Context: an optimization exercise on an open-source flow, tuned for small area and a short achievable clock period. The choices shown serve that exercise and are no tape-out recipe. The RTL was checked by simulation tests, not by an equivalence proof against the original design. The series may have gaps, and a smaller design here may also do less where the tests do not look.

$ cat design.v
module correlation_32(num_1, num_2, num_3, num_4, num_5, num_6, num_7, num_8, num_9, num_10, num_11, num_12, num_13, num_14, num_15, num_16, Target_Num, clk, Reset, Out_4);
input clk, Reset;
input [31:0] Target_Num,
num_1, num_2, num_3, num_4, num_5, num_6, num_7, num_8, num_9, num_10, num_11, num_12, num_13, num_14, num_15, num_16;
output [3:0] Out_4;
reg [4:0] i;
reg [5:0] corr [1:16];
reg [5:0] max_corr;
reg [4:0] max_num;
always@(posedge clk)
begin
	if(Reset)
	begin
		for(i = 1; i < 16; i = i + 1)
			corr[i] = 0;
	end
	else
	begin
		corr[1] = cal_correlation(num_1, Target_Num);
		corr[2] = cal_correlation(num_2, Target_Num);
		corr[3] = cal_correlation(num_3, Target_Num);
		corr[4] = cal_correlation(num_4, Target_Num);
		corr[5] = cal_correlation(num_5, Target_Num);
		corr[6] = cal_correlation(num_6, Target_Num);
		corr[7] = cal_correlation(num_7, Target_Num);
		corr[8] = cal_correlation(num_8, Target_Num);
		corr[9] = cal_correlation(num_9, Target_Num);
		corr[10] = cal_correlation(num_10, Target_Num);
		corr[11] = cal_correlation(num_11, Target_Num);
		corr[12] = cal_correlation(num_12, Target_Num);
		corr[13] = cal_correlation(num_13, Target_Num);
		corr[14] = cal_correlation(num_14, Target_Num);
		corr[15] = cal_correlation(num_15, Target_Num);
		corr[16] = cal_correlation(num_16, Target_Num);
		max_corr = 0;
		max_num = 1;
		for (i = 1; i <= 16; i = i + 1)
		begin
			if(max_corr < corr[i])
			begin
				max_corr = corr[i];
				max_num = i;
			end
		end
	end
end
assign Out_4 = max_num - 1;
function [5:0] cal_correlation;
input [31:0] num, target_num;
integer i;
begin
	cal_correlation = 0;
	for(i = 0; i < 32; i = i + 1)
	begin
		if(num[i] == target_num[i])
			cal_correlation = cal_correlation + 1;
	end
end
endfunction 
endmodule 
module RFCorrelator(bit_stream, clk, reset, Target_Num,
num_1, num_2, num_3, num_4, num_5, num_6, num_7, num_8, num_9, num_10, num_11, num_12, num_13, num_14, num_15, num_16, Out_str);
output [31:0] Target_Num;
input clk, reset, bit_stream;
output [3:0] Out_str;
input [31:0] num_1, num_2, num_3, num_4, num_5, num_6, num_7, num_8, num_9, num_10, num_11, num_12, num_13, num_14, num_15, num_16;
reg [31:0] shift_reg;
reg [5:0] current_bit;
reg [31:0] Target_Num;
wire [3:0] Out_4;
correlation_32 u(num_1, num_2, num_3, num_4, num_5, num_6, num_7, num_8, num_9, num_10, num_11, num_12, num_13, num_14, num_15, num_16, Target_Num, clk, reset, Out_4);
assign Out_str = Out_4;
always@(posedge clk)
begin
	if(reset)
	begin
		shift_reg <= 0;
		current_bit <= 0;
	end
	else if(current_bit < 32)
	begin
		shift_reg <= shift_reg >> 1;
		shift_reg[31] <= bit_stream;
		current_bit <= current_bit + 1;
	end
	else
	begin
		Target_Num <= shift_reg;
		shift_reg <= 0;
		current_bit <= 0;	
	end
end
endmodule 
$ cat run.sh
#!/bin/bash
# synth_recipe.tcl (not shown) runs the flow's synth.tcl, then flattens the netlist and writes it again
# the make line also repeats each setting of config.mk as NAME=value (left out here)
make -C /OpenROAD-flow-scripts/flow DESIGN_CONFIG=/design/flow/config.mk WORK_HOME=/design/flow/orfs CLKGATE_MAP_FILE= SYNTH_SCRIPT=/design/flow/synth_recipe.tcl finish
$ cat constraint.sdc
create_clock -name core_clock -period 55.0 [get_ports {clk}]
set_input_delay 11.0000 -clock core_clock [delete_from_list [all_inputs] [get_ports {clk}]]
set_output_delay 11.0000 -clock core_clock [all_outputs]
set_load 0.01 [all_outputs]
$ cat config.mk
export PLATFORM = sky130hd
export DESIGN_NAME = RFCorrelator
export DESIGN_NICKNAME = RFCorrelator
export VERILOG_FILES = /design/flow/design.v
export SDC_FILE = /design/flow/constraint.sdc
export NUM_CORES = 4
export LEC_CHECK = 0
export CAP_MARGIN = 20
export CORE_MARGIN = 2
export CORE_UTILIZATION = 40
export PLACE_DENSITY = 0.6
export SLEW_MARGIN = 20
### The routed nets, run 1

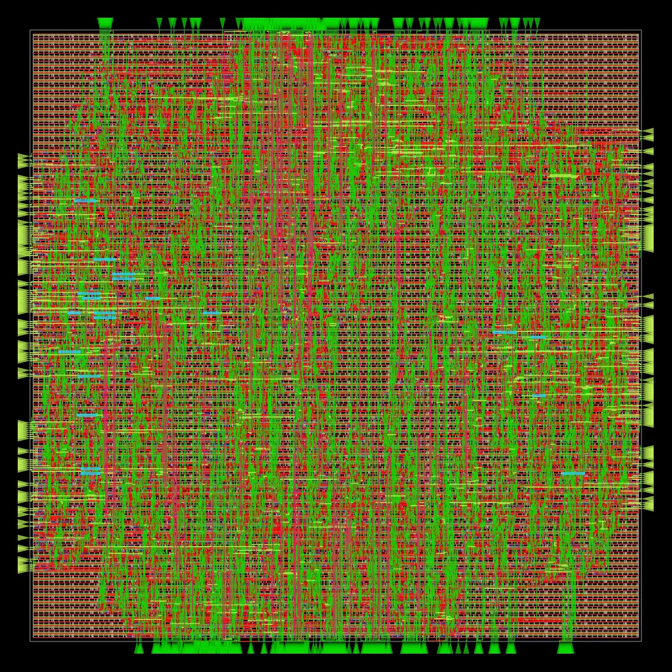
drt total wl: 235700 um
top layer in use: met5
DR vias: 70260
DR WL/cell: 18.78 um

### Routing congestion map, run 1

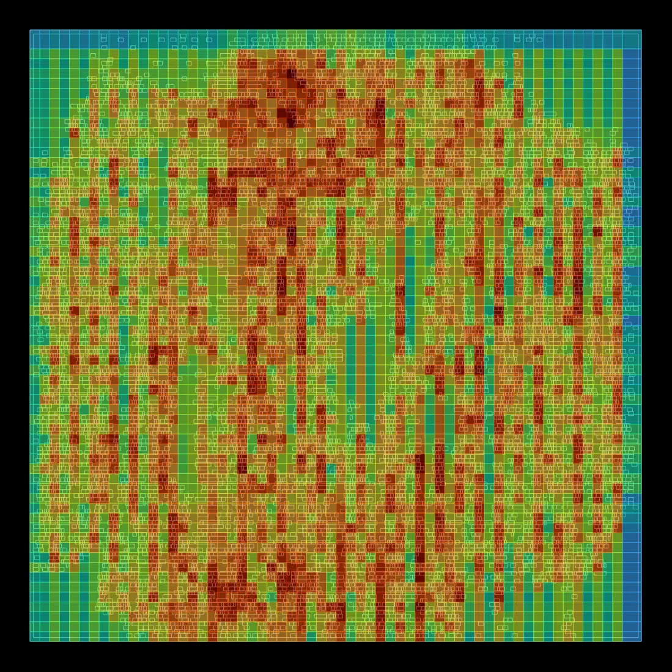
global-route usage over all layers: 0.2481
GRT Max-Usage Layer: met2
met3 Use GR: 0.01571
met2 Usage GRT: 0.4697
Final Util: 0.4544

### Signal wires on met1, run 1

The bar under the picture is 100 um long.
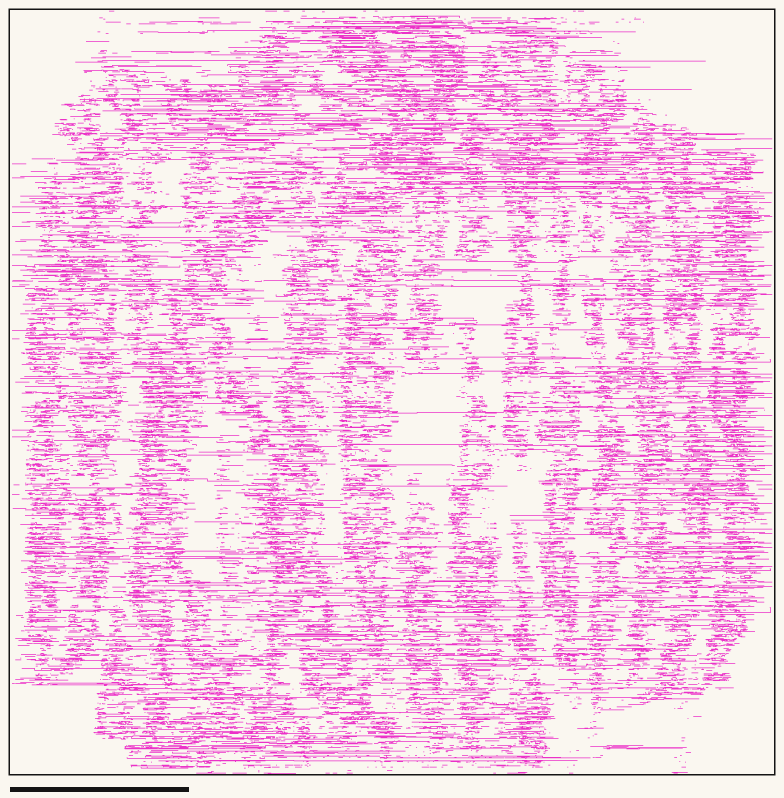
The layer holds 40% of the routed length. The wires run mostly horizontal. The layer carries 93.7 mm of wire.

### Wiring by layer, run 1

Two of the layers only.
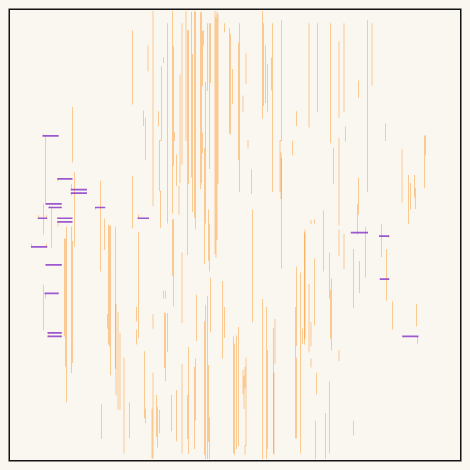
Purple is met5, wire length 237 um. Orange is met4, wire length 13800 um.

run 1: cells in the mapped netlist (22+ instances only):
| library cell | n | area, um^2 |
|---|---|---|
| a211oi_1 | 63 | 473.0 |
| a21boi_0 | 38 | 285.3 |
| a21o_1 | 75 | 563.0 |
| a21oi_1 | 429 | 2147 |
| a221oi_1 | 25 | 219.0 |
| a22oi_1 | 22 | 165.2 |
| a31o_2 | 22 | 192.7 |
| a31oi_1 | 135 | 844.6 |
| a32oi_1 | 28 | 245.2 |
| a41oi_1 | 42 | 367.9 |
| and2_1 | 124 | 775.7 |
| and3_1 | 70 | 437.9 |
| and4_1 | 26 | 227.7 |
| buf_1 | 27 | 101.4 |
| buf_2 | 28 | 140.1 |
| clkbuf_1 | 67 | 251.5 |
| dfxtp_1 | 38 | 760.7 |
| edfxtp_1 | 36 | 1081 |
| ha_1 | 573 | 7169 |
| inv_1 | 410 | 1539 |
| mux2_2 | 84 | 945.9 |
| mux2i_1 | 194 | 1942 |
| nand2_1 | 1212 | 4549 |
| nand2b_1 | 79 | 494.2 |
| nand3_1 | 284 | 1421 |
| nand3b_1 | 34 | 255.2 |
| nand4_1 | 132 | 825.8 |
| nor2_1 | 813 | 3052 |
| nor2b_1 | 87 | 544.3 |
| nor3_1 | 218 | 1091 |
| nor3b_1 | 61 | 457.9 |
| nor4_1 | 63 | 394.1 |
| o211ai_1 | 72 | 540.5 |
| o21a_1 | 67 | 503.0 |
| o21ai_0 | 368 | 1842 |
| o22ai_1 | 76 | 475.5 |
| o31ai_1 | 84 | 630.6 |
| o32ai_1 | 24 | 210.2 |
| or2_2 | 58 | 362.9 |
| or3_1 | 58 | 362.9 |
| xnor2_1 | 1734 | 15190 |
| xnor3_1 | 225 | 5067 |
| xor2_1 | 823 | 7208 |
| xor3_1 | 30 | 713.2 |
run 1: cells by family after synthesis:
logic type	count (synthesis)	synth area share
simple gates	3412	0.2246
fa+ha+maj	585	0.1018
compound gates	1877	0.1743
mux	278	0.04032
flops	74	0.02571
xor+xnor	2852	0.4035
buf+inv	547	0.02989
run 1: metrics by stage:
| step | instance area, um^2 | setup WS (ps) | cells | util |
|---|---|---|---|---|
| 3_5_place_dp | 80140 | -1001 | 12480 | 0.4496 |
| 6_report | 80990 | 2795 | 12550 | 0.4544 |
| 4_1_cts | 80460 | 35.40 | 12500 | 0.4514 |
| 2_1_floorplan | 71630 | 5514 | 9625 | - |
| 5_1_grt | 80990 | -57.47 | 12550 | 0.4544 |
| 3_3_place_gp | 80130 | 293.0 | 12480 | 0.4496 |
run 1: cell type report:
class                   instances  area, um^2
diodes                         37       92.59
clock buffers                   9       225.2
clock inverters                 7       76.32
fillers                     17960       97230
inverters                     413        1554
multi-input cells            9005       68010
flip-flops and latches         74        1842
well taps                    2355        2947
repair buffers                649        6248
run 1: path summary, 6_finish.rpt:
path / from / end / slack, ps / cells past startpoint
hold / removal: shift_reg[0]$_SDFF_PP0_ / Target_Num[0]$_DFFE_PP_ / 410 / 0
setup reg to reg: Target_Num[1]$_DFFE_PP_ / u.max_num[1]$_SDFFCE_PN0N_ / 13360 / 217
setup / recovery: num_2[0] / u.max_num[1]$_SDFFCE_PN0N_ / 2800 / 230
hold reg to reg: shift_reg[0]$_SDFF_PP0_ / Target_Num[0]$_DFFE_PP_ / 410 / 0
run 1: per-layer routing:
metal | up-vias | track usage | wire (um)
met4 | 40 | 0.1375 | 13840
li1 | 35240 | - | -
met3 | 436 | 0.01571 | 7398
met2 | 1346 | 0.4697 | 120500
met5 | - | 0 | 237
met1 | 33200 | 0.2729 | 93670
run 1: critical path: cells and delay by family:
family | cells | cell delay [ps]
AO/OA/AOI/OAI | 81 | 13750
XOR/XNOR | 5 | 1190
adder cells (fa/ha/maj) | 44 | 13240
buffers and inverters | 27 | 3500
multiplexers | 9 | 1870
AND/OR/NAND/NOR | 64 | 7620
run 1: timing repair:
item	in CTS	in global routing
cloned	0	1
setup endpoints to repair	4	4
resized for setup	3	70
hold buffers	0	0
buffers inserted	0	16
pin swaps	0	13
==> flow_summary_export.csv, run 1 <==
group,metric,value,unit
run_status,status,"finished clean",
placement,gp_congestion,0.9664,
clock_tree,clockRootBuffer,"clkbuf_16",
setup_path,crit_arrival,52300,ps
sta,setup_viol,0,
clock_tree,htree_levels,3,
min_path,hp-class,"reg -> reg",
final_layout,layout.nets,11240,
sta,slew_headroom,0.2850,
sta,whs,412.7,ps
setup_path,worstSetupPathType,"in -> reg",
sta,max_freq,19.16,MHz
sta,tightest_slew,1065,ps
setup_path,critical-path-slowest-cell,"clkdlybuf4s50_1",
yosys,yosysWarningCount,3,
yosys,netlist_area,71630,um^2
floorplan,placementRows,155,
setup_path,start_kind,"primary input",
clock_tree,clock-sinks,74,
floorplan,design.core.area,178200,um^2
route,initialDrtViolationCount,3455,
yosys,synth_seq_area_share,0.02571,
yosys,synth_nets,10710,
route,first_pass_iters,8,
clock_tree,path_clk_slew,60,ps
sta,tns,0,ps
floorplan,die_y,427.2,um
floorplan,io_pins,551,
floorplan,initial_core_util,0.4019,
clock_tree,clk_path_buf_depth,2,
global_routing,grt_pass1_wl,363100,um
yosys,async_flop_share,0,
sta,worst_clock_skew,8.563,ps
yosys,yosys_register_bits,74,
setup_path,path_max_fanout,15,
route,ant_nets,0,
yosys,synthFlopType,"dfxtp_1",
yosys,postSynthAreaPerCell,7.442,um^2
clock_tree,clock_latency,370,ps
floorplan,dieArea,182500,um^2
final_layout,layout_common_cells,"xnor2_1, nand2_1, xor2_1",
placement,portBuffers,550,
sta,period_minus_slack,52200,ps
flow_run,maxCapViolCount,0,
setup_path,slowest_delay,470,ps
clock_tree,cts_buffers,9,
sta,slew_viol_final,0,
placement,hpwl,202900,um
setup_path,worst_setup_path_end_kind,"register",
global_routing,grt_pass1_vias,68900,
route,drc,0,
global_routing,grt_max_degree,33,
yosys,synth_edf_count,36,
global_routing,gr-total-overflow,0,
final_layout,layout_commonest_cell,"xnor2_1",
clock_tree,cts_tree,"yes",
floorplan,die_w,427.2,um
sta,finalCritPeriodShare,0.9492,
setup_path,crit_top_cell,"ha_1",
yosys,ys_types,100,
setup_path,required,55090,ps
yosys,postSynthCellCount,9625,
final_layout,area_growth,13.07,%
sta,hold_viol,0,
global_routing,antenna_found_initial,69,
final_layout,drive_gt1_frac,0.04056,
route,vias_per_cell,5.599,
### Metal 3, run 1

The bar under the picture is 100 um long.
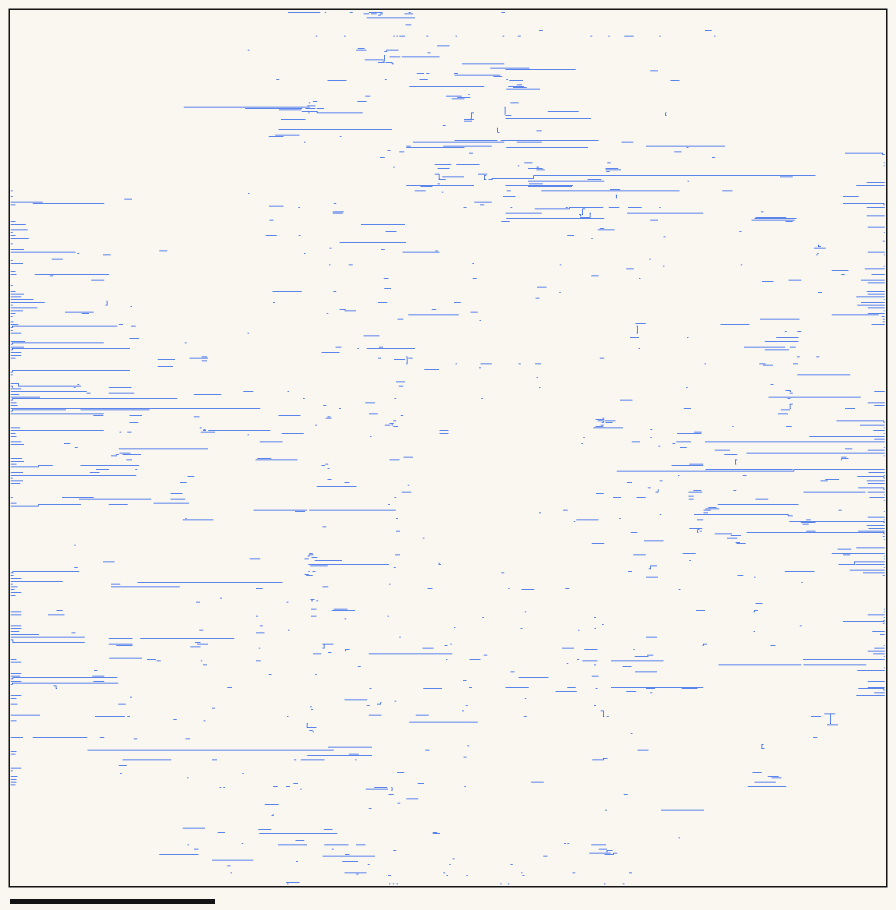

==> run 2: too many edits to list; what changed since run 1 <==
design.v: 93 -> 1283 lines; modules unchanged: 0
  correlation_32: edited, 60 -> 1244 lines
  fa_cell: new, 6 lines
  ha_cell: new, 6 lines
  RFCorrelator: edited, 33 -> 27 lines
==> module ha_cell as of run 2 <==
module ha_cell(a, b, s, co);
  input a, b;
  output s, co;
  assign s = a ^ b;
  assign co = a & b;
endmodule
==> module RFCorrelator as of run 2 <==
module RFCorrelator(bit_stream, clk, reset, Target_Num,
num_1, num_2, num_3, num_4, num_5, num_6, num_7, num_8, num_9, num_10, num_11, num_12, num_13, num_14, num_15, num_16, Out_str);
output [31:0] Target_Num;
input clk, reset, bit_stream;
output [3:0] Out_str;
input [31:0] num_1, num_2, num_3, num_4, num_5, num_6, num_7, num_8, num_9, num_10, num_11, num_12, num_13, num_14, num_15, num_16;
reg [31:0] shift_reg;
reg [5:0] current_bit;
reg [31:0] Target_Num;
reg [3:0] Out_str;
wire [3:0] best;
correlation_32 u(num_1, num_2, num_3, num_4, num_5, num_6, num_7, num_8, num_9, num_10, num_11, num_12, num_13, num_14, num_15, num_16, Target_Num, best);
wire load = current_bit[5];
always @(posedge clk)
begin
	shift_reg <= {bit_stream, shift_reg[31:1]};
	Out_str <= best;
	if (reset)
		current_bit <= 0;
	else if (load)
		current_bit <= 0;
	else
		current_bit <= current_bit + 1;
	if (!reset && load)
		Target_Num <= shift_reg;
end
endmodule
==> module fa_cell as of run 2 <==
module fa_cell(a, b, c, s, co);
  input a, b, c;
  output s, co;
  assign s = a ^ b ^ c;
  assign co = (a & b) | (c & (a ^ b));
endmodule
--- a/config.mk
+++ b/config.mk
@@ -11,2 +11,3 @@
 export PLACE_DENSITY = 0.6
 export SLEW_MARGIN = 20
+export SYNTH_HIERARCHICAL = 1
### Metal 3, run 2

The bar under the picture is 50 um long.
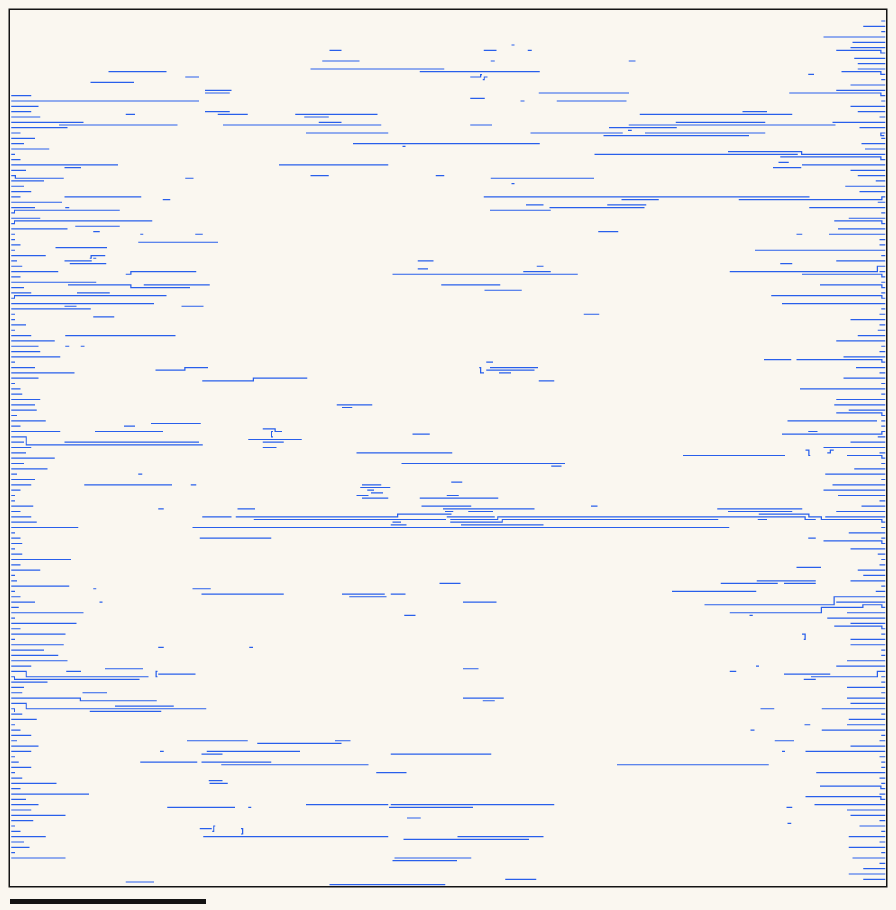
The layer holds 7.0% of the routed length. The wires run mostly horizontal.
drt total wl: 78380 um
DR vias: 15120

### Pin placement, run 2

The bar under the picture is 50 um long. Pins as bars across the die edge, other pins in grey.
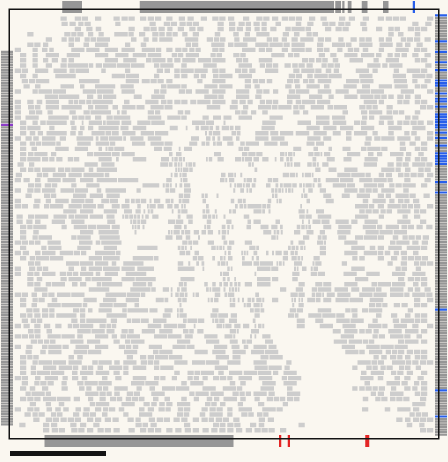
Red is Out_str, pins 4, direction output, edge south. Purple is bit_stream, pins 1, direction input, edge west. Blue is num_9, pins 32, direction input, edge 31 east, 1 north.
All pins by edge: 162 east, 144 west, 134 north, 111 south.
count of input and output buffers: 550
Die Width: 223.5 um
DIE HEIGHT: 223.5 um

==> run 2 against run 1 <==
Effect of this change: fmax rose to 2.7 times the previous value; sequential cell count stayed put; hold slack worse by 63 ps; synthesized cell count shrank 83%; worst setup slack improved by 33000 ps; via count is 78% lower; cell count fell by 78%; global-route usage is 6.7 points higher; largest cell class unchanged.
==> flow_summary_export.csv, run 2 <==
group,metric,value,unit
final_layout,layout.nets,3197,
global_routing,grt_pass1_vias,16940,
final_layout,layout_commonest_cell,"clkdlybuf4s50_1",
sta,max_freq,51.90,MHz
placement,hpwl,62120,um
global_routing,antenna_found_initial,1,
floorplan,io_pins,551,
final_layout,multiInputGateArea,17010,um^2
global_routing,grt_max_degree,23,
floorplan,dieArea,49940,um^2
yosys,synth_edf_count,32,
global_routing,grt_util_met1,0.4149,
yosys,synthFlopType,"dfxtp_1",
floorplan,placementRows,80,
clock_tree,clk_path_buf_depth,2,
yosys,synth_seq_area_share,0.09351,
sta,slew_viol_final,0,
setup_path,worst_setup_path_end_kind,"register",
clock_tree,cts_resized,0,
final_layout,area_growth,34.32,%
final_layout,register_area,1802,um^2
flow_run,maxCapViolCount,0,
route,wl_per_cell,27.94,um
placement,post-place-ws,35370,ps
sta,slew_headroom,0.2635,
yosys,postSynthAreaPerCell,11.59,um^2
sta,layout_setup_ws,35730,ps
sta,rsz0062_at_grt,"false",
sta,whs,349.3,ps
yosys,async_flop_share,0,
floorplan,design.core.area,47650,um^2
sta,setup_viol,0,
floorplan,initial_core_util,0.4044,
sta,tns,0,ps
yosys,yosysWarningCount,7,
sta,tightest_slew,1100,ps
placement,dp_cells,2789,
yosys,yosysTopAreaCell,"fa_1",
setup_path,crit_arrival,19530,ps
clock_tree,cts_tree,"yes",
route,vias_per_cell,5.390,
yosys,synth_top_area_share,0.4322,
route,drc,0,
global_routing,grt_use_met2,0.5330,
clock_tree,htree_levels,3,
yosys,ys_top_cells_by_count,"xor2_1, fa_1, ha_1, nand2_1, clkbuf_1",
global_routing,gr-total-overflow,0,
yosys,ys_types,82,
clock_tree,cts_setup_buffers,0,
setup_path,required,55260,ps
min_path,hp-class,"reg -> reg",
setup_path,path_max_fanout,12,
route,ant_nets,0,
yosys,synth.most_common_cell,"xor2_1",
sta,worst_clock_skew,4.672,ps
run_status,status,"finished clean",
clock_tree,ctsHoldBuffers,0,
final_layout,n_antenna_cell,0,
route,initialDrtViolationCount,1134,
global_routing,grt.busiest_layer,"met2",
sta,period_minus_slack,19270,ps
sta,finalCritPeriodShare,0.3503,
placement,gp_congestion,0.9498,
route,first_pass_iters,5,
clock_tree,path_clk_slew,60,ps
global_routing,grt_pass1_wl,112900,um
clock_tree,clock_latency,340,ps
yosys,synth_area_leaders,"fa_1, xor2_1, ha_1",
yosys,netlist_area,19270,um^2
yosys,postSynthCellCount,1662,
clock_tree,clock-sinks,74,
setup_path,start_kind,"primary input",
yosys,synth_nets,2674,
yosys,yosys_register_bits,74,
final_layout,layout_common_cells,"clkdlybuf4s50_1, xor2_1, fa_1",
final_layout,drive_gt1_frac,0.04475,
clock_tree,cts_buffers,9,
final_layout,fillCellCount,4189,
sta,hold_viol,0,
setup_path,worstSetupPathType,"in -> reg",
final_layout,layout.cells.non_filler,2805,
clock_tree,clockRootBuffer,"clkbuf_16",
global_routing,track_usage,0.3151,
global_routing,use_met3,0.05703,
[run 2: changes by cell type after synthesis, sizes merged, moves of 341 or more]
| cell | delta |
|---|---|
| fa | +416 |
| nor2 | -768 |
| inv | -367 |
| a21oi | -395 |
| ha | -492 |
| o21ai | -341 |
| xnor2 | -1755 |
| nand2 | -1156 |
[run 2: final timing paths]
kind                                start                     to  slack (ps)  cells past startpoint
setup / recovery                num_8[29]     Out_str[0]$_DFF_P_       35730                     25
hold / removal      shift_reg[11]$_DFF_P_  shift_reg[10]$_DFF_P_         350                      0
setup reg to reg  Target_Num[2]$_DFFE_PP_     Out_str[0]$_DFF_P_       45860                     25
hold reg to reg     shift_reg[11]$_DFF_P_  shift_reg[10]$_DFF_P_         350                      0
[run 2: area by class of cell]
type	instances	share of cell area
clock buffers	10	0.008847
flip-flops and latches	74	0.06962
multi-input cells	1471	0.6574
repair buffers	584	0.2226
clock inverters	6	0.005318
inverters	45	0.006527
well taps	615	0.02973
[run 2: cells by family (layout without fill, tap and decap cells)]
logic type	after synthesis	after routing	synth area share
multiplexers	55	55	0.03065
flip-flops	74	74	0.09351
buffers and inverters	117	645	0.02390
adder cells (fa/ha/maj)	514	514	0.4939
AO/OA/AOI/OAI	180	180	0.06728
XOR/XNOR	513	513	0.2332
AND/OR/NAND/NOR	209	209	0.05754
[run 2: modules after synthesis (local to each module, per instance)]
| module | copies in the design | cell area [um^2] | cells inside | flip-flops and latches |
|---|---|---|---|---|
| correlation_32 | 1 | 7980 | 1074 | 0 |
| RFCorrelator | 1 | 1958 | 92 | 74 |
| fa_cell | 416 | 20.02 | 1 | 0 |
| ha_cell | 80 | 12.51 | 1 | 0 |
[run 2: stage by stage]
stage / cell area, um^2 / utilization
2_1_floorplan: 19270 / -
3_3_place_gp: 25510 / 0.5354
3_5_place_dp: 25510 / 0.5355
4_1_cts: 25880 / 0.5432
5_1_grt: 25880 / 0.5432
6_report: 25880 / 0.5432
[run 2: layer usage]
layer,up-vias,share of wire
met3,85,0.070
li1,6514,-
met4,2,0.031
met5,-,0.00019
met1,7822,0.41
met2,696,0.48
[run 2: worst max-delay path, cell delays in order]
cell             delay (ps)
clkdlybuf4s50_1         470
xor2_1                  220
fa_1                    590
fa_1                    630
fa_1                    470
fa_1                    490
fa_1                    430
fa_1                    490
ha_1                    210
ha_1                    310
nand2b_1                150
a221oi_1                270
nor2_1                   70
nand2_1                 250
mux2_2                  370
o21ai_0                 150
a22oi_1                  90
o211ai_1                890
mux2_2                  460
a221oi_1                280
nor3b_1                  90
or3_1                   400
or3b_1                  400
mux2_2                  280
o221ai_2                 60
### Signal wires on met1, run 2

The bar under the picture is 50 um long.
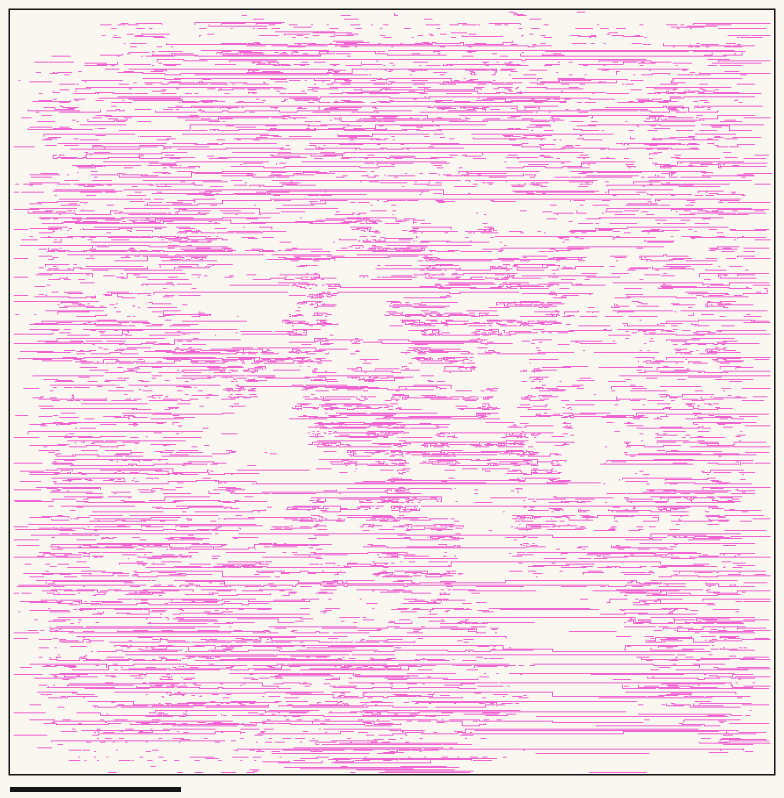

--- run 3 (diff from run 2) ---
==> flow/run.sh (new file) <==
#!/bin/bash
# The standard layout, except that the port buffers are the smallest buffer
# (buf_1) instead of the resizer's default choice.
set -euo pipefail
export BUFFER_PORTS_ARGS="-buffer_cell sky130_fd_sc_hd__buf_1"
bash standard.sh > standard_flow.log 2>&1
==> standard.sh (new file) <==
#!/bin/bash
# synth_recipe.tcl (not shown) runs the flow's synth.tcl, then flattens the netlist and writes it again
# the make line also repeats each setting of config.mk as NAME=value (left out here)
make -C /OpenROAD-flow-scripts/flow DESIGN_CONFIG=/design/flow/config.mk WORK_HOME=/design/flow/orfs CLKGATE_MAP_FILE= SYNTH_SCRIPT=/design/flow/synth_recipe.tcl "${@:-finish}"
--- a/config.mk
+++ b/config.mk
@@ -7,6 +7,7 @@
 export LEC_CHECK = 0
+export ABC_AREA = 1
 export CAP_MARGIN = 20
 export CORE_MARGIN = 2
-export CORE_UTILIZATION = 40
-export PLACE_DENSITY = 0.6
+export CORE_UTILIZATION = 55
+export PLACE_DENSITY = 0.75
 export SLEW_MARGIN = 20
removed: run.sh
### Signal wires on met1, run 3

The bar under the picture is 50 um long.
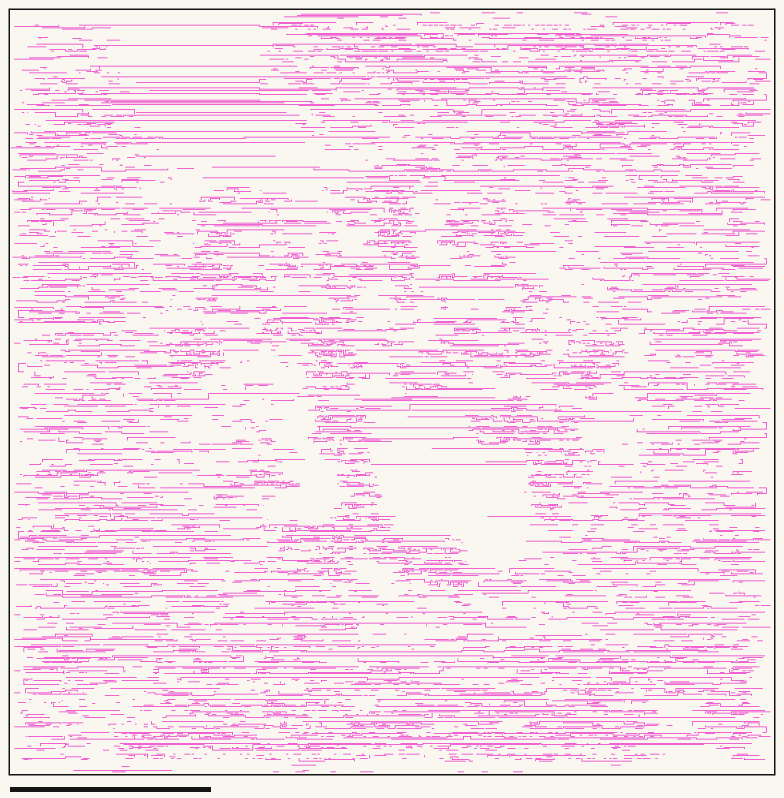
2999 nets have wire on it. The layer carries 23.5 mm of wire. The wires run mostly horizontal.

==> run 3 against run 2 <==
Effect of this change: still clean; first-iteration DRC count up 5.4%; cell count up 1.4%; clock skew up 3.1 ps; global-route usage up 7.1 points.
==> flow_summary_export.csv, run 3 <==
group,metric,value,unit
route,initialDrtViolationCount,1195,
final_layout,layout_common_cells,"buf_1, xor2_1, fa_1",
route,via_count,15660,
sta,tightest_slew,549.7,ps
setup_path,slowest_delay,590,ps
sta,finalCritPeriodShare,0.3120,
yosys,async_flop_share,0,
final_layout,n_antenna_cell,0,
clock_tree,htree_levels,3,
sta,slew_headroom,0.6335,
yosys,yosys_register_bits,74,
yosys,synthMuxAreaShare,0,
yosys,synth_edf_count,32,
floorplan,design.core.area,34370,um^2
final_layout,multiInputGateArea,16390,um^2
clock_tree,cts_tree,"yes",
global_routing,antenna_found_initial,0,
setup_path,crit_top_cell,"nand2_1",
setup_path,reg2reg_from,"Target_Num[12]$_DFFE_PP_",
yosys,ys_top_cells_by_count,"xor2_1, fa_1, nand2_1, inv_1, ha_1",
yosys,synth-simple-area-share,0.1092,
global_routing,grt_max_degree,33,
clock_tree,cts_setup_buffers,0,
clock_tree,ctsHoldBuffers,0,
global_routing,grt_pass1_wl,100300,um
clock_tree,clock-sinks,74,
sta,setup_viol,0,
route,wl_per_cell,23.99,um
setup_path,r2r-end,"Out_str[1]$_DFF_P_",
sta,tns,0,ps
final_layout,fillCellCount,2835,
yosys,ys_types,35,
setup_path,crit_path_end,"Out_str[0]$_DFF_P_",
setup_path,start_kind,"primary input",
setup_path,worstSetupPathType,"in -> reg",
final_layout,register_area,1802,um^2
sta,whs,349.6,ps
clock_tree,cts_resized,0,
yosys,postSynthCellCount,1858,
setup_path,worst_setup_path_end_kind,"register",
sta,rsz0062_at_grt,"false",
final_layout,area_growth,15.24,%
route,vias_per_cell,5.507,
floorplan,dieArea,36190,um^2
placement,hpwl,54440,um
sta,period_minus_slack,17160,ps
clock_tree,clk_path_buf_depth,2,
yosys,yosysTopAreaCell,"fa_1",
clock_tree,cts_buffers,9,
placement,dp_cells,2828,
yosys,synth_nets,2870,
setup_path,critical-path-slowest-cell,"fa_1",
sta,max_freq,58.28,MHz
sta,hold_viol,0,
route,routed_wl,68220,um
final_layout,layout_commonest_cell,"buf_1",
setup_path,r2r_slack,47660,ps
clock_tree,path_clk_slew,70,ps
setup_path,crit_arrival,17450,ps
yosys,synth.most_common_cell,"xor2_1",
clock_tree,clock_latency,350,ps
final_layout,drive_gt1_frac,0.05232,
sta,slew_viol_final,0,
setup_path,required,55290,ps
yosys,synth_seq_area_share,0.09444,
yosys,synth_area_leaders,"fa_1, xor2_1, nand2_1",
floorplan,placementRows,68,
route,met1_length,23500,um
min_path,hp-class,"reg -> reg",
route,first_pass_iters,5,
setup_path,crit_path_start,"num_14[12]",
sta,worst_clock_skew,7.772,ps
min_path,whs_path_depth,0,
placement,portBuffers,550,
floorplan,io_pins,551,
flow_run,maxCapViolCount,0,
route,highest_layer,"met4",
global_routing,grt_pass1_vias,17330,
yosys,netlist_area,19080,um^2
global_routing,gr-total-overflow,0,
yosys,yosysWarningCount,7,
clock_tree,clockRootBuffer,"clkbuf_16",
run_status,status,"finished clean",
yosys,synth_top_family_by_area,"adder cells",
final_layout,layout.nets,3396,
floorplan,die_w,190.2,um
yosys,synth_top_area_share,0.4365,
yosys,synth-xor-area-share,0.2355,
floorplan,initial_core_util,0.5550,
yosys,synthFlopType,"dfxtp_1",
floorplan,die_y,190.2,um
final_layout,layout.cells.non_filler,2844,
yosys,postSynthAreaPerCell,10.27,um^2
route,ant_nets,0,
route,drc,0,
setup_path,path_max_fanout,13,
yosys,synthAdderAreaFrac,0.4897,
setup_path,rr_worst_depth,37,
placement,gp_congestion,0.9656,
yosys,synth_compound_area_frac,0.02473,
### The routed nets, run 3

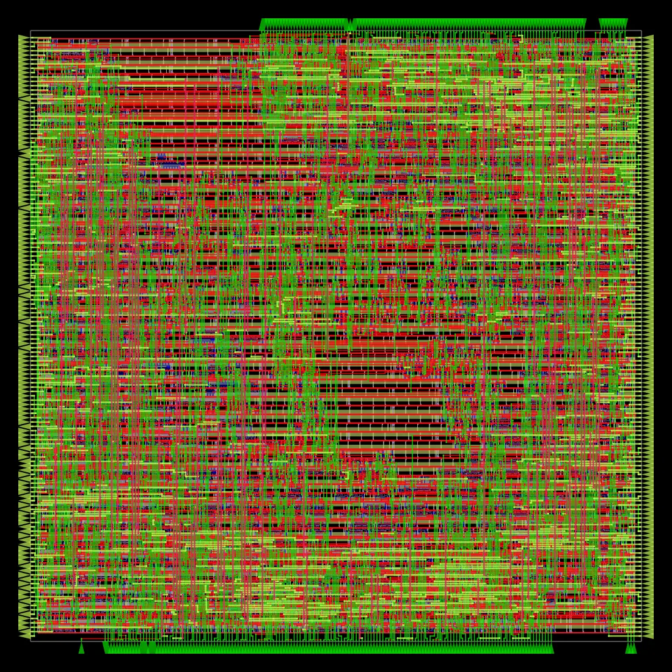
global-route usage over all layers: 0.3856
met3 wire len: 7084 um
DR WL met2: 32710 um

[run 3: routing by layer]
metal	track usage	up-vias
li1	-	6719
met1	0.4456	7643
met2	0.6468	1057
met3	0.09477	242
met4	0.2406	0
met5	0	-
[run 3: per-stage QoR]
| step | worst slack, ps | util | instance area, um^2 |
|---|---|---|---|
| floorplan | 38420 | - | 19080 |
| global placement | 37610 | 0.6306 | 21680 |
| detailed placement | 37550 | 0.6306 | 21680 |
| CTS | 37910 | 0.6396 | 21980 |
| global route | 37350 | 0.6396 | 21980 |
| finish | 37840 | 0.6396 | 21980 |
[run 3: critical path, delay by kind of cell]
kind | cells | cell delay (ps)
buffers and inverters | 3 | 350
AND/OR/NAND/NOR | 20 | 1730
XOR/XNOR | 1 | 250
adder cells (fa/ha/maj) | 9 | 3430
AO/OA/AOI/OAI | 3 | 640
[run 3: kinds of logic after synthesis]
| family | Yosys count |
|---|---|
| AOI/OAI and AO/OA | 76 |
| xor gates and xnor gates | 513 |
| adders and majority gates | 497 |
| buffers and inverters | 228 |
| DFF | 74 |
| and+or+nand+nor | 470 |
[run 3: per-module statistics from Yosys, one instance, submodules excluded]
module / cell area [um^2] / cells / flip-flops and latches / copies in the design
fa_cell: 20.02 / 1 / 0 / 416
ha_cell: 12.51 / 1 / 0 / 80
RFCorrelator: 1913 / 98 / 74 / 1
correlation_32: 7835 / 1264 / 0 / 1
[run 3: worst min path at each step]
stage / from / to / slack (ps)
floorplan: shift_reg[1]$_DFF_P_ / shift_reg[0]$_DFF_P_ / 330
global placement: shift_reg[13]$_DFF_P_ / shift_reg[12]$_DFF_P_ / 330
detailed placement: shift_reg[13]$_DFF_P_ / shift_reg[12]$_DFF_P_ / 340
CTS: shift_reg[11]$_DFF_P_ / shift_reg[10]$_DFF_P_ / 350
global route: shift_reg[11]$_DFF_P_ / shift_reg[10]$_DFF_P_ / 350
finish: shift_reg[12]$_DFF_P_ / shift_reg[11]$_DFF_P_ / 350
[run 3: layout make-up]
type,instances,share of cell area
clock inverter,7,0.003756
timing repair buffer,583,0.1052
multi-input combinational,1556,0.7456
sequential,74,0.08196
tap,455,0.02590
inverter,160,0.02732
clock buffer,9,0.01024
### Pin placement, run 3

The bar under the picture is 50 um long. Pins as bars across the die edge, other pins in grey.
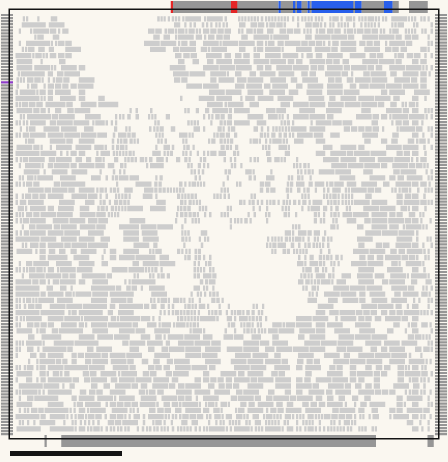

--- run 4 (diff from run 3) ---
--- a/config.mk
+++ b/config.mk
@@ -10,4 +10,4 @@
 export CORE_MARGIN = 2
-export CORE_UTILIZATION = 55
-export PLACE_DENSITY = 0.75
+export CORE_UTILIZATION = 70
+export PLACE_DENSITY = 0.85
 export SLEW_MARGIN = 20
### Pin placement, run 4

The bar under the picture is 50 um long. Pins as bars across the die edge, other pins in grey.
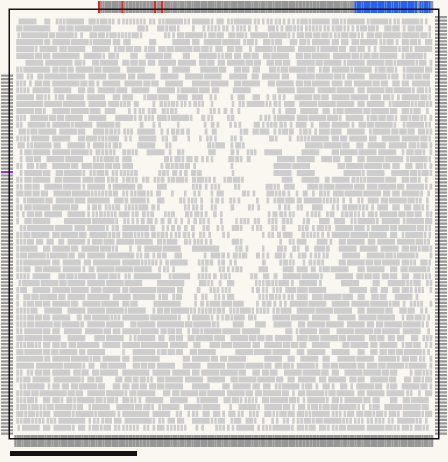
Red is Out_str, pins 4, direction output, edge north. Blue is num_9, pins 32, direction input, edge north. Purple is bit_stream, pins 1, direction input, edge west.
All pins by edge: 180 south, 144 north, 122 east, 105 west.
DIE HEIGHT: 169.1 um
Die Width: 169.1 um

==> run 4 against run 3 <==
Effect of this change: highest routed layer is now met5; still clean on timing, DRC and antenna; global-route usage is 12 points higher; utilization is 17 points higher; first-iteration DRC count is 58% higher.
==> flow_summary_export.csv, run 4 <==
group,metric,value,unit
setup_path,worst_setup_path_end_kind,"register",
setup_path,crit_family,"adder cells",
sta,period_minus_slack,17300,ps
route,drc,0,
final_layout,drive_gt1_frac,0.05190,
clock_tree,cts_resized,0,
route,vias_per_cell,6.015,
clock_tree,clockRootBuffer,"clkbuf_16",
sta,slew_viol_final,0,
yosys,synth_nets,2870,
yosys,ys_top_cells_by_count,"xor2_1, fa_1, nand2_1, inv_1, ha_1",
sta,slew_headroom,0.6233,
placement,portBuffers,550,
floorplan,initial_core_util,0.7098,
sta,tns,0,ps
clock_tree,path_clk_slew,60,ps
yosys,synth_area_leaders,"fa_1, xor2_1, nand2_1",
route,ant_nets,0,
yosys,yosysTopAreaCell,"fa_1",
global_routing,gr-total-overflow,0,
clock_tree,cts_setup_buffers,0,
sta,hold_viol,0,
setup_path,path_max_fanout,14,
floorplan,placementRows,60,
run_status,status,"finished clean",
setup_path,start_kind,"primary input",
yosys,yosys_register_bits,74,
global_routing,grt_max_degree,33,
setup_path,crit_buf_inv,5,
clock_tree,clk_path_buf_depth,2,
sta,setup_viol,0,
yosys,netlist_area,19080,um^2
yosys,synthFlopType,"dfxtp_1",
yosys,yosysWarningCount,7,
setup_path,required,55200,ps
clock_tree,ctsHoldBuffers,0,
setup_path,worstSetupPathType,"in -> reg",
final_layout,layout_common_cells,"buf_1, xor2_1, fa_1",
setup_path,cp_num_cells,37,
final_layout,area_growth,14.37,%
yosys,postSynthCellCount,1858,
setup_path,critical-path-slowest-cell,"fa_1",
flow_run,maxCapViolCount,0,
yosys,synth_edf_count,32,
yosys,async_flop_share,0,
sta,max_freq,57.80,MHz
yosys,synth_top_area_share,0.4365,
floorplan,io_pins,551,
clock_tree,clock-sinks,74,
min_path,whs_path_depth,0,
yosys,ys_types,35,
sta,tightest_slew,565.0,ps
final_layout,layout.nets,3396,
yosys,synth.most_common_cell,"xor2_1",
global_routing,grt_pass1_wl,103300,um
sta,worst_clock_skew,15.88,ps
route,wl_per_cell,25.98,um
setup_path,rr_worst_depth,37,
clock_tree,htree_levels,3,
floorplan,design.core.area,26880,um^2
floorplan,dieArea,28590,um^2
placement,hpwl,54950,um
clock_tree,clock_latency,350,ps
setup_path,slowest_delay,660,ps
route,routed_wl,71090,um
yosys,postSynthAreaPerCell,10.27,um^2
global_routing,grt_pass1_vias,17800,
min_path,hp-class,"reg -> reg",
route,via_count,16460,
placement,gp_congestion,1.012,
route,initialDrtViolationCount,1888,
route,first_pass_iters,6,
setup_path,crit_top_cell,"nand2_1",
global_routing,antenna_found_initial,7,
setup_path,crit_arrival,17500,ps
global_routing,track_usage,0.5048,
sta,finalCritPeriodShare,0.3145,
final_layout,layout_commonest_cell,"buf_1",
sta,rsz0062_at_grt,"false",
clock_tree,cts_tree,"yes",
yosys,synth_seq_area_share,0.09444,
final_layout,final_core_util,0.8118,
clock_tree,cts_buffers,9,
### Signal wires on met1, run 4

The bar under the picture is 50 um long.
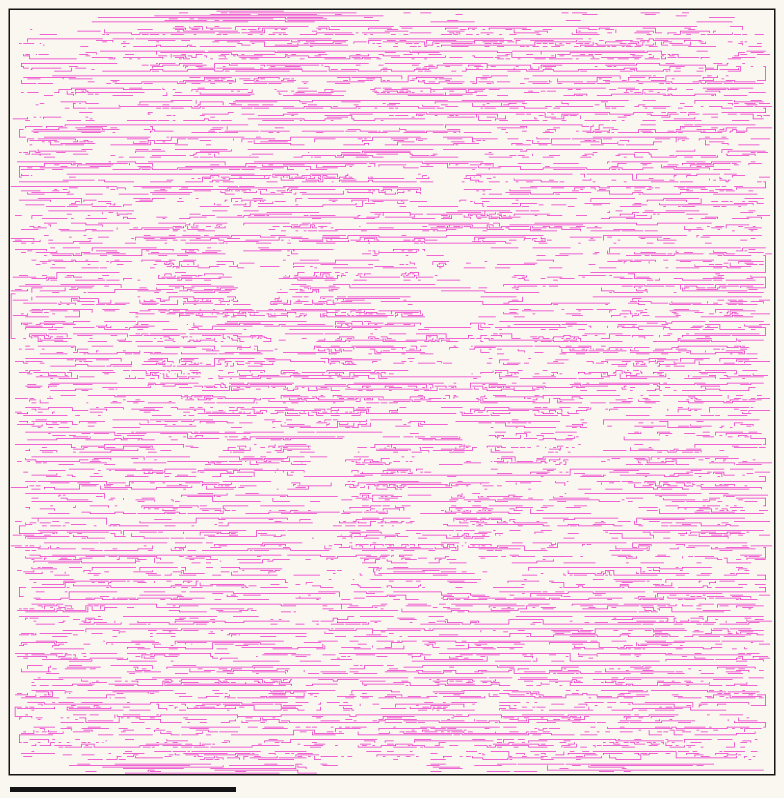
3092 nets have wire on it. The longest straight run is 77.3 um. The wires run mostly horizontal.

[run 4: cell counts after synthesis]
No cell type changed its count.
[run 4: cell type report]
type	instances	area (um^2)
clock buffer	10	229.0
inverter	160	600.6
tap	341	426.7
clock inverter	6	41.29
fill	1625	5057
multi-input combinational	1556	16390
antenna	6	15.01
sequential	74	1802
timing repair buffer	583	2312
[run 4: per-module statistics from Yosys, one instance, submodules excluded]
module	times used	area, um^2
RFCorrelator	1	1913
correlation_32	1	7835
fa_cell	416	20.02
ha_cell	80	12.51
[run 4: stage by stage]
stage                     hold WS, ps  cell area (um^2)  cells  setup slack (ps)
after detailed placement        337.7             21530   2714             37560
after global placement          329.3             21530   2714             37630
final                           351.7             21820   2736             37700
after CTS                       348.8             21800   2730             37880
after floorplan                 326.5             19080   1858             38420
after global routing            356.0             21810   2733             37430
[run 4: metal layers]
metal / GRT usage / vias to the layer above / wire length [um]
li1: - / 6725 / -
met1: 0.5715 / 7883 / 23100
met2: 0.7568 / 1396 / 31960
met3: 0.1854 / 449 / 8839
met4: 0.4411 / 4 / 7169
met5: 0 / - / 29
[run 4: kinds of logic after synthesis]
logic type      share of synthesized area
compound gates                    0.02473
xor+xnor                           0.2355
flops                             0.09444
simple gates                       0.1092
buf+inv                           0.04644
fa+ha+maj                          0.4897
[run 4: worst paths after layout]
kind | startpoint | endpoint | slack, ps
setup / recovery | num_2[12] | Out_str[0]$_DFF_P_ | 37700
setup reg to reg | Target_Num[12]$_DFFE_PP_ | Out_str[0]$_DFF_P_ | 47450
hold / removal | shift_reg[28]$_DFF_P_ | shift_reg[27]$_DFF_P_ | 350
hold reg to reg | shift_reg[28]$_DFF_P_ | shift_reg[27]$_DFF_P_ | 350
### The routed nets, run 4

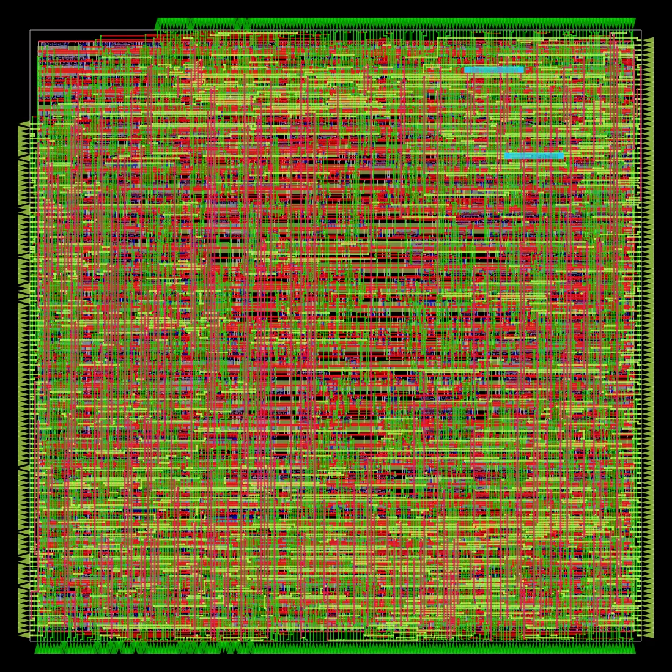

--- run 5 (diff from run 4) ---
--- a/config.mk
+++ b/config.mk
@@ -10,4 +10,4 @@
 export CORE_MARGIN = 2
-export CORE_UTILIZATION = 70
-export PLACE_DENSITY = 0.85
+export CORE_UTILIZATION = 40
+export PLACE_DENSITY = 0.6
 export SLEW_MARGIN = 20
### The routed nets, run 5

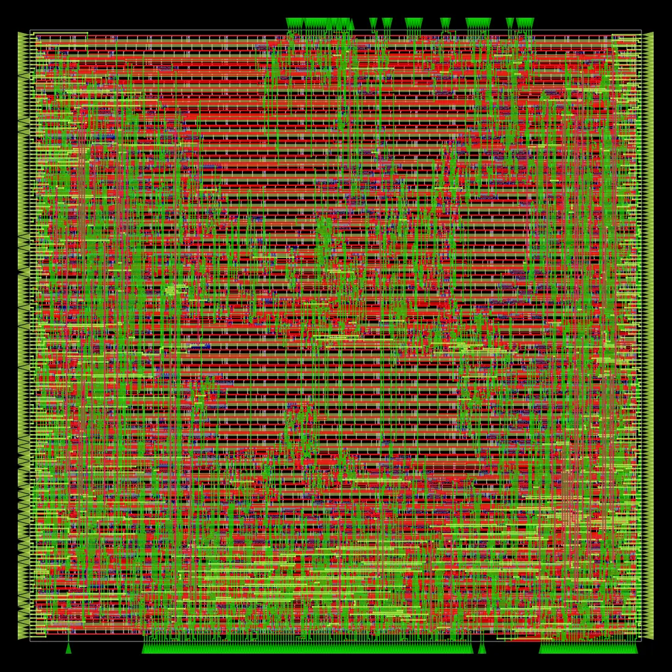
DR vias: 15170
top layer in use: met4

==> run 5 against run 4 <==
Effect of this change: critical path depth decreased by 2; register-to-register slack gained 110 ps; critical path type unchanged.
==> flow_summary_export.csv, run 5 <==
group,metric,value,unit
yosys,postSynthCellCount,1858,
sta,worst_clock_skew,17.45,ps
yosys,synthFlopType,"dfxtp_1",
setup_path,crit_family,"adder cells",
sta,tightest_slew,587.2,ps
sta,period_minus_slack,17320,ps
setup_path,reg2reg_from,"Target_Num[13]$_DFFE_PP_",
global_routing,antenna_found_initial,0,
min_path,whs_path_depth,0,
setup_path,r2r_slack,47560,ps
final_layout,fillCellCount,4563,
sta,slew_headroom,0.6085,
clock_tree,ctsHoldBuffers,0,
floorplan,design.core.area,47450,um^2
floorplan,die_w,222.4,um
route,ant_nets,0,
placement,gp_congestion,0.9577,
clock_tree,path_clk_slew,80,ps
setup_path,worstSetupPathType,"in -> reg",
global_routing,grt_pass1_wl,105600,um
sta,finalCritPeriodShare,0.3149,
global_routing,use_met3,0.04245,
global_routing,grt_pass1_vias,17080,
final_layout,area_growth,16.29,%
setup_path,path_max_fanout,14,
setup_path,r2r-end,"Out_str[0]$_DFF_P_",
yosys,yosysTopAreaCell,"fa_1",
placement,portBuffers,550,
clock_tree,clock_latency,370,ps
final_layout,layout.nets,3396,
yosys,netlist_area,19080,um^2
clock_tree,clockRootBuffer,"clkbuf_16",
min_path,hold_start,"shift_reg[26]$_DFF_P_",
final_layout,layout_common_cells,"buf_1, xor2_1, fa_1",
sta,tns,0,ps
floorplan,io_pins,551,
placement,hpwl,59780,um
global_routing,grt_util_met1,0.3707,
yosys,synth_nets,2870,
yosys,synth.most_common_cell,"xor2_1",
final_layout,drive_gt1_frac,0.05232,
clock_tree,cts_tree,"yes",
route,vias_per_cell,5.050,
clock_tree,cts_buffers,9,
setup_path,crit_top_cell,"fa_1",
setup_path,crit_arrival,17570,ps
sta,slew_viol_final,0,
clock_tree,cts_resized,0,
floorplan,placementRows,80,
yosys,yosys_register_bits,74,
route,initialDrtViolationCount,870,
flow_run,maxCapViolCount,0,
yosys,yosysWarningCount,7,
final_layout,n_antenna_cell,0,
sta,setup_viol,0,
global_routing,grt_max_degree,33,
sta,rsz0062_at_grt,"false",
yosys,postSynthAreaPerCell,10.27,um^2
sta,hold_viol,0,
final_layout,postLayoutCellArea,22180,um^2
yosys,synth_top_area_share,0.4365,
setup_path,rr_worst_depth,35,
final_layout,layout_commonest_cell,"buf_1",
min_path,holdPathEnd,"shift_reg[25]$_DFF_P_",
yosys,ys_types,35,
floorplan,die_y,222.4,um
floorplan,dieArea,49460,um^2
setup_path,start_kind,"primary input",
final_layout,register_area,1802,um^2
clock_tree,cts_setup_buffers,0,
yosys,synth_area_leaders,"fa_1, xor2_1, nand2_1",
clock_tree,htree_levels,3,
route,drc,0,
floorplan,initial_core_util,0.4021,
yosys,synth_edf_count,32,
setup_path,slowest_delay,640,ps
clock_tree,clk_path_buf_depth,2,
clock_tree,clock-sinks,74,
yosys,ys_top_cells_by_count,"xor2_1, fa_1, nand2_1, inv_1, ha_1",
setup_path,required,55250,ps
run_status,status,"finished clean",
global_routing,grt.busiest_layer,"met2",
global_routing,gr-total-overflow,0,
yosys,synth_seq_area_share,0.09444,
setup_path,critical-path-slowest-cell,"fa_1",
placement,place_area,21880,um^2
min_path,hp-class,"reg -> reg",
setup_path,crit_buf_inv,6,
setup_path,worst_setup_path_end_kind,"register",
yosys,async_flop_share,0,
final_layout,multiInputGateArea,16390,um^2
sta,max_freq,57.73,MHz
global_routing,grt_use_met2,0.5113,
route,first_pass_iters,7,
### Wiring by layer, run 5

Two of the layers only.
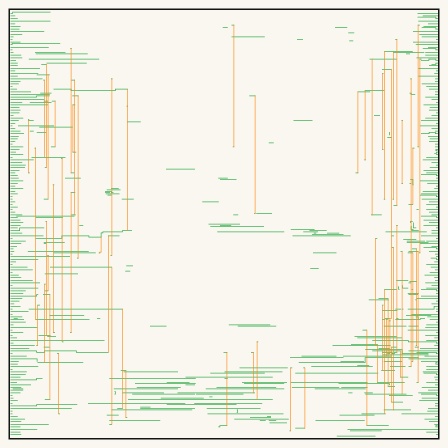
Orange is met4, wire length 3370 um. Green is met3, wire length 5130 um.
drt total wl: 71540 um
global-route usage over all layers: 0.2952
DR WL/cell: 23.81 um

## run 5: cell count changes in the layout (fill, tap and decap cells not counted), sizes merged
cell and change:
diode -6, clkinv -3, inv +2, bufinv +1, clkbuf -1, clkinvlp +1
## run 5: final cells by class
type,instances,share of cell area
clock inverter,7,0.003723
tap,615,0.03469
inverter,160,0.02707
timing repair buffer,583,0.1042
clock buffer,9,0.01015
sequential,74,0.08122
multi-input combinational,1556,0.7389
## run 5: how the worst max path moves through the flow
| stage | start | to | slack, ps | cells after the start |
|---|---|---|---|---|
| finish | num_1[13] | Out_str[0]$_DFF_P_ | 37680 | 35 |
| floorplan | num_5[12] | Out_str[1]$_DFF_P_ | 38420 | 36 |
| global placement | num_1[13] | Out_str[1]$_DFF_P_ | 37330 | 35 |
| global route | num_1[13] | Out_str[0]$_DFF_P_ | 37280 | 36 |
| CTS | num_1[13] | Out_str[0]$_DFF_P_ | 37640 | 35 |
| detailed placement | num_1[13] | Out_str[0]$_DFF_P_ | 37240 | 35 |
## run 5: cells by family after synthesis
group / after synthesis / synth area share
AND/OR/NAND/NOR: 470 / 0.1092
buffers and inverters: 228 / 0.04644
AO/OA/AOI/OAI: 76 / 0.02473
flip-flops: 74 / 0.09444
XOR/XNOR: 513 / 0.2355
adder cells (fa/ha/maj): 497 / 0.4897
## run 5: per-module statistics from Yosys (local to each module, per instance)
| module | copies in the design | flip-flops and latches | cell area (um^2) | cells inside |
|---|---|---|---|---|
| correlation_32 | 1 | 0 | 7835 | 1264 |
| fa_cell | 416 | 0 | 20.02 | 1 |
| RFCorrelator | 1 | 74 | 1913 | 98 |
| ha_cell | 80 | 0 | 12.51 | 1 |
## run 5: metal layers
layer / vias up / part of all wire
met4: 0 / 0.047
met5: - / 0
met3: 137 / 0.072
li1: 6722 / -
met1: 7499 / 0.39
met2: 812 / 0.49
## run 5: stage by stage
step	setup WS (ps)	cells	utilization	hold slack, ps
after floorplan	38420	1858	-	326.5
after global placement	37330	2988	0.4611	329.9
after detailed placement	37240	2988	0.4611	335.2
after CTS	37640	3004	0.4676	337.0
after global routing	37280	3004	0.4676	338.5
final	37680	3004	0.4676	348.3
### Signal wires on met1, run 5

The bar under the picture is 50 um long.
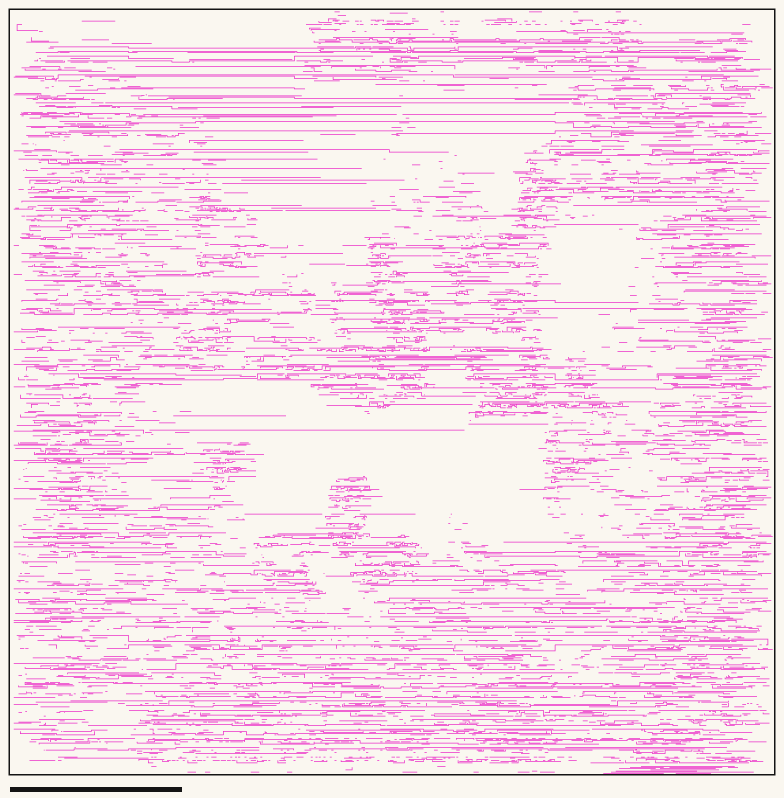

--- run 6 (diff from run 5) ---
--- a/design.v
+++ b/design.v
@@ -1,4 +1,4 @@
-module correlation_32(num_1, num_2, num_3, num_4, num_5, num_6, num_7, num_8, num_9, num_10, num_11, num_12, num_13, num_14, num_15, num_16, Target_Num, Out_4);
+module correlation_32(num_1, num_2, num_3, num_4, num_5, num_6, num_7, num_8, num_9, num_10, num_11, num_12, num_13, num_14, num_15, num_16, Target_Num, hdist);
   input [31:0] Target_Num, num_1, num_2, num_3, num_4, num_5, num_6, num_7, num_8, num_9, num_10, num_11, num_12, num_13, num_14, num_15, num_16;
-  output [3:0] Out_4;
+  output [95:0] hdist;
   wire [31:0] x0 = num_1 ^ Target_Num;
@@ -66,3 +66,3 @@
   ha_cell p0_h31 (p0_c28, p0_c29, p0_s30, p0_c30);
-  wire [5:0] d0 = {p0_c30, p0_s30, p0_s29, p0_s27, p0_s23, p0_s15};
+  assign hdist[5:0] = {p0_c30, p0_s30, p0_s29, p0_s27, p0_s23, p0_s15};
   wire [31:0] x1 = num_2 ^ Target_Num;
@@ -130,3 +130,3 @@
   ha_cell p1_h31 (p1_c28, p1_c29, p1_s30, p1_c30);
-  wire [5:0] d1 = {p1_c30, p1_s30, p1_s29, p1_s27, p1_s23, p1_s15};
+  assign hdist[11:6] = {p1_c30, p1_s30, p1_s29, p1_s27, p1_s23, p1_s15};
   wire [31:0] x2 = num_3 ^ Target_Num;
@@ -194,3 +194,3 @@
   ha_cell p2_h31 (p2_c28, p2_c29, p2_s30, p2_c30);
-  wire [5:0] d2 = {p2_c30, p2_s30, p2_s29, p2_s27, p2_s23, p2_s15};
+  assign hdist[17:12] = {p2_c30, p2_s30, p2_s29, p2_s27, p2_s23, p2_s15};
   wire [31:0] x3 = num_4 ^ Target_Num;
@@ -258,3 +258,3 @@
   ha_cell p3_h31 (p3_c28, p3_c29, p3_s30, p3_c30);
-  wire [5:0] d3 = {p3_c30, p3_s30, p3_s29, p3_s27, p3_s23, p3_s15};
+  assign hdist[23:18] = {p3_c30, p3_s30, p3_s29, p3_s27, p3_s23, p3_s15};
   wire [31:0] x4 = num_5 ^ Target_Num;
@@ -322,3 +322,3 @@
   ha_cell p4_h31 (p4_c28, p4_c29, p4_s30, p4_c30);
-  wire [5:0] d4 = {p4_c30, p4_s30, p4_s29, p4_s27, p4_s23, p4_s15};
+  assign hdist[29:24] = {p4_c30, p4_s30, p4_s29, p4_s27, p4_s23, p4_s15};
   wire [31:0] x5 = num_6 ^ Target_Num;
@@ -386,3 +386,3 @@
   ha_cell p5_h31 (p5_c28, p5_c29, p5_s30, p5_c30);
-  wire [5:0] d5 = {p5_c30, p5_s30, p5_s29, p5_s27, p5_s23, p5_s15};
+  assign hdist[35:30] = {p5_c30, p5_s30, p5_s29, p5_s27, p5_s23, p5_s15};
   wire [31:0] x6 = num_7 ^ Target_Num;
@@ -450,3 +450,3 @@
   ha_cell p6_h31 (p6_c28, p6_c29, p6_s30, p6_c30);
-  wire [5:0] d6 = {p6_c30, p6_s30, p6_s29, p6_s27, p6_s23, p6_s15};
+  assign hdist[41:36] = {p6_c30, p6_s30, p6_s29, p6_s27, p6_s23, p6_s15};
   wire [31:0] x7 = num_8 ^ Target_Num;
@@ -514,3 +514,3 @@
   ha_cell p7_h31 (p7_c28, p7_c29, p7_s30, p7_c30);
-  wire [5:0] d7 = {p7_c30, p7_s30, p7_s29, p7_s27, p7_s23, p7_s15};
+  assign hdist[47:42] = {p7_c30, p7_s30, p7_s29, p7_s27, p7_s23, p7_s15};
   wire [31:0] x8 = num_9 ^ Target_Num;
@@ -578,3 +578,3 @@
   ha_cell p8_h31 (p8_c28, p8_c29, p8_s30, p8_c30);
-  wire [5:0] d8 = {p8_c30, p8_s30, p8_s29, p8_s27, p8_s23, p8_s15};
+  assign hdist[53:48] = {p8_c30, p8_s30, p8_s29, p8_s27, p8_s23, p8_s15};
   wire [31:0] x9 = num_10 ^ Target_Num;
@@ -642,3 +642,3 @@
   ha_cell p9_h31 (p9_c28, p9_c29, p9_s30, p9_c30);
-  wire [5:0] d9 = {p9_c30, p9_s30, p9_s29, p9_s27, p9_s23, p9_s15};
+  assign hdist[59:54] = {p9_c30, p9_s30, p9_s29, p9_s27, p9_s23, p9_s15};
   wire [31:0] x10 = num_11 ^ Target_Num;
@@ -706,3 +706,3 @@
   ha_cell p10_h31 (p10_c28, p10_c29, p10_s30, p10_c30);
-  wire [5:0] d10 = {p10_c30, p10_s30, p10_s29, p10_s27, p10_s23, p10_s15};
+  assign hdist[65:60] = {p10_c30, p10_s30, p10_s29, p10_s27, p10_s23, p10_s15};
   wire [31:0] x11 = num_12 ^ Target_Num;
@@ -770,3 +770,3 @@
   ha_cell p11_h31 (p11_c28, p11_c29, p11_s30, p11_c30);
-  wire [5:0] d11 = {p11_c30, p11_s30, p11_s29, p11_s27, p11_s23, p11_s15};
+  assign hdist[71:66] = {p11_c30, p11_s30, p11_s29, p11_s27, p11_s23, p11_s15};
   wire [31:0] x12 = num_13 ^ Target_Num;
@@ -834,3 +834,3 @@
   ha_cell p12_h31 (p12_c28, p12_c29, p12_s30, p12_c30);
-  wire [5:0] d12 = {p12_c30, p12_s30, p12_s29, p12_s27, p12_s23, p12_s15};
+  assign hdist[77:72] = {p12_c30, p12_s30, p12_s29, p12_s27, p12_s23, p12_s15};
   wire [31:0] x13 = num_14 ^ Target_Num;
@@ -898,3 +898,3 @@
   ha_cell p13_h31 (p13_c28, p13_c29, p13_s30, p13_c30);
-  wire [5:0] d13 = {p13_c30, p13_s30, p13_s29, p13_s27, p13_s23, p13_s15};
+  assign hdist[83:78] = {p13_c30, p13_s30, p13_s29, p13_s27, p13_s23, p13_s15};
   wire [31:0] x14 = num_15 ^ Target_Num;
@@ -962,3 +962,3 @@
   ha_cell p14_h31 (p14_c28, p14_c29, p14_s30, p14_c30);
-  wire [5:0] d14 = {p14_c30, p14_s30, p14_s29, p14_s27, p14_s23, p14_s15};
+  assign hdist[89:84] = {p14_c30, p14_s30, p14_s29, p14_s27, p14_s23, p14_s15};
   wire [31:0] x15 = num_16 ^ Target_Num;
@@ -1026,3 +1026,23 @@
   ha_cell p15_h31 (p15_c28, p15_c29, p15_s30, p15_c30);
-  wire [5:0] d15 = {p15_c30, p15_s30, p15_s29, p15_s27, p15_s23, p15_s15};
+  assign hdist[95:90] = {p15_c30, p15_s30, p15_s29, p15_s27, p15_s23, p15_s15};
+endmodule
+module argmin_16(hdist, best);
+  input [95:0] hdist;
+  output [3:0] best;
+  wire [5:0] d0 = hdist[5:0];
+  wire [5:0] d1 = hdist[11:6];
+  wire [5:0] d2 = hdist[17:12];
+  wire [5:0] d3 = hdist[23:18];
+  wire [5:0] d4 = hdist[29:24];
+  wire [5:0] d5 = hdist[35:30];
+  wire [5:0] d6 = hdist[41:36];
+  wire [5:0] d7 = hdist[47:42];
+  wire [5:0] d8 = hdist[53:48];
+  wire [5:0] d9 = hdist[59:54];
+  wire [5:0] d10 = hdist[65:60];
+  wire [5:0] d11 = hdist[71:66];
+  wire [5:0] d12 = hdist[77:72];
+  wire [5:0] d13 = hdist[83:78];
+  wire [5:0] d14 = hdist[89:84];
+  wire [5:0] d15 = hdist[95:90];
   wire [6:0] l0g0_L01_c;
@@ -1242,3 +1262,3 @@
   wire [3:0] l2g0_i = {(l2g0_w2 | l2g0_w3), (l2g0_w1 | l2g0_w3), (({2{l2g0_w0}} & l1g0_i) | ({2{l2g0_w1}} & l1g1_i) | ({2{l2g0_w2}} & l1g2_i) | ({2{l2g0_w3}} & l1g3_i))};
-  assign Out_4 = l2g0_i;
+  assign best = l2g0_i;
 endmodule
@@ -1265,5 +1285,6 @@
 reg [31:0] Target_Num;
-reg [3:0] Out_str;
-wire [3:0] best;
-correlation_32 u(num_1, num_2, num_3, num_4, num_5, num_6, num_7, num_8, num_9, num_10, num_11, num_12, num_13, num_14, num_15, num_16, Target_Num, best);
+reg [95:0] hdist_reg;
+wire [95:0] hdist;
+correlation_32 u(num_1, num_2, num_3, num_4, num_5, num_6, num_7, num_8, num_9, num_10, num_11, num_12, num_13, num_14, num_15, num_16, Target_Num, hdist);
+argmin_16 s(hdist_reg, Out_str);
 wire load = current_bit[5];
@@ -1272,3 +1293,3 @@
 	shift_reg <= {bit_stream, shift_reg[31:1]};
-	Out_str <= best;
+	hdist_reg <= hdist;
 	if (reset)
### Signal wires on met1, run 6

The bar under the picture is 100 um long.
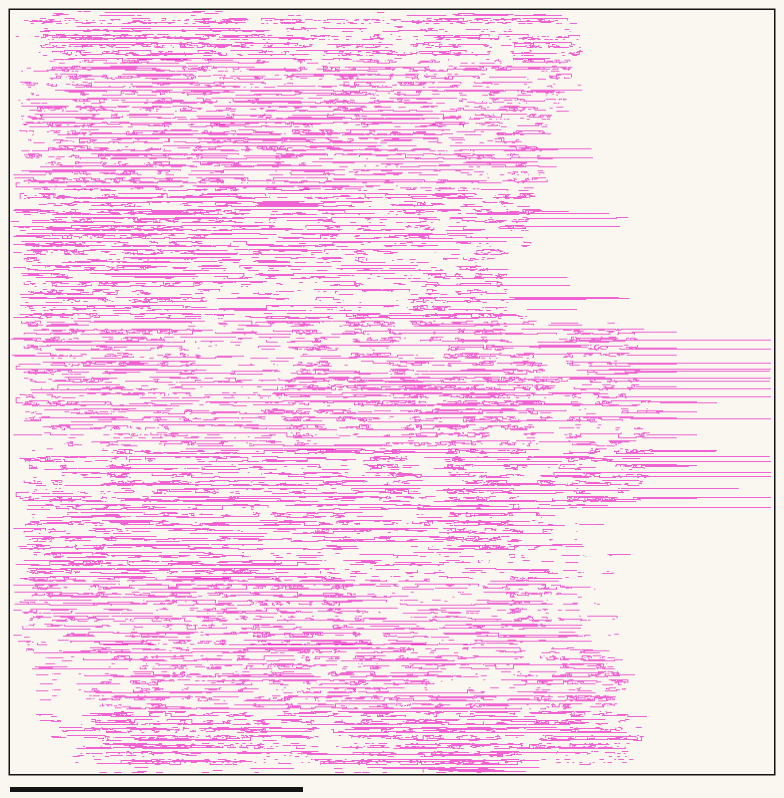
The layer carries 40.8 mm of wire. The wires run mostly horizontal.

### Wiring by layer, run 6

Two of the layers only.
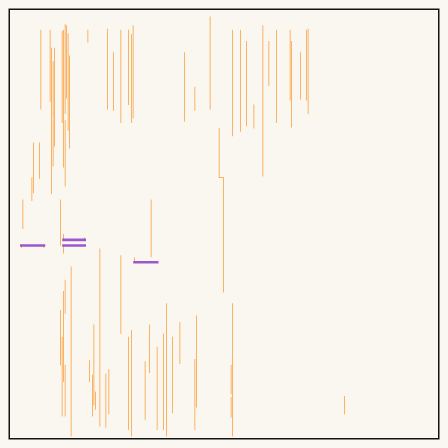
Purple is met5, wire length 53.4 um. Orange is met4, wire length 3240 um.

==> run 6 against run 5 <==
Effect of this change: sequential share of layout area is 4.7 points higher; count of clock-buffer cells in the layout is 11 higher; final area is 29% higher; global-route usage is 1.4 points lower; cell count is 64% higher; non-clock buffer count is 1 lower; largest cell class unchanged; critical path type unchanged; still clean.
==> flow_summary_export.csv, run 6 <==
group,metric,value,unit
floorplan,die_y,260.8,um
sta,slew_viol_final,0,
setup_path,cp_cell_sequence,"buf_1 -> inv_1 -> nand2_1 -> nand2_1 -> fa_1 -> fa_1 -> fa_1 -> ha_1 -> fa_1 -> fa_1 -> fa_1 -> ha_1 -> ha_1",
global_routing,gr-total-overflow,0,
clock_tree,clock_latency,460,ps
clock_tree,cts_setup_buffers,0,
yosys,postSynthCellCount,3646,
sta,rsz0062_at_grt,"false",
yosys,synth_area_leaders,"fa_1, nand2_1, dfxtp_1",
sta,whs,349.6,ps
route,wl_per_cell,19.58,um
clock_tree,ctsHoldBuffers,0,
final_layout,largest_reg_flops,96,
yosys,synth.most_common_cell,"nand2_1",
sta,tns,0,ps
setup_path,path_max_fanout,2,
yosys,synth_seq_area_share,0.1382,
min_path,hp-class,"reg -> reg",
final_layout,fillCellCount,6719,
final_layout,multiInputGateArea,17960,um^2
global_routing,grt_pass1_wl,136600,um
route,routed_wl,96720,um
final_layout,drive_gt1_frac,0.07111,
setup_path,r2r-end,"hdist_reg[16]$_DFF_P_",
setup_path,rr_worst_depth,12,
yosys,postSynthAreaPerCell,7.233,um^2
global_routing,grt_pass1_vias,21540,
setup_path,crit_buf_inv,2,
setup_path,required,55330,ps
setup_path,crit_top_cell,"fa_1",
yosys,ys_top_cells_by_count,"nand2_1, inv_1, fa_1, nand2_2, dfxtp_1",
floorplan,placementRows,94,
sta,max_freq,68.43,MHz
setup_path,crit_path_start,"num_11[26]",
clock_tree,cts_tree,"yes",
sta,slew_headroom,0.3364,
yosys,yosysWarningCount,7,
setup_path,crit_family,"adder cells",
yosys,synth_nets,4658,
placement,hpwl,82990,um
sta,tightest_slew,995.4,ps
route,ant_nets,0,
setup_path,crit_arrival,14940,ps
setup_path,worstSetupPathType,"in -> reg",
floorplan,die_w,260.8,um
yosys,synthFlopType,"dfxtp_1",
yosys,yosys_register_bits,166,
global_routing,antenna_found_initial,15,
placement,gp_congestion,1.020,
placement,portBuffers,550,
final_layout,layout_common_cells,"nand2_1, inv_1, buf_1",
sta,period_minus_slack,14610,ps
min_path,hold_start,"shift_reg[9]$_DFF_P_",
clock_tree,clockRootBuffer,"clkbuf_16",
sta,setup_viol,0,
clock_tree,path_clk_slew,70,ps
floorplan,io_pins,551,
setup_path,worst_setup_path_end_kind,"register",
clock_tree,clk_path_buf_depth,2,
floorplan,design.core.area,65510,um^2
setup_path,slowest_delay,660,ps
final_layout,area_growth,8.113,%
yosys,synth_edf_count,32,
yosys,ys_types,37,
sta,worst_clock_skew,21.17,ps
clock_tree,htree_levels,4,
final_layout,register_area,3643,um^2
yosys,synth_top_area_share,0.3158,
route,via_count,23140,
route,initialDrtViolationCount,1703,
final_layout,final_core_util,0.4352,
setup_path,r2r_slack,49980,ps
yosys,async_flop_share,0,
clock_tree,clock-sinks,166,
clock_tree,cts_resized,0,
flow_run,maxCapViolCount,0,
run_status,status,"finished clean",
sta,hold_viol,0,
global_routing,track_usage,0.2815,
sta,finalCritPeriodShare,0.2657,
min_path,whs_path_depth,0,
setup_path,start_kind,"primary input",
route,drc,0,
final_layout,layout.nets,5063,
yosys,netlist_area,26370,um^2
route,vias_per_cell,4.684,
global_routing,grt_max_degree,33,
floorplan,dieArea,68000,um^2
min_path,holdPathEnd,"shift_reg[8]$_DFF_P_",
clock_tree,cts_buffers,17,
setup_path,reg2reg_from,"Target_Num[17]$_DFFE_PP_",
final_layout,layout_commonest_cell,"nand2_1",
route,first_pass_iters,6,
yosys,yosysTopAreaCell,"fa_1",
floorplan,initial_core_util,0.4025,
setup_path,critical-path-slowest-cell,"fa_1",
==> run 6: changes by cell type in the layout (fill, tap and decap cells not counted), moves of 2 or more <==
cell,previous run,this run
buf_4,33,31
clkbuf_16,9,18
clkinvlp_4,2,0
inv_6,3,9
nand2_1,314,1731
diode_2,0,12
inv_8,1,31
dfxtp_1,42,134
xor2_1,512,0
nand2_2,19,139
inv_1,139,651
==> run 6: worst max path at each step <==
stage                                  endpoint  slack [ps]  cells after the start
after floorplan           hdist_reg[94]$_DFF_P_       40340                     13
after global placement    hdist_reg[64]$_DFF_P_       40030                     13
after detailed placement  hdist_reg[64]$_DFF_P_       39970                     13
after CTS                            Out_str[0]       40400                     29
after global routing                 Out_str[0]       39820                     29
final                     hdist_reg[64]$_DFF_P_       40390                     13
==> run 6: Yosys stat by module (local to each module, per instance) <==
module	flip-flops and latches	cells inside
argmin_16	0	688
RFCorrelator	166	190
fa_cell	0	1
ha_cell	0	1
correlation_32	0	2272
==> run 6: cell type report <==
type / instances / share of cell area
Multi-Input combinational cell: 2580 / 0.6300
Clock buffer: 20 / 0.01641
Timing Repair Buffer: 582 / 0.08154
Antenna cell: 12 / 0.001053
Sequential cell: 166 / 0.1278
Tap cell: 864 / 0.03792
Clock inverter: 12 / 0.004476
Inverter: 704 / 0.1008
==> run 6: stage by stage <==
step	cell area (um^2)	std cells	worst slack, ps
4_1_cts	28450	4927	40400
3_5_place_dp	27860	4895	39970
6_report	28510	4940	40390
5_1_grt	28500	4935	39820
3_3_place_gp	27860	4895	40030
2_1_floorplan	26370	3646	40340
==> run 6: per-layer routing <==
metal | up-vias | GRT usage | part of all wire
met3 | 161 | 0.05488 | 0.079
met5 | - | 0 | 0.00055
met2 | 875 | 0.4581 | 0.46
met1 | 10880 | 0.3723 | 0.42
li1 | 11220 | - | -
met4 | 8 | 0.1014 | 0.033
==> run 6: logic make-up (layout without fill, tap and decap cells) <==
family / after synthesis / in the layout / share of synthesized area
other: 0 / 12 / 0
DFF: 166 / 166 / 0.1382
xor gates and xnor gates: 1 / 1 / 0.0003322
buffers and inverters: 900 / 1318 / 0.1808
adders and majority gates: 497 / 497 / 0.3542
and+or+nand+nor: 2006 / 2006 / 0.3087
AOI/OAI and AO/OA: 76 / 76 / 0.01775
### Routing congestion map, run 6

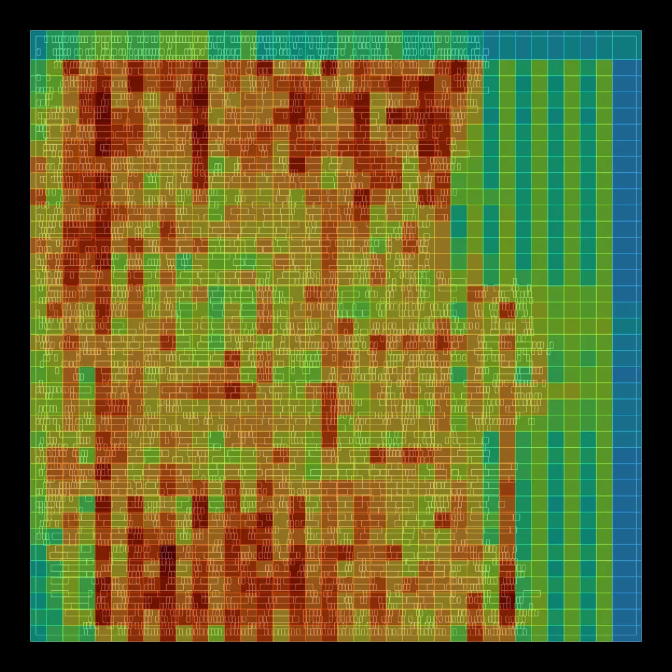

==> run 7: too many edits to list; what changed since run 6 <==
design.v: 1304 -> 1789 lines; modules unchanged: 4
  correlation_32: edited, 1028 -> 1508 lines
  xor_cell: new, 5 lines
==> module xor_cell as of run 7 <==
module xor_cell(a, b, y);
  input a, b;
  output y;
  assign y = a ^ b;
endmodule
==> flow/run.sh (replaced) <==
#!/bin/bash
# The standard layout (standard.sh) with two changes:
#  - synthesis maps the logic with ABC scripts of our own (flow/abc_*.script):
#    the argmin module with flow/abc_argmin.script, everything else with
#    flow/abc_main.script. Everything else in synthesis is the standard flow's script
#    (synth_recipe.tcl), so the registers are the standard synthesis's.
#  - the port buffers are the smallest buffer (buf_1).
# Each tool's output goes to the ORFS logs under orfs/logs; make's own
# output goes to flow_make.log.
set -euo pipefail
W=$PWD
export MY_ABC_SCRIPT=$W/flow/abc_main.script
export MY_ABC_SEL_SCRIPT=$W/flow/abc_argmin.script
export BUFFER_PORTS_ARGS="-buffer_cell sky130_fd_sc_hd__buf_1"
cat > $W/my_synth.tcl <<EOF
proc abc {args} {
  set i [lsearch -exact \$args -script]
  if { \$i >= 0 } {
    set a1 \$args
    lset a1 [expr {\$i + 1}] \$::env(MY_ABC_SCRIPT)
    set a2 \$args
    lset a2 [expr {\$i + 1}] \$::env(MY_ABC_SEL_SCRIPT)
    yosys abc {*}\$a2 argmin_16
    yosys abc {*}\$a1
    return
  }
  yosys abc {*}\$args
}
source $W/synth_recipe.tcl
EOF
grep -q 'SYNTH_SCRIPT=[^ ]*synth_recipe.tcl' standard.sh
sed "s#SYNTH_SCRIPT=[^ ]*synth_recipe.tcl#SYNTH_SCRIPT=$W/my_synth.tcl#" standard.sh > my_standard.sh
bash my_standard.sh > flow_make.log 2>&1
==> flow/abc_argmin.script (new file) <==
strash; dch; map; topo; buffer -c; upsize -c; dnsize -c; stime -c
==> flow/abc_main.script (new file) <==
strash; dch; map -a; topo; stime -c
### Routing congestion map, run 7

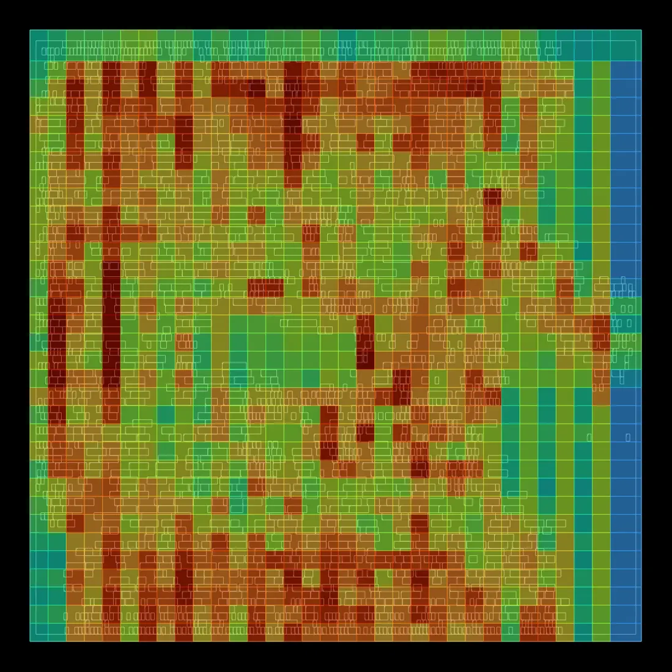
met3 Use GR: 0.06066
DR WL/cell: 24.97 um

### The routed nets, run 7

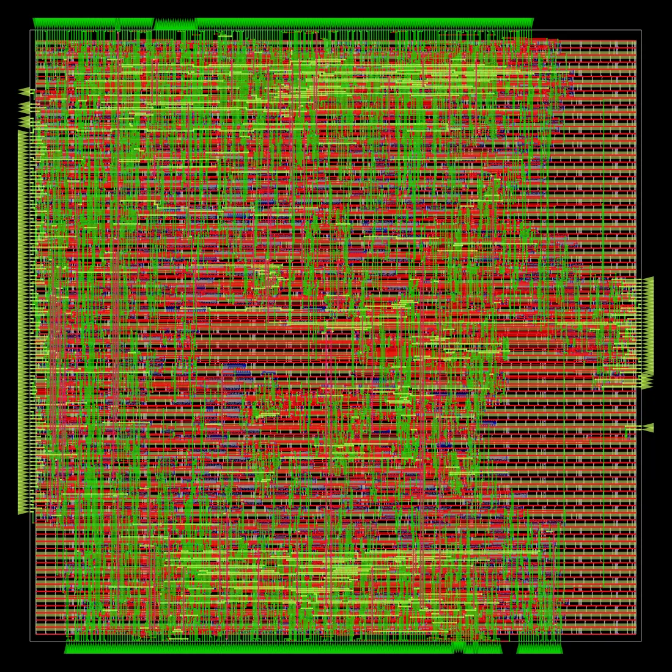
met3 wire len: 5471 um
global-route usage over all layers: 0.2873
DR WL met2: 36460 um
drt total wl: 77240 um
Metal-1 WL: 32620 um

==> run 7 against run 6 <==
Effect of this change: fmax shrank 3.6%; die area shrank 20%; hold slack is essentially flat; critical path depth grew 5; still clean on timing, DRC and antenna; via count shrank 30%; worst setup slack lost 550 ps.
==> flow_summary_export.csv, run 7 <==
group,metric,value,unit
sta,slew_viol_final,0,
final_layout,layout.nets,3412,
global_routing,antenna_found_initial,0,
route,vias_per_cell,5.241,
placement,portBuffers,550,
yosys,synthMuxAreaShare,0,
flow_run,maxCapViolCount,0,
run_status,status,"finished clean",
yosys,ys_top_cells_by_count,"xor2_1, fa_1, nand2_1, dfxtp_1, inv_1",
clock_tree,cts_buffers,17,
yosys,synth_nets,2812,
global_routing,gr-total-overflow,0,
placement,gp_congestion,0.9983,
final_layout,drive_gt1_frac,0.05802,
clock_tree,cts_tree,"yes",
global_routing,grt_pass1_wl,110700,um
sta,tightest_slew,754.4,ps
yosys,synth-simple-area-share,0.06926,
sta,slew_headroom,0.4952,
sta,hold_viol,0,
clock_tree,ctsHoldBuffers,0,
global_routing,grt_max_degree,33,
final_layout,final_core_util,0.4786,
floorplan,die_w,232.6,um
setup_path,worstSetupPathType,"reg -> out",
clock_tree,clock-sinks,166,
yosys,yosysWarningCount,7,
yosys,postSynthCellCount,1800,
sta,period_minus_slack,15170,ps
yosys,synth_compound_area_frac,0.07226,
setup_path,path_max_fanout,13,
sta,rsz0062_at_grt,"false",
setup_path,worst_setup_path_end_kind,"output pin",
yosys,async_flop_share,0,
floorplan,die_y,232.6,um
final_layout,n_antenna_cell,0,
floorplan,design.core.area,51510,um^2
final_layout,layout_commonest_cell,"buf_1",
yosys,synth.most_common_cell,"xor2_1",
yosys,synthFlopType,"dfxtp_1",
setup_path,required,44000,ps
floorplan,initial_core_util,0.4058,
yosys,ys_types,62,
global_routing,grt_pass1_vias,17970,
yosys,synth_top_family_by_area,"adder cells",
yosys,netlist_area,20900,um^2
yosys,synth-xor-area-share,0.2146,
sta,whs,349.5,ps
yosys,synthAdderAreaFrac,0.4470,
floorplan,io_pins,551,
placement,hpwl,62780,um
setup_path,crit_arrival,4170,ps
floorplan,placementRows,83,
yosys,synth_area_leaders,"fa_1, xor2_1, dfxtp_1",
clock_tree,htree_levels,4,
sta,finalCritPeriodShare,0.2757,
clock_tree,cts_setup_buffers,0,
sta,tns,0,ps
clock_tree,clockRootBuffer,"clkbuf_16",
yosys,yosys_register_bits,166,
sta,max_freq,65.94,MHz
yosys,yosysTopAreaCell,"fa_1",
sta,setup_viol,0,
yosys,synth_top_area_share,0.3985,
final_layout,fillCellCount,4872,
clock_tree,cts_resized,0,
setup_path,slowest_delay,470,ps
floorplan,dieArea,54090,um^2
setup_path,start_kind,"register",
final_layout,largest_reg_flops,96,
setup_path,crit_top_cell,"nand2_1",
route,initialDrtViolationCount,1057,
yosys,postSynthAreaPerCell,11.61,um^2
clock_tree,clock_latency,450,ps
clock_tree,clk_path_buf_depth,2,
final_layout,area_growth,17.94,%
setup_path,critical-path-slowest-cell,"o21ai_2",
clock_tree,path_clk_slew,70,ps
route,drc,0,
route,first_pass_iters,5,
yosys,synth_seq_area_share,0.1743,
route,via_count,16210,
yosys,synth_edf_count,32,
sta,worst_clock_skew,13.12,ps
final_layout,layout_common_cells,"buf_1, xor2_1, fa_1",
min_path,hp-class,"reg -> reg",
route,ant_nets,0,
setup_path,cp_cell_sequence,"o22ai_1 -> o21ai_1 -> a21oi_2 -> nor2_2 -> nand2_1 -> o21ai_0 -> nand2_1 -> o21ai_0 -> a21oi_1 -> o21ai_2 -> nand2_1 -> o21ai_1 -> o22ai_1 -> o21bai_1 -> a22oi_2 -> nand2_1 -> o32ai_1 -> buf_1",
-- run 7: area by class of cell --
class / instances / area, um^2 / area share
clock buffer: 17 / 425.4 / 0.01726
multi-input combinational: 1512 / 16790 / 0.6810
inverter: 120 / 450.4 / 0.01827
clock inverter: 15 / 181.4 / 0.007360
timing repair buffer: 583 / 2312 / 0.09380
tap: 680 / 850.8 / 0.03452
sequential: 166 / 3643 / 0.1478
-- run 7: worst paths after layout --
kind | startpoint | endpoint | slack (ps) | depth (start not counted)
min | shift_reg[25]$_DFF_P_ | shift_reg[24]$_DFF_P_ | 350 | 0
max | hdist_reg[92]$_DFF_P_ | Out_str[2] | 39830 | 18
min reg2reg | shift_reg[25]$_DFF_P_ | shift_reg[24]$_DFF_P_ | 350 | 0
max reg2reg | Target_Num[30]$_DFFE_PP_ | hdist_reg[76]$_DFF_P_ | 50090 | 10
-- run 7: logic make-up after synthesis --
family,count (synthesis)
compound gates,202
xor+xnor,512
fa+ha+maj,497
buf+inv,122
flops,166
simple gates,301
-- run 7: stage by stage --
stage / worst slack, ps / area, um^2 / instances
2_1_floorplan: 40400 / 20900 / 1800
3_3_place_gp: 40040 / 24040 / 3061
3_5_place_dp: 40020 / 24040 / 3061
4_1_cts: 39880 / 24650 / 3093
5_1_grt: 39460 / 24650 / 3093
6_report: 39830 / 24650 / 3093
-- run 7: layer usage --
layer,track usage,part of all wire,vias up
met5,0,0,-
met4,0.1031,0.035,0
met3,0.06066,0.071,153
met2,0.4607,0.47,709
met1,0.3846,0.42,8264
li1,-,-,7085
-- run 7: worst max-delay path: cells and delay by family, from the launching register on --
kind	cells	cell delay, ps
AND/OR/NAND/NOR	5	730
buffers and inverters	1	200
AO/OA/AOI/OAI	12	2390
flip-flops	1	400
-- run 7: per-module statistics from Yosys, one instance, submodules excluded, a selection --
| module | cell area, um^2 | flops+latches | cells | times used |
|---|---|---|---|---|
| RFCorrelator | 3746 | 166 | 186 | 1 |
| argmin_16 | 3341 | 0 | 606 | 1 |
| fa_cell | 20.02 | 0 | 1 | 416 |
| ha_cell | 12.51 | 0 | 1 | 80 |
| xor_cell | 8.758 | 0 | 1 | 512 |
### Wiring by layer, run 7

Two of the layers only.
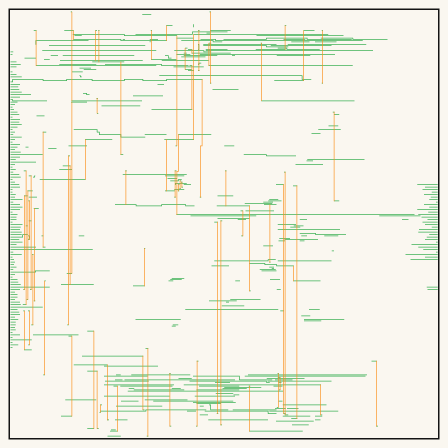

--- run 8 (diff from run 7) ---
==> flow/abc_argmin.script (replaced) <==
strash; dch; map -a; topo; buffer -c; upsize -c; dnsize -c; stime -c
### Wiring by layer, run 8

Two of the layers only.
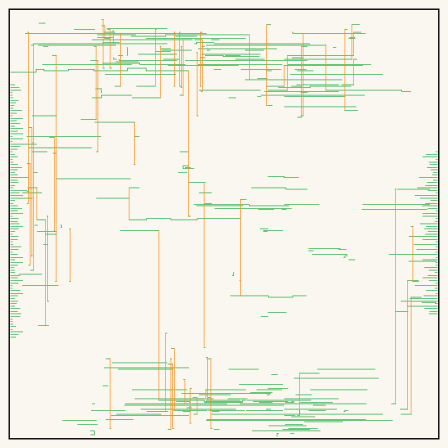
Orange is met4, wire length 2290 um. Green is met3, wire length 5240 um.
DR vias: 14730
global-route usage over all layers: 0.2832
DR WL/cell: 24.62 um
drt total wl: 71610 um

==> run 8 against run 7 <==
Effect of this change: via count shrank 9.1%; synthesized area shrank 5.4%; fmax shrank 6.3%; still clean; count of clock-buffer cells in the layout is the same; worst setup slack lost 1000 ps.
==> flow_summary_export.csv, run 8 <==
group,metric,value,unit
clock_tree,cts_setup_buffers,0,
route,vias_per_cell,5.066,
floorplan,design.core.area,48850,um^2
route,first_pass_iters,5,
final_layout,fillCellCount,4533,
yosys,synth_nets,2649,
yosys,yosysWarningCount,7,
final_layout,n_antenna_cell,0,
clock_tree,clock_latency,440,ps
sta,hold_viol,0,
setup_path,worstSetupPathType,"reg -> out",
placement,portBuffers,550,
floorplan,dieArea,51200,um^2
yosys,postSynthCellCount,1637,
clock_tree,cts_tree,"yes",
clock_tree,cts_resized,0,
yosys,ys_top_cells_by_count,"xor2_1, fa_1, dfxtp_1, nand2_1, inv_1",
min_path,hold_start,"shift_reg[8]$_DFF_P_",
flow_run,maxCapViolCount,0,
global_routing,antenna_found_initial,0,
sta,period_minus_slack,16180,ps
route,ant_nets,0,
clock_tree,clockRootBuffer,"clkbuf_16",
yosys,synth.most_common_cell,"xor2_1",
sta,slew_viol_final,0,
sta,setup_viol,0,
route,initialDrtViolationCount,992,
clock_tree,cts_buffers,17,
global_routing,gr-total-overflow,0,
final_layout,largest_reg_flops,96,
floorplan,die_y,226.3,um
setup_path,r2r-end,"hdist_reg[10]$_DFF_P_",
yosys,synthFlopType,"dfxtp_1",
yosys,netlist_area,19760,um^2
sta,finalCritPeriodShare,0.2942,
min_path,hp-class,"reg -> reg",
floorplan,placementRows,81,
yosys,synth_seq_area_share,0.1844,
yosys,synth_top_area_share,0.4214,
final_layout,area_growth,18.77,%
yosys,yosysTopAreaCell,"fa_1",
global_routing,grt_max_degree,33,
setup_path,required,44000,ps
global_routing,grt_pass1_wl,101800,um
min_path,whs_path_depth,0,
final_layout,layout_common_cells,"buf_1, xor2_1, fa_1",
route,drc,0,
sta,rsz0062_at_grt,"false",
setup_path,rr_worst_depth,11,
clock_tree,path_clk_slew,70,ps
final_layout,drive_gt1_frac,0.04323,
final_layout,layout.nets,3243,
floorplan,initial_core_util,0.4046,
clock_tree,htree_levels,4,
setup_path,crit_arrival,5180,ps
run_status,status,"finished clean",
setup_path,reg2reg_from,"Target_Num[1]$_DFFE_PP_",
clock_tree,ctsHoldBuffers,0,
global_routing,grt_pass1_vias,16280,
yosys,synth_edf_count,32,
sta,tns,0,ps
setup_path,start_kind,"register",
clock_tree,clk_path_buf_depth,2,
final_layout,postLayoutCellArea,23470,um^2
sta,worst_clock_skew,16.48,ps
yosys,postSynthAreaPerCell,12.07,um^2
setup_path,worst_setup_path_end_kind,"output pin",
yosys,async_flop_share,0,
setup_path,path_max_fanout,13,
placement,place_area,22850,um^2
yosys,synth_area_leaders,"fa_1, xor2_1, dfxtp_1",
min_path,holdPathEnd,"shift_reg[7]$_DFF_P_",
floorplan,io_pins,551,
yosys,yosys_register_bits,166,
floorplan,die_w,226.3,um
placement,gp_congestion,0.9233,
setup_path,r2r_slack,50210,ps
placement,hpwl,56110,um
yosys,ys_types,46,
final_layout,layout_commonest_cell,"buf_1",
clock_tree,clock-sinks,166,
sta,tightest_slew,791.0,ps
sta,max_freq,61.79,MHz
sta,slew_headroom,0.4671,
### Metal 3, run 8

The bar under the picture is 50 um long.
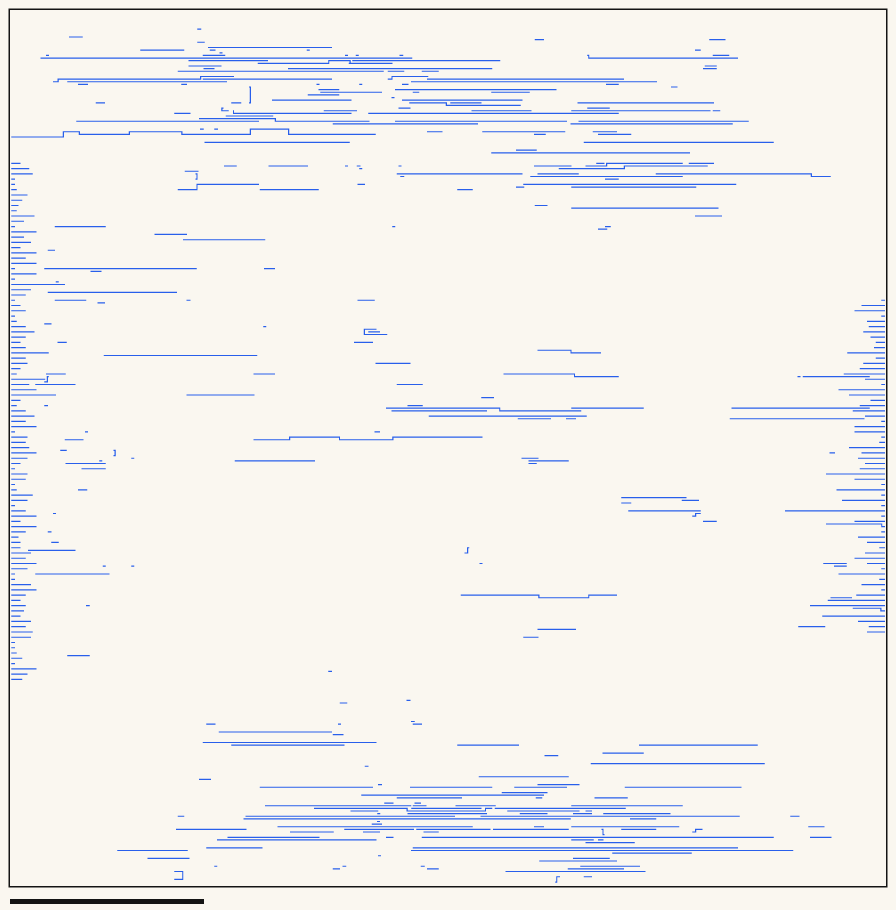
The longest straight run is 98.4 um. The wires run mostly horizontal. The layer holds 7.3% of the routed length.
met3 Use GR: 0.06129

run 8: cell count changes after synthesis, moves of 7 or more:
cell,before,now
o21a_1,12,1
o21ai_0,26,49
nand3_1,54,5
nand4_1,35,0
o221ai_1,0,10
nor2_1,30,41
o211ai_1,20,3
o21ai_2,12,3
nand2_1,146,117
o2111ai_1,8,1
nand3_2,9,0
inv_1,111,90
run 8: modules after synthesis, one instance, submodules excluded, excerpt:
module | copies in the design | flops+latches | cells | area (um^2)
RFCorrelator | 1 | 166 | 186 | 3746
argmin_16 | 1 | 0 | 443 | 2203
fa_cell | 416 | 0 | 1 | 20.02
ha_cell | 80 | 0 | 1 | 12.51
xor_cell | 512 | 0 | 1 | 8.758
run 8: logic make-up after synthesis:
group	count (synthesis)	synth area share
xor gates and xnor gates	512	0.2269
DFF	166	0.1844
buffers and inverters	113	0.02298
adders and majority gates	503	0.4760
AOI/OAI and AO/OA	169	0.05457
and+or+nand+nor	174	0.03514
run 8: per-layer routing:
layer | wire [um] | global-route usage | vias up
met1 | 28490 | 0.3597 | 7530
li1 | - | - | 6402
met2 | 35590 | 0.4824 | 668
met5 | 0 | 0 | -
met4 | 2285 | 0.08998 | 0
met3 | 5240 | 0.06129 | 132
run 8: worst max path at each step:
stage | start | endpoint | depth (start not counted)
floorplan | num_2[12] | hdist_reg[10]$_DFF_P_ | 10
global placement | hdist_reg[85]$_DFF_P_ | Out_str[0] | 30
detailed placement | hdist_reg[67]$_DFF_P_ | Out_str[1] | 28
CTS | hdist_reg[67]$_DFF_P_ | Out_str[1] | 28
global route | hdist_reg[67]$_DFF_P_ | Out_str[1] | 28
finish | hdist_reg[67]$_DFF_P_ | Out_str[1] | 27
run 8: worst max-delay path: stages (launching register included):
cell and delay (ps):
dfxtp_1 300, inv_1 80, a22oi_1 90, o22ai_1 140
o221ai_1 130, a22oi_1 400, nor2_2 160, o21ai_0 200
inv_1 90, a22oi_1 180, nand2_1 70, o211ai_1 80
o21ai_1 90, o211ai_1 160, nand2_1 280, o21ai_0 460
inv_1 160, o22ai_1 170, o221ai_1 140, a22oi_1 180
nand2_1 60, o21ai_0 90, maj3_2 240, nand2_1 50
nor2_1 130, inv_1 80, o221ai_1 340, buf_1 190
run 8: final cells by class:
cell class	count	area, um^2	share of cell area
inverter	105	396.6	0.01690
sequential	166	3643	0.1552
clock buffer	17	425.4	0.01812
multi-input combinational	1358	15670	0.6675
clock inverter	15	196.4	0.008369
tap	664	830.8	0.03539
timing repair buffer	583	2312	0.09851
run 8: metrics by stage:
step | hold slack, ps | utilization | instances | worst slack [ps]
finish | 348.5 | 0.4805 | 2908 | 38820
global route | 354.8 | 0.4805 | 2908 | 38250
CTS | 347.4 | 0.4805 | 2908 | 38870
detailed placement | 332.3 | 0.4678 | 2876 | 39350
global placement | 332.1 | 0.4678 | 2876 | 39470
floorplan | 326.5 | - | 1637 | 40400
### Signal wires on met1, run 8

The bar under the picture is 50 um long.
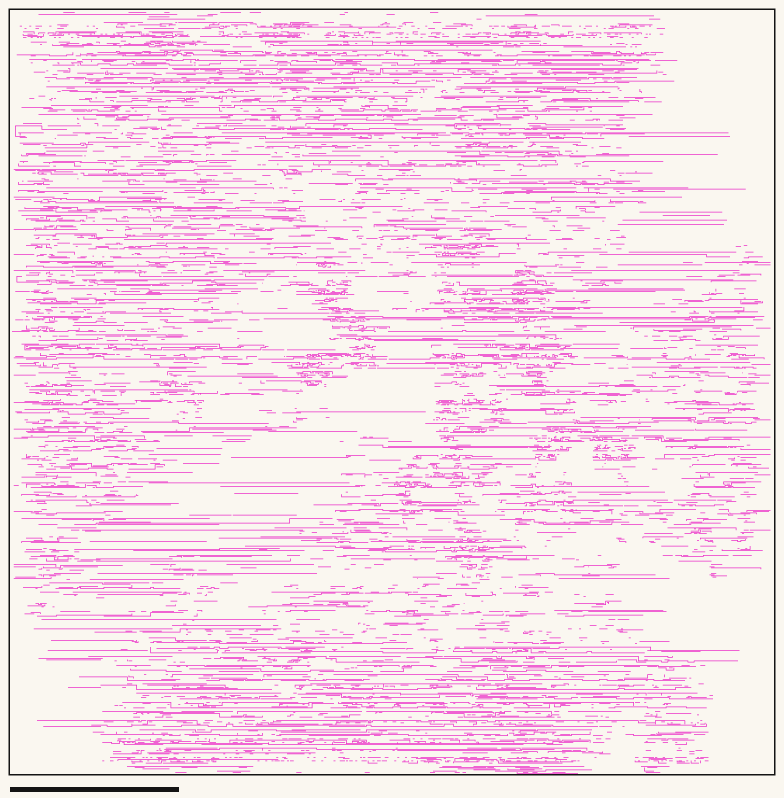

--- run 9: outline of the changes from run 8 ---
design.v: 1789 -> 1873 lines; modules unchanged: 5
  argmin_16: edited, 236 -> 320 lines
==> flow/abc_argmin.script (replaced) <==
strash; dch; map; topo; buffer -c; upsize -c; dnsize -c; stime -c
--- a/config.mk
+++ b/config.mk
@@ -7,8 +7,9 @@
 export LEC_CHECK = 0
 export ABC_AREA = 1
-export CAP_MARGIN = 20
+export CAP_MARGIN = 5
 export CORE_MARGIN = 2
 export CORE_UTILIZATION = 40
+export CTS_BUF_LIST = sky130_fd_sc_hd__clkbuf_8
 export PLACE_DENSITY = 0.6
-export SLEW_MARGIN = 20
+export SLEW_MARGIN = 5
 export SYNTH_HIERARCHICAL = 1
### Signal wires on met1, run 9

The bar under the picture is 50 um long.
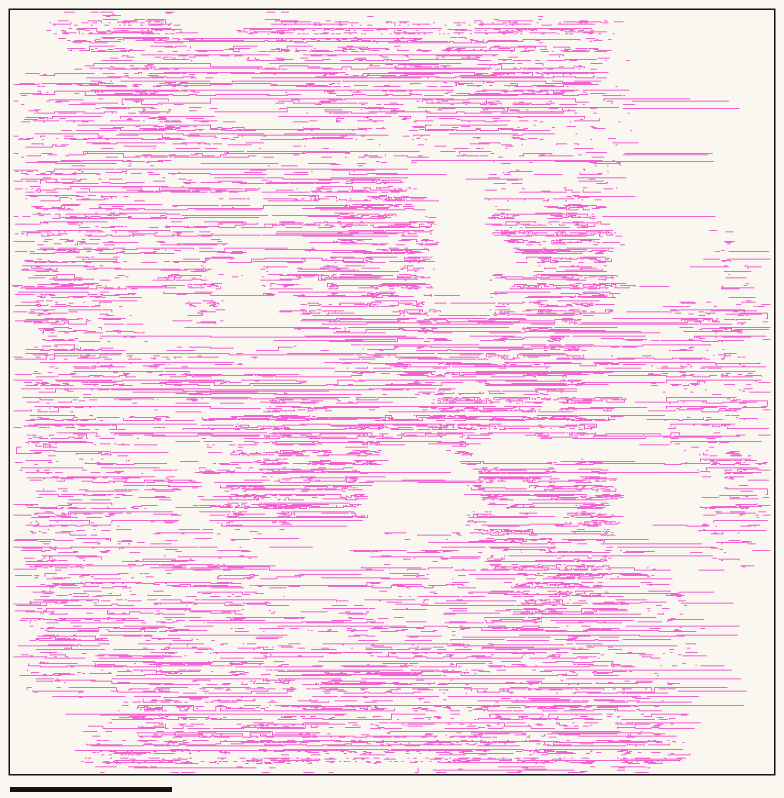
The layer carries 34.4 mm of wire. 3127 nets have wire on it. The longest straight run is 90.2 um. The wires run mostly horizontal. The layer holds 41% of the routed length.
DR vias: 17620
GR met1 Demand/Resource: 0.4043
drt total wl: 84210 um

==> run 9 against run 8 <==
Effect of this change: still clean; critical path depth decreased by 13; sequential share of layout area is 1.0 points lower; cell count increased by 9.2%; sequential cell count is the same; synthesized area rose by 9.3%; fmax rose by 10%; final area increased by 7.1%; hold slack better by 7.7 ps; clock skew is 1.0 ps higher.
==> flow_summary_export.csv, run 9 <==
group,metric,value,unit
run_status,status,"finished clean",
setup_path,rr_worst_depth,11,
route,wl_per_cell,26.51,um
sta,tns,0,ps
sta,slew_headroom,0.1717,
global_routing,grt_pass1_wl,121600,um
setup_path,reg2reg_from,"Target_Num[21]$_DFFE_PP_",
setup_path,worstSetupPathType,"reg -> out",
global_routing,antenna_found_initial,1,
final_layout,fillCellCount,5052,
sta,hold_viol,0,
min_path,hold_start,"shift_reg[9]$_DFF_P_",
yosys,async_flop_share,0,
route,initialDrtViolationCount,1362,
sta,period_minus_slack,14670,ps
yosys,synth_top_family_by_area,"adder cells",
setup_path,path_max_fanout,8,
yosys,yosysWarningCount,7,
sta,slew_viol_final,0,
placement,place_area,24750,um^2
sta,tightest_slew,1242,ps
route,vias_per_cell,5.548,
setup_path,r2r-end,"hdist_reg[4]$_DFF_P_",
flow_run,maxCapViolCount,0,
clock_tree,cts_buffers,17,
yosys,synth-xor-area-share,0.2076,
setup_path,cp_cell_sequence,"inv_1 -> o2bb2ai_1 -> a21oi_1 -> o21ai_2 -> a21oi_4 -> nand4_1 -> nand4_1 -> a32oi_1 -> o21ai_1 -> nand3_1 -> a31oi_1 -> nand4_1 -> nand4_1 -> buf_1",
final_layout,postLayoutCellArea,25140,um^2
clock_tree,cts_resized,0,
setup_path,crit_top_cell,"nand4_1",
clock_tree,htree_levels,4,
final_layout,layout_common_cells,"buf_1, xor2_1, fa_1",
yosys,synth_edf_count,32,
yosys,yosys_register_bits,166,
yosys,synthFlopType,"dfxtp_1",
floorplan,initial_core_util,0.4031,
yosys,ys_top_cells_by_count,"xor2_1, fa_1, dfxtp_1, nand2_1, inv_1",
clock_tree,clk_path_buf_depth,2,
global_routing,grt_max_degree,33,
sta,worst_clock_skew,17.50,ps
setup_path,slowest_delay,520,ps
placement,portBuffers,550,
setup_path,required,44000,ps
route,ant_nets,0,
clock_tree,cts_tree,"yes",
min_path,holdPathEnd,"shift_reg[8]$_DFF_P_",
route,drc,0,
yosys,synth_top_area_share,0.3855,
yosys,synth_seq_area_share,0.1686,
setup_path,r2r_slack,49580,ps
yosys,synth-simple-area-share,0.06289,
placement,gp_congestion,0.9645,
clock_tree,cts_setup_buffers,0,
yosys,netlist_area,21610,um^2
clock_tree,clock-sinks,166,
floorplan,io_pins,551,
yosys,synth.most_common_cell,"xor2_1",
clock_tree,path_clk_slew,90,ps
clock_tree,clock_latency,520,ps
floorplan,design.core.area,53600,um^2
setup_path,start_kind,"register",
global_routing,track_usage,0.3028,
yosys,postSynthAreaPerCell,11.54,um^2
yosys,ys_types,64,
sta,max_freq,68.18,MHz
yosys,postSynthCellCount,1873,
floorplan,placementRows,85,
yosys,yosysTopAreaCell,"fa_1",
final_layout,largest_reg_flops,96,
yosys,synth_compound_area_frac,0.1040,
clock_tree,clockRootBuffer,"clkbuf_8",
sta,rsz0062_at_grt,"false",
clock_tree,ctsHoldBuffers,0,
sta,finalCritPeriodShare,0.2667,
final_layout,area_growth,16.36,%
route,first_pass_iters,5,
min_path,whs_path_depth,0,
min_path,hp-class,"reg -> reg",
final_layout,drive_gt1_frac,0.06172,
global_routing,grt_pass1_vias,19160,
floorplan,die_w,236.4,um
sta,whs,356.2,ps
setup_path,worst_setup_path_end_kind,"output pin",
floorplan,dieArea,55890,um^2
yosys,synth_area_leaders,"fa_1, xor2_1, dfxtp_1",
final_layout,layout.nets,3478,
final_layout,layout_commonest_cell,"buf_1",
yosys,synthAdderAreaFrac,0.4324,
yosys,synthMuxAreaShare,0,
global_routing,gr-total-overflow,0,
setup_path,critical-path-slowest-cell,"dfxtp_1",
floorplan,die_y,236.4,um
placement,hpwl,67100,um
yosys,synth_nets,2885,
setup_path,crit_arrival,3670,ps
sta,setup_viol,0,
### Metal 3, run 9

The bar under the picture is 50 um long.
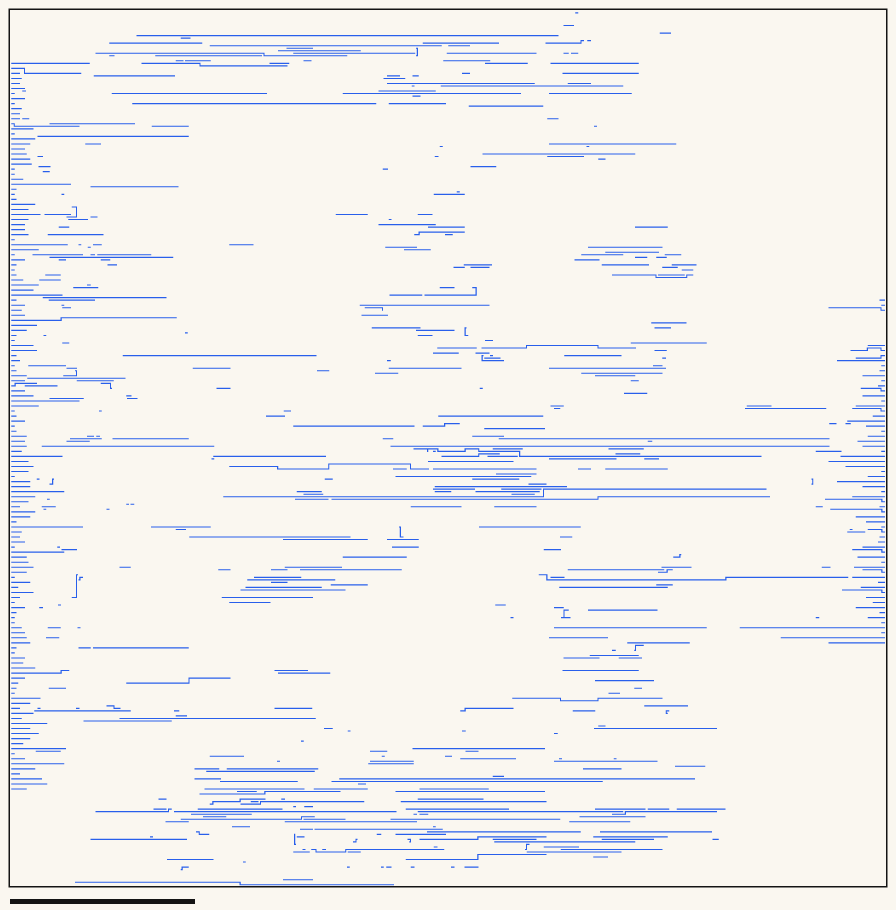
450 nets have wire on it. The wires run mostly horizontal.

## run 9: critical path, delay by kind of cell, from the launching register on
| family | cells | cell delay, ps |
|---|---|---|
| buffers and inverters | 2 | 380 |
| AND/OR/NAND/NOR | 5 | 1020 |
| AO/OA/AOI/OAI | 7 | 1230 |
| flip-flops | 1 | 520 |
## run 9: worst max-delay path by stage
stage | cells past startpoint | from | end | slack, ps
detailed placement | 11 | num_1[15] | hdist_reg[4]$_DFF_P_ | 39880
floorplan | 10 | num_2[12] | hdist_reg[10]$_DFF_P_ | 40400
global placement | 11 | num_1[15] | hdist_reg[4]$_DFF_P_ | 39940
finish | 14 | hdist_reg[32]$_DFF_P_ | Out_str[0] | 40330
global route | 14 | hdist_reg[32]$_DFF_P_ | Out_str[2] | 40100
CTS | 14 | hdist_reg[32]$_DFF_P_ | Out_str[0] | 40380
## run 9: modules after synthesis, one instance, submodules excluded, a selection
module        flops+latches  area [um^2]  cells  times used
RFCorrelator            166         3741    186           1
xor_cell                  0        8.758      1         512
argmin_16                 0         4051    679           1
ha_cell                   0        12.51      1          80
fa_cell                   0        20.02      1         416
## run 9: area by class of cell
class                           count  area (um^2)  share of cell area
Multi-Input combinational cell   1569        17430              0.6935
Sequential cell                   166         3643              0.1449
Timing Repair Buffer              583         2312             0.09197
Tap cell                          696        870.8             0.03464
Inverter                          129        484.2             0.01926
Clock buffer                       18        247.7            0.009854
Clock inverter                     14        145.1            0.005773
Antenna cell                        1        2.502          0.00009954
## run 9: per-layer routing
layer / share of wire / vias up / global-route usage
met5: 0 / - / 0
met4: 0.051 / 0 / 0.1452
met3: 0.084 / 189 / 0.05910
met2: 0.46 / 951 / 0.4738
met1: 0.41 / 8933 / 0.4043
li1: - / 7546 / -
## run 9: logic make-up (layout without fill, tap and decap cells)
family                     count (synthesis)  count (layout)
other                                      0               1
and+or+nand+nor                          270             270
AOI/OAI and AO/OA                        290             290
xor gates and xnor gates                 512             512
DFF                                      166             166
buffers and inverters                    138             744
adders and majority gates                497             497
## run 9: metrics by stage
| step | utilization | setup WS, ps | instances |
|---|---|---|---|
| final | 0.4690 | 40330 | 3176 |
| after global routing | 0.4690 | 40100 | 3176 |
| after CTS | 0.4690 | 40380 | 3175 |
| after detailed placement | 0.4616 | 39880 | 3143 |
| after global placement | 0.4616 | 39940 | 3143 |
| after floorplan | - | 40400 | 1873 |

==> gallery <==
Wiring by layer.
Two of the layers only.
shot_01.png
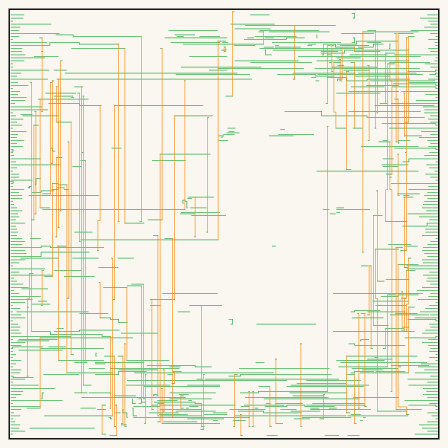
shot_02.png
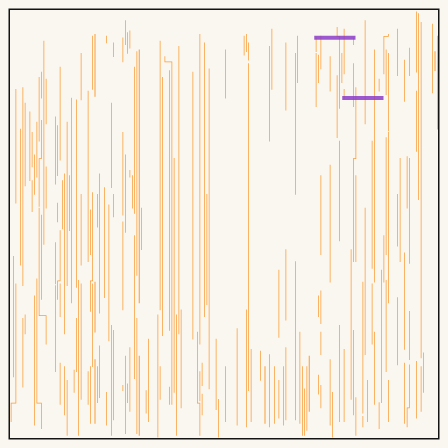
shot_03.png
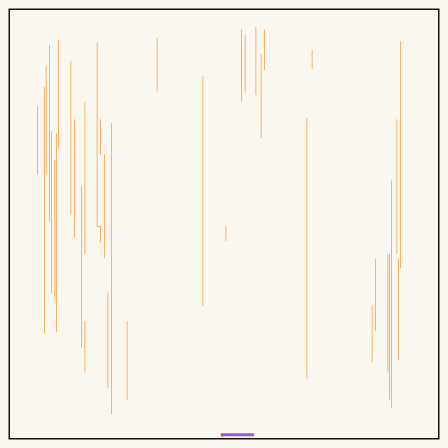
shot_04.png
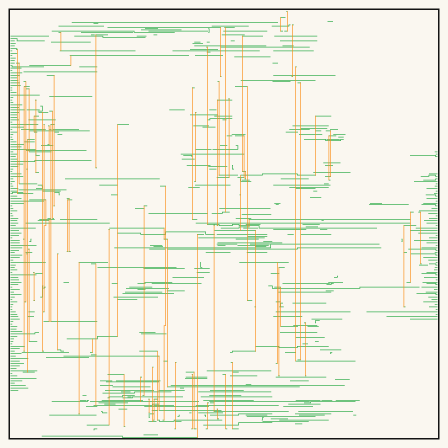
shot_02.png -> run 4
shot_04.png -> run 9
shot_01.png -> run 3
shot_03.png -> run 2

Key to shot_03.png:
Orange is met4, wire length 2410 um. Purple is met5, wire length 15.6 um.


==> screenshots <==
Metal 3.
image #1
The bar under the picture is 100 um long.
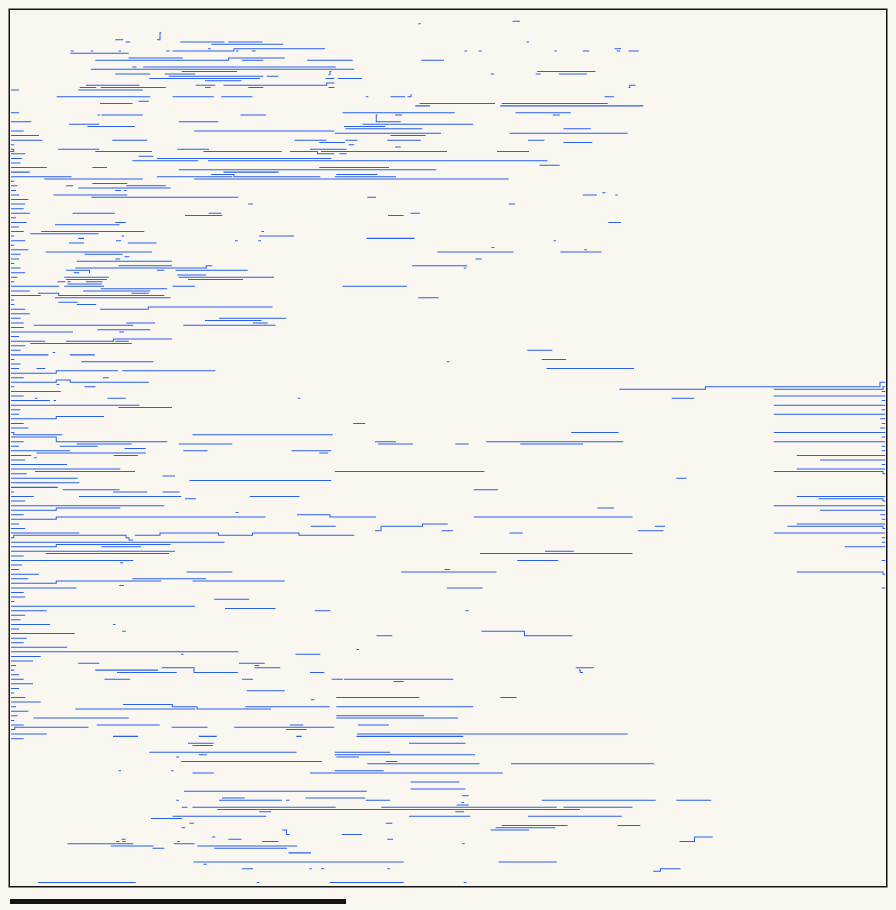
image #2
The bar under the picture is 50 um long.
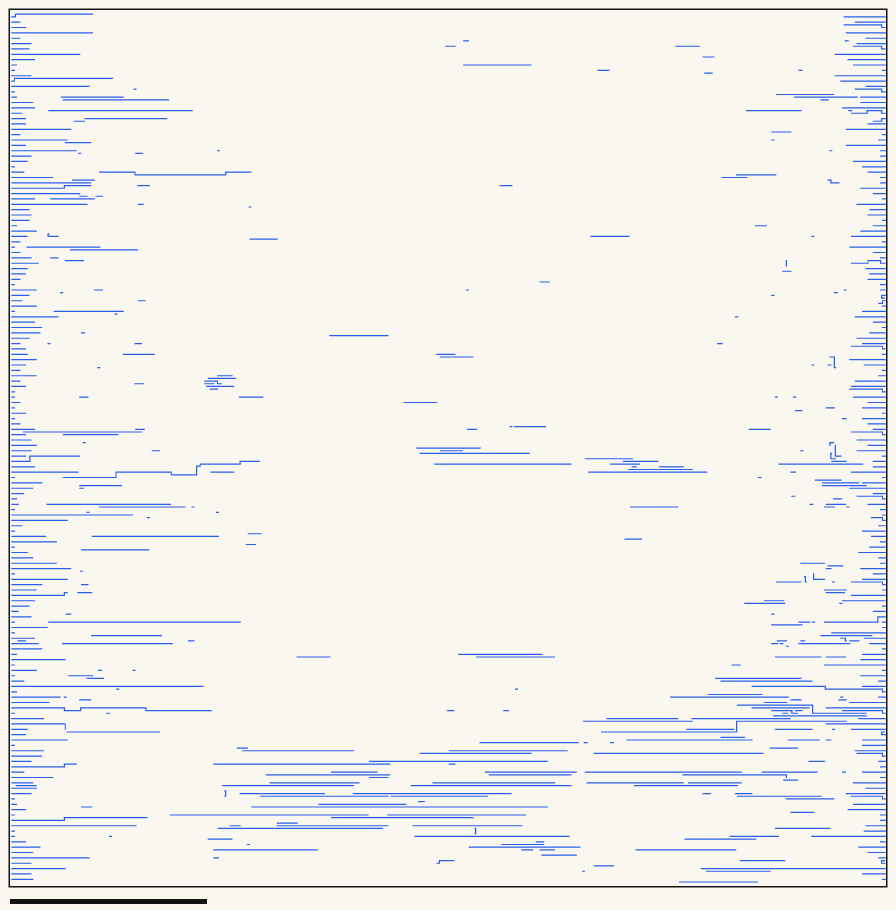
image #3
The bar under the picture is 50 um long.
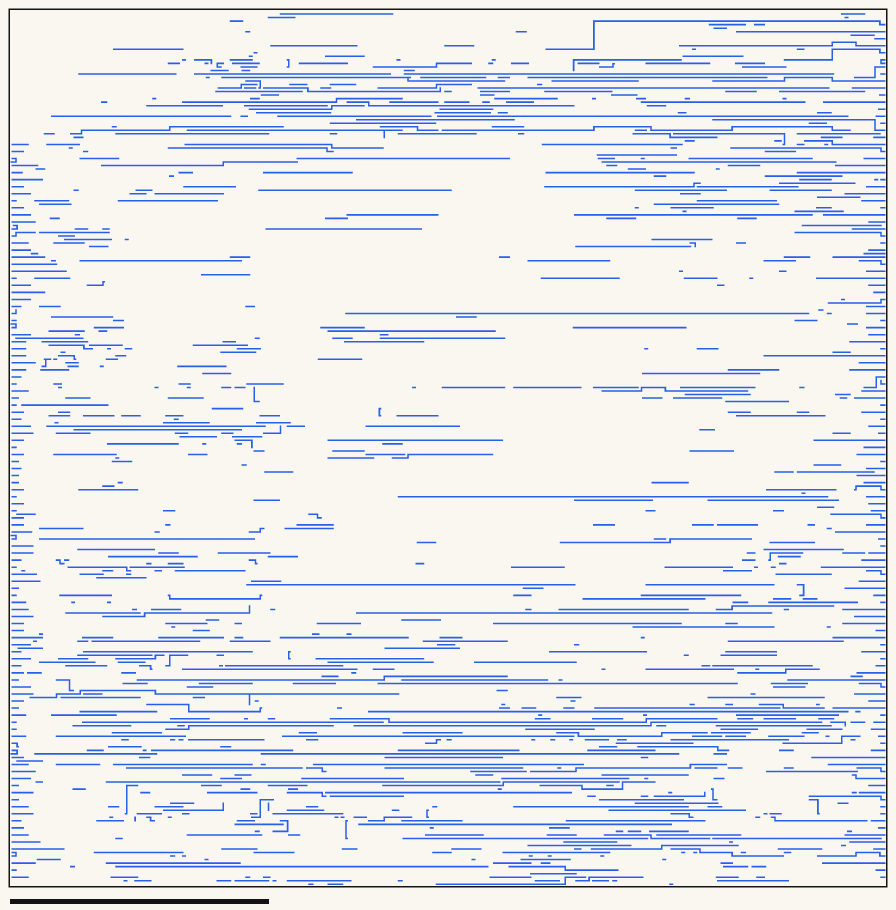
image #4
The bar under the picture is 50 um long.
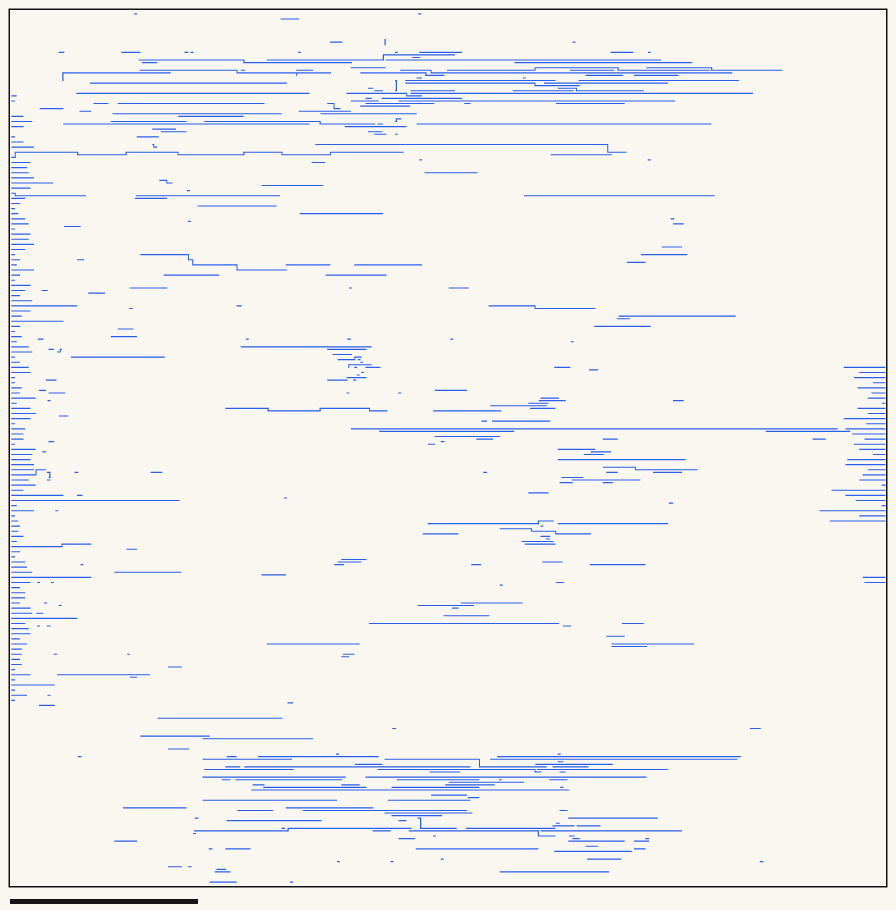
| from | picture |
|---|---|
| run 6 | image #1 |
| run 5 | image #2 |
| run 7 | image #4 |
| run 4 | image #3 |
The one with the smallest die is image #3.
The one with the largest die is image #1.

Key to image #4:
329 nets have wire on it. The layer carries 5470 um of wire. The layer holds 7.1% of the routed length.

-- separate check: timing with driven ports --
The flow's constraints put no driver on any port. The routed layouts listed below were extracted and timed again, unchanged, in two steps. Step 1, drivers: a clkbuf_16 drives clk and a buf_2 each remaining input, both assumed. Step 2 moves the port delays by t, midway between the first and last clock arrival at a register: inputs arrive t later, outputs are due t later. That takes back most of the time a late clock gives input paths. Three values: ideal, step 1, step 2; two values: the first two.
run	t, ns	setup slack, ns	clock arrival spread, ns	worst register clock-pin slew, ns	worst slew at a driven data input, ns
run 1	0.415	2.795 / 2.829 / 2.413	0.013 / 0.013	0.07 / 0.07	0.20
run 2	0.391	35.733 / 35.726 / 35.335	0.007 / 0.007	0.06 / 0.06	0.09
run 3	0.389	37.841 / 37.854 / 37.465	0.009 / 0.010	0.07 / 0.07	0.13
run 4	0.381	37.700 / 37.686 / 37.306	0.016 / 0.015	0.07 / 0.07	0.16
run 5	0.405	37.679 / 37.699 / 37.293	0.019 / 0.019	0.08 / 0.08	0.07
run 6	0.504	40.388 / 40.342 / 39.918	0.021 / 0.021	0.08 / 0.08	0.12
run 7	0.493	39.835 / 39.780 / 39.947	0.013 / 0.013	0.07 / 0.07	0.12
run 8	0.488	38.817 / 38.763 / 39.251	0.017 / 0.016	0.08 / 0.08	0.08
run 9	0.567	40.333 / 40.280 / 39.904	0.018 / 0.018	0.10 / 0.10	0.06
After both steps every run listed still meets setup and hold. The setup slack of run 6, which loses most, moves by -0.046 ns with the drivers and by -0.470 ns with both steps.
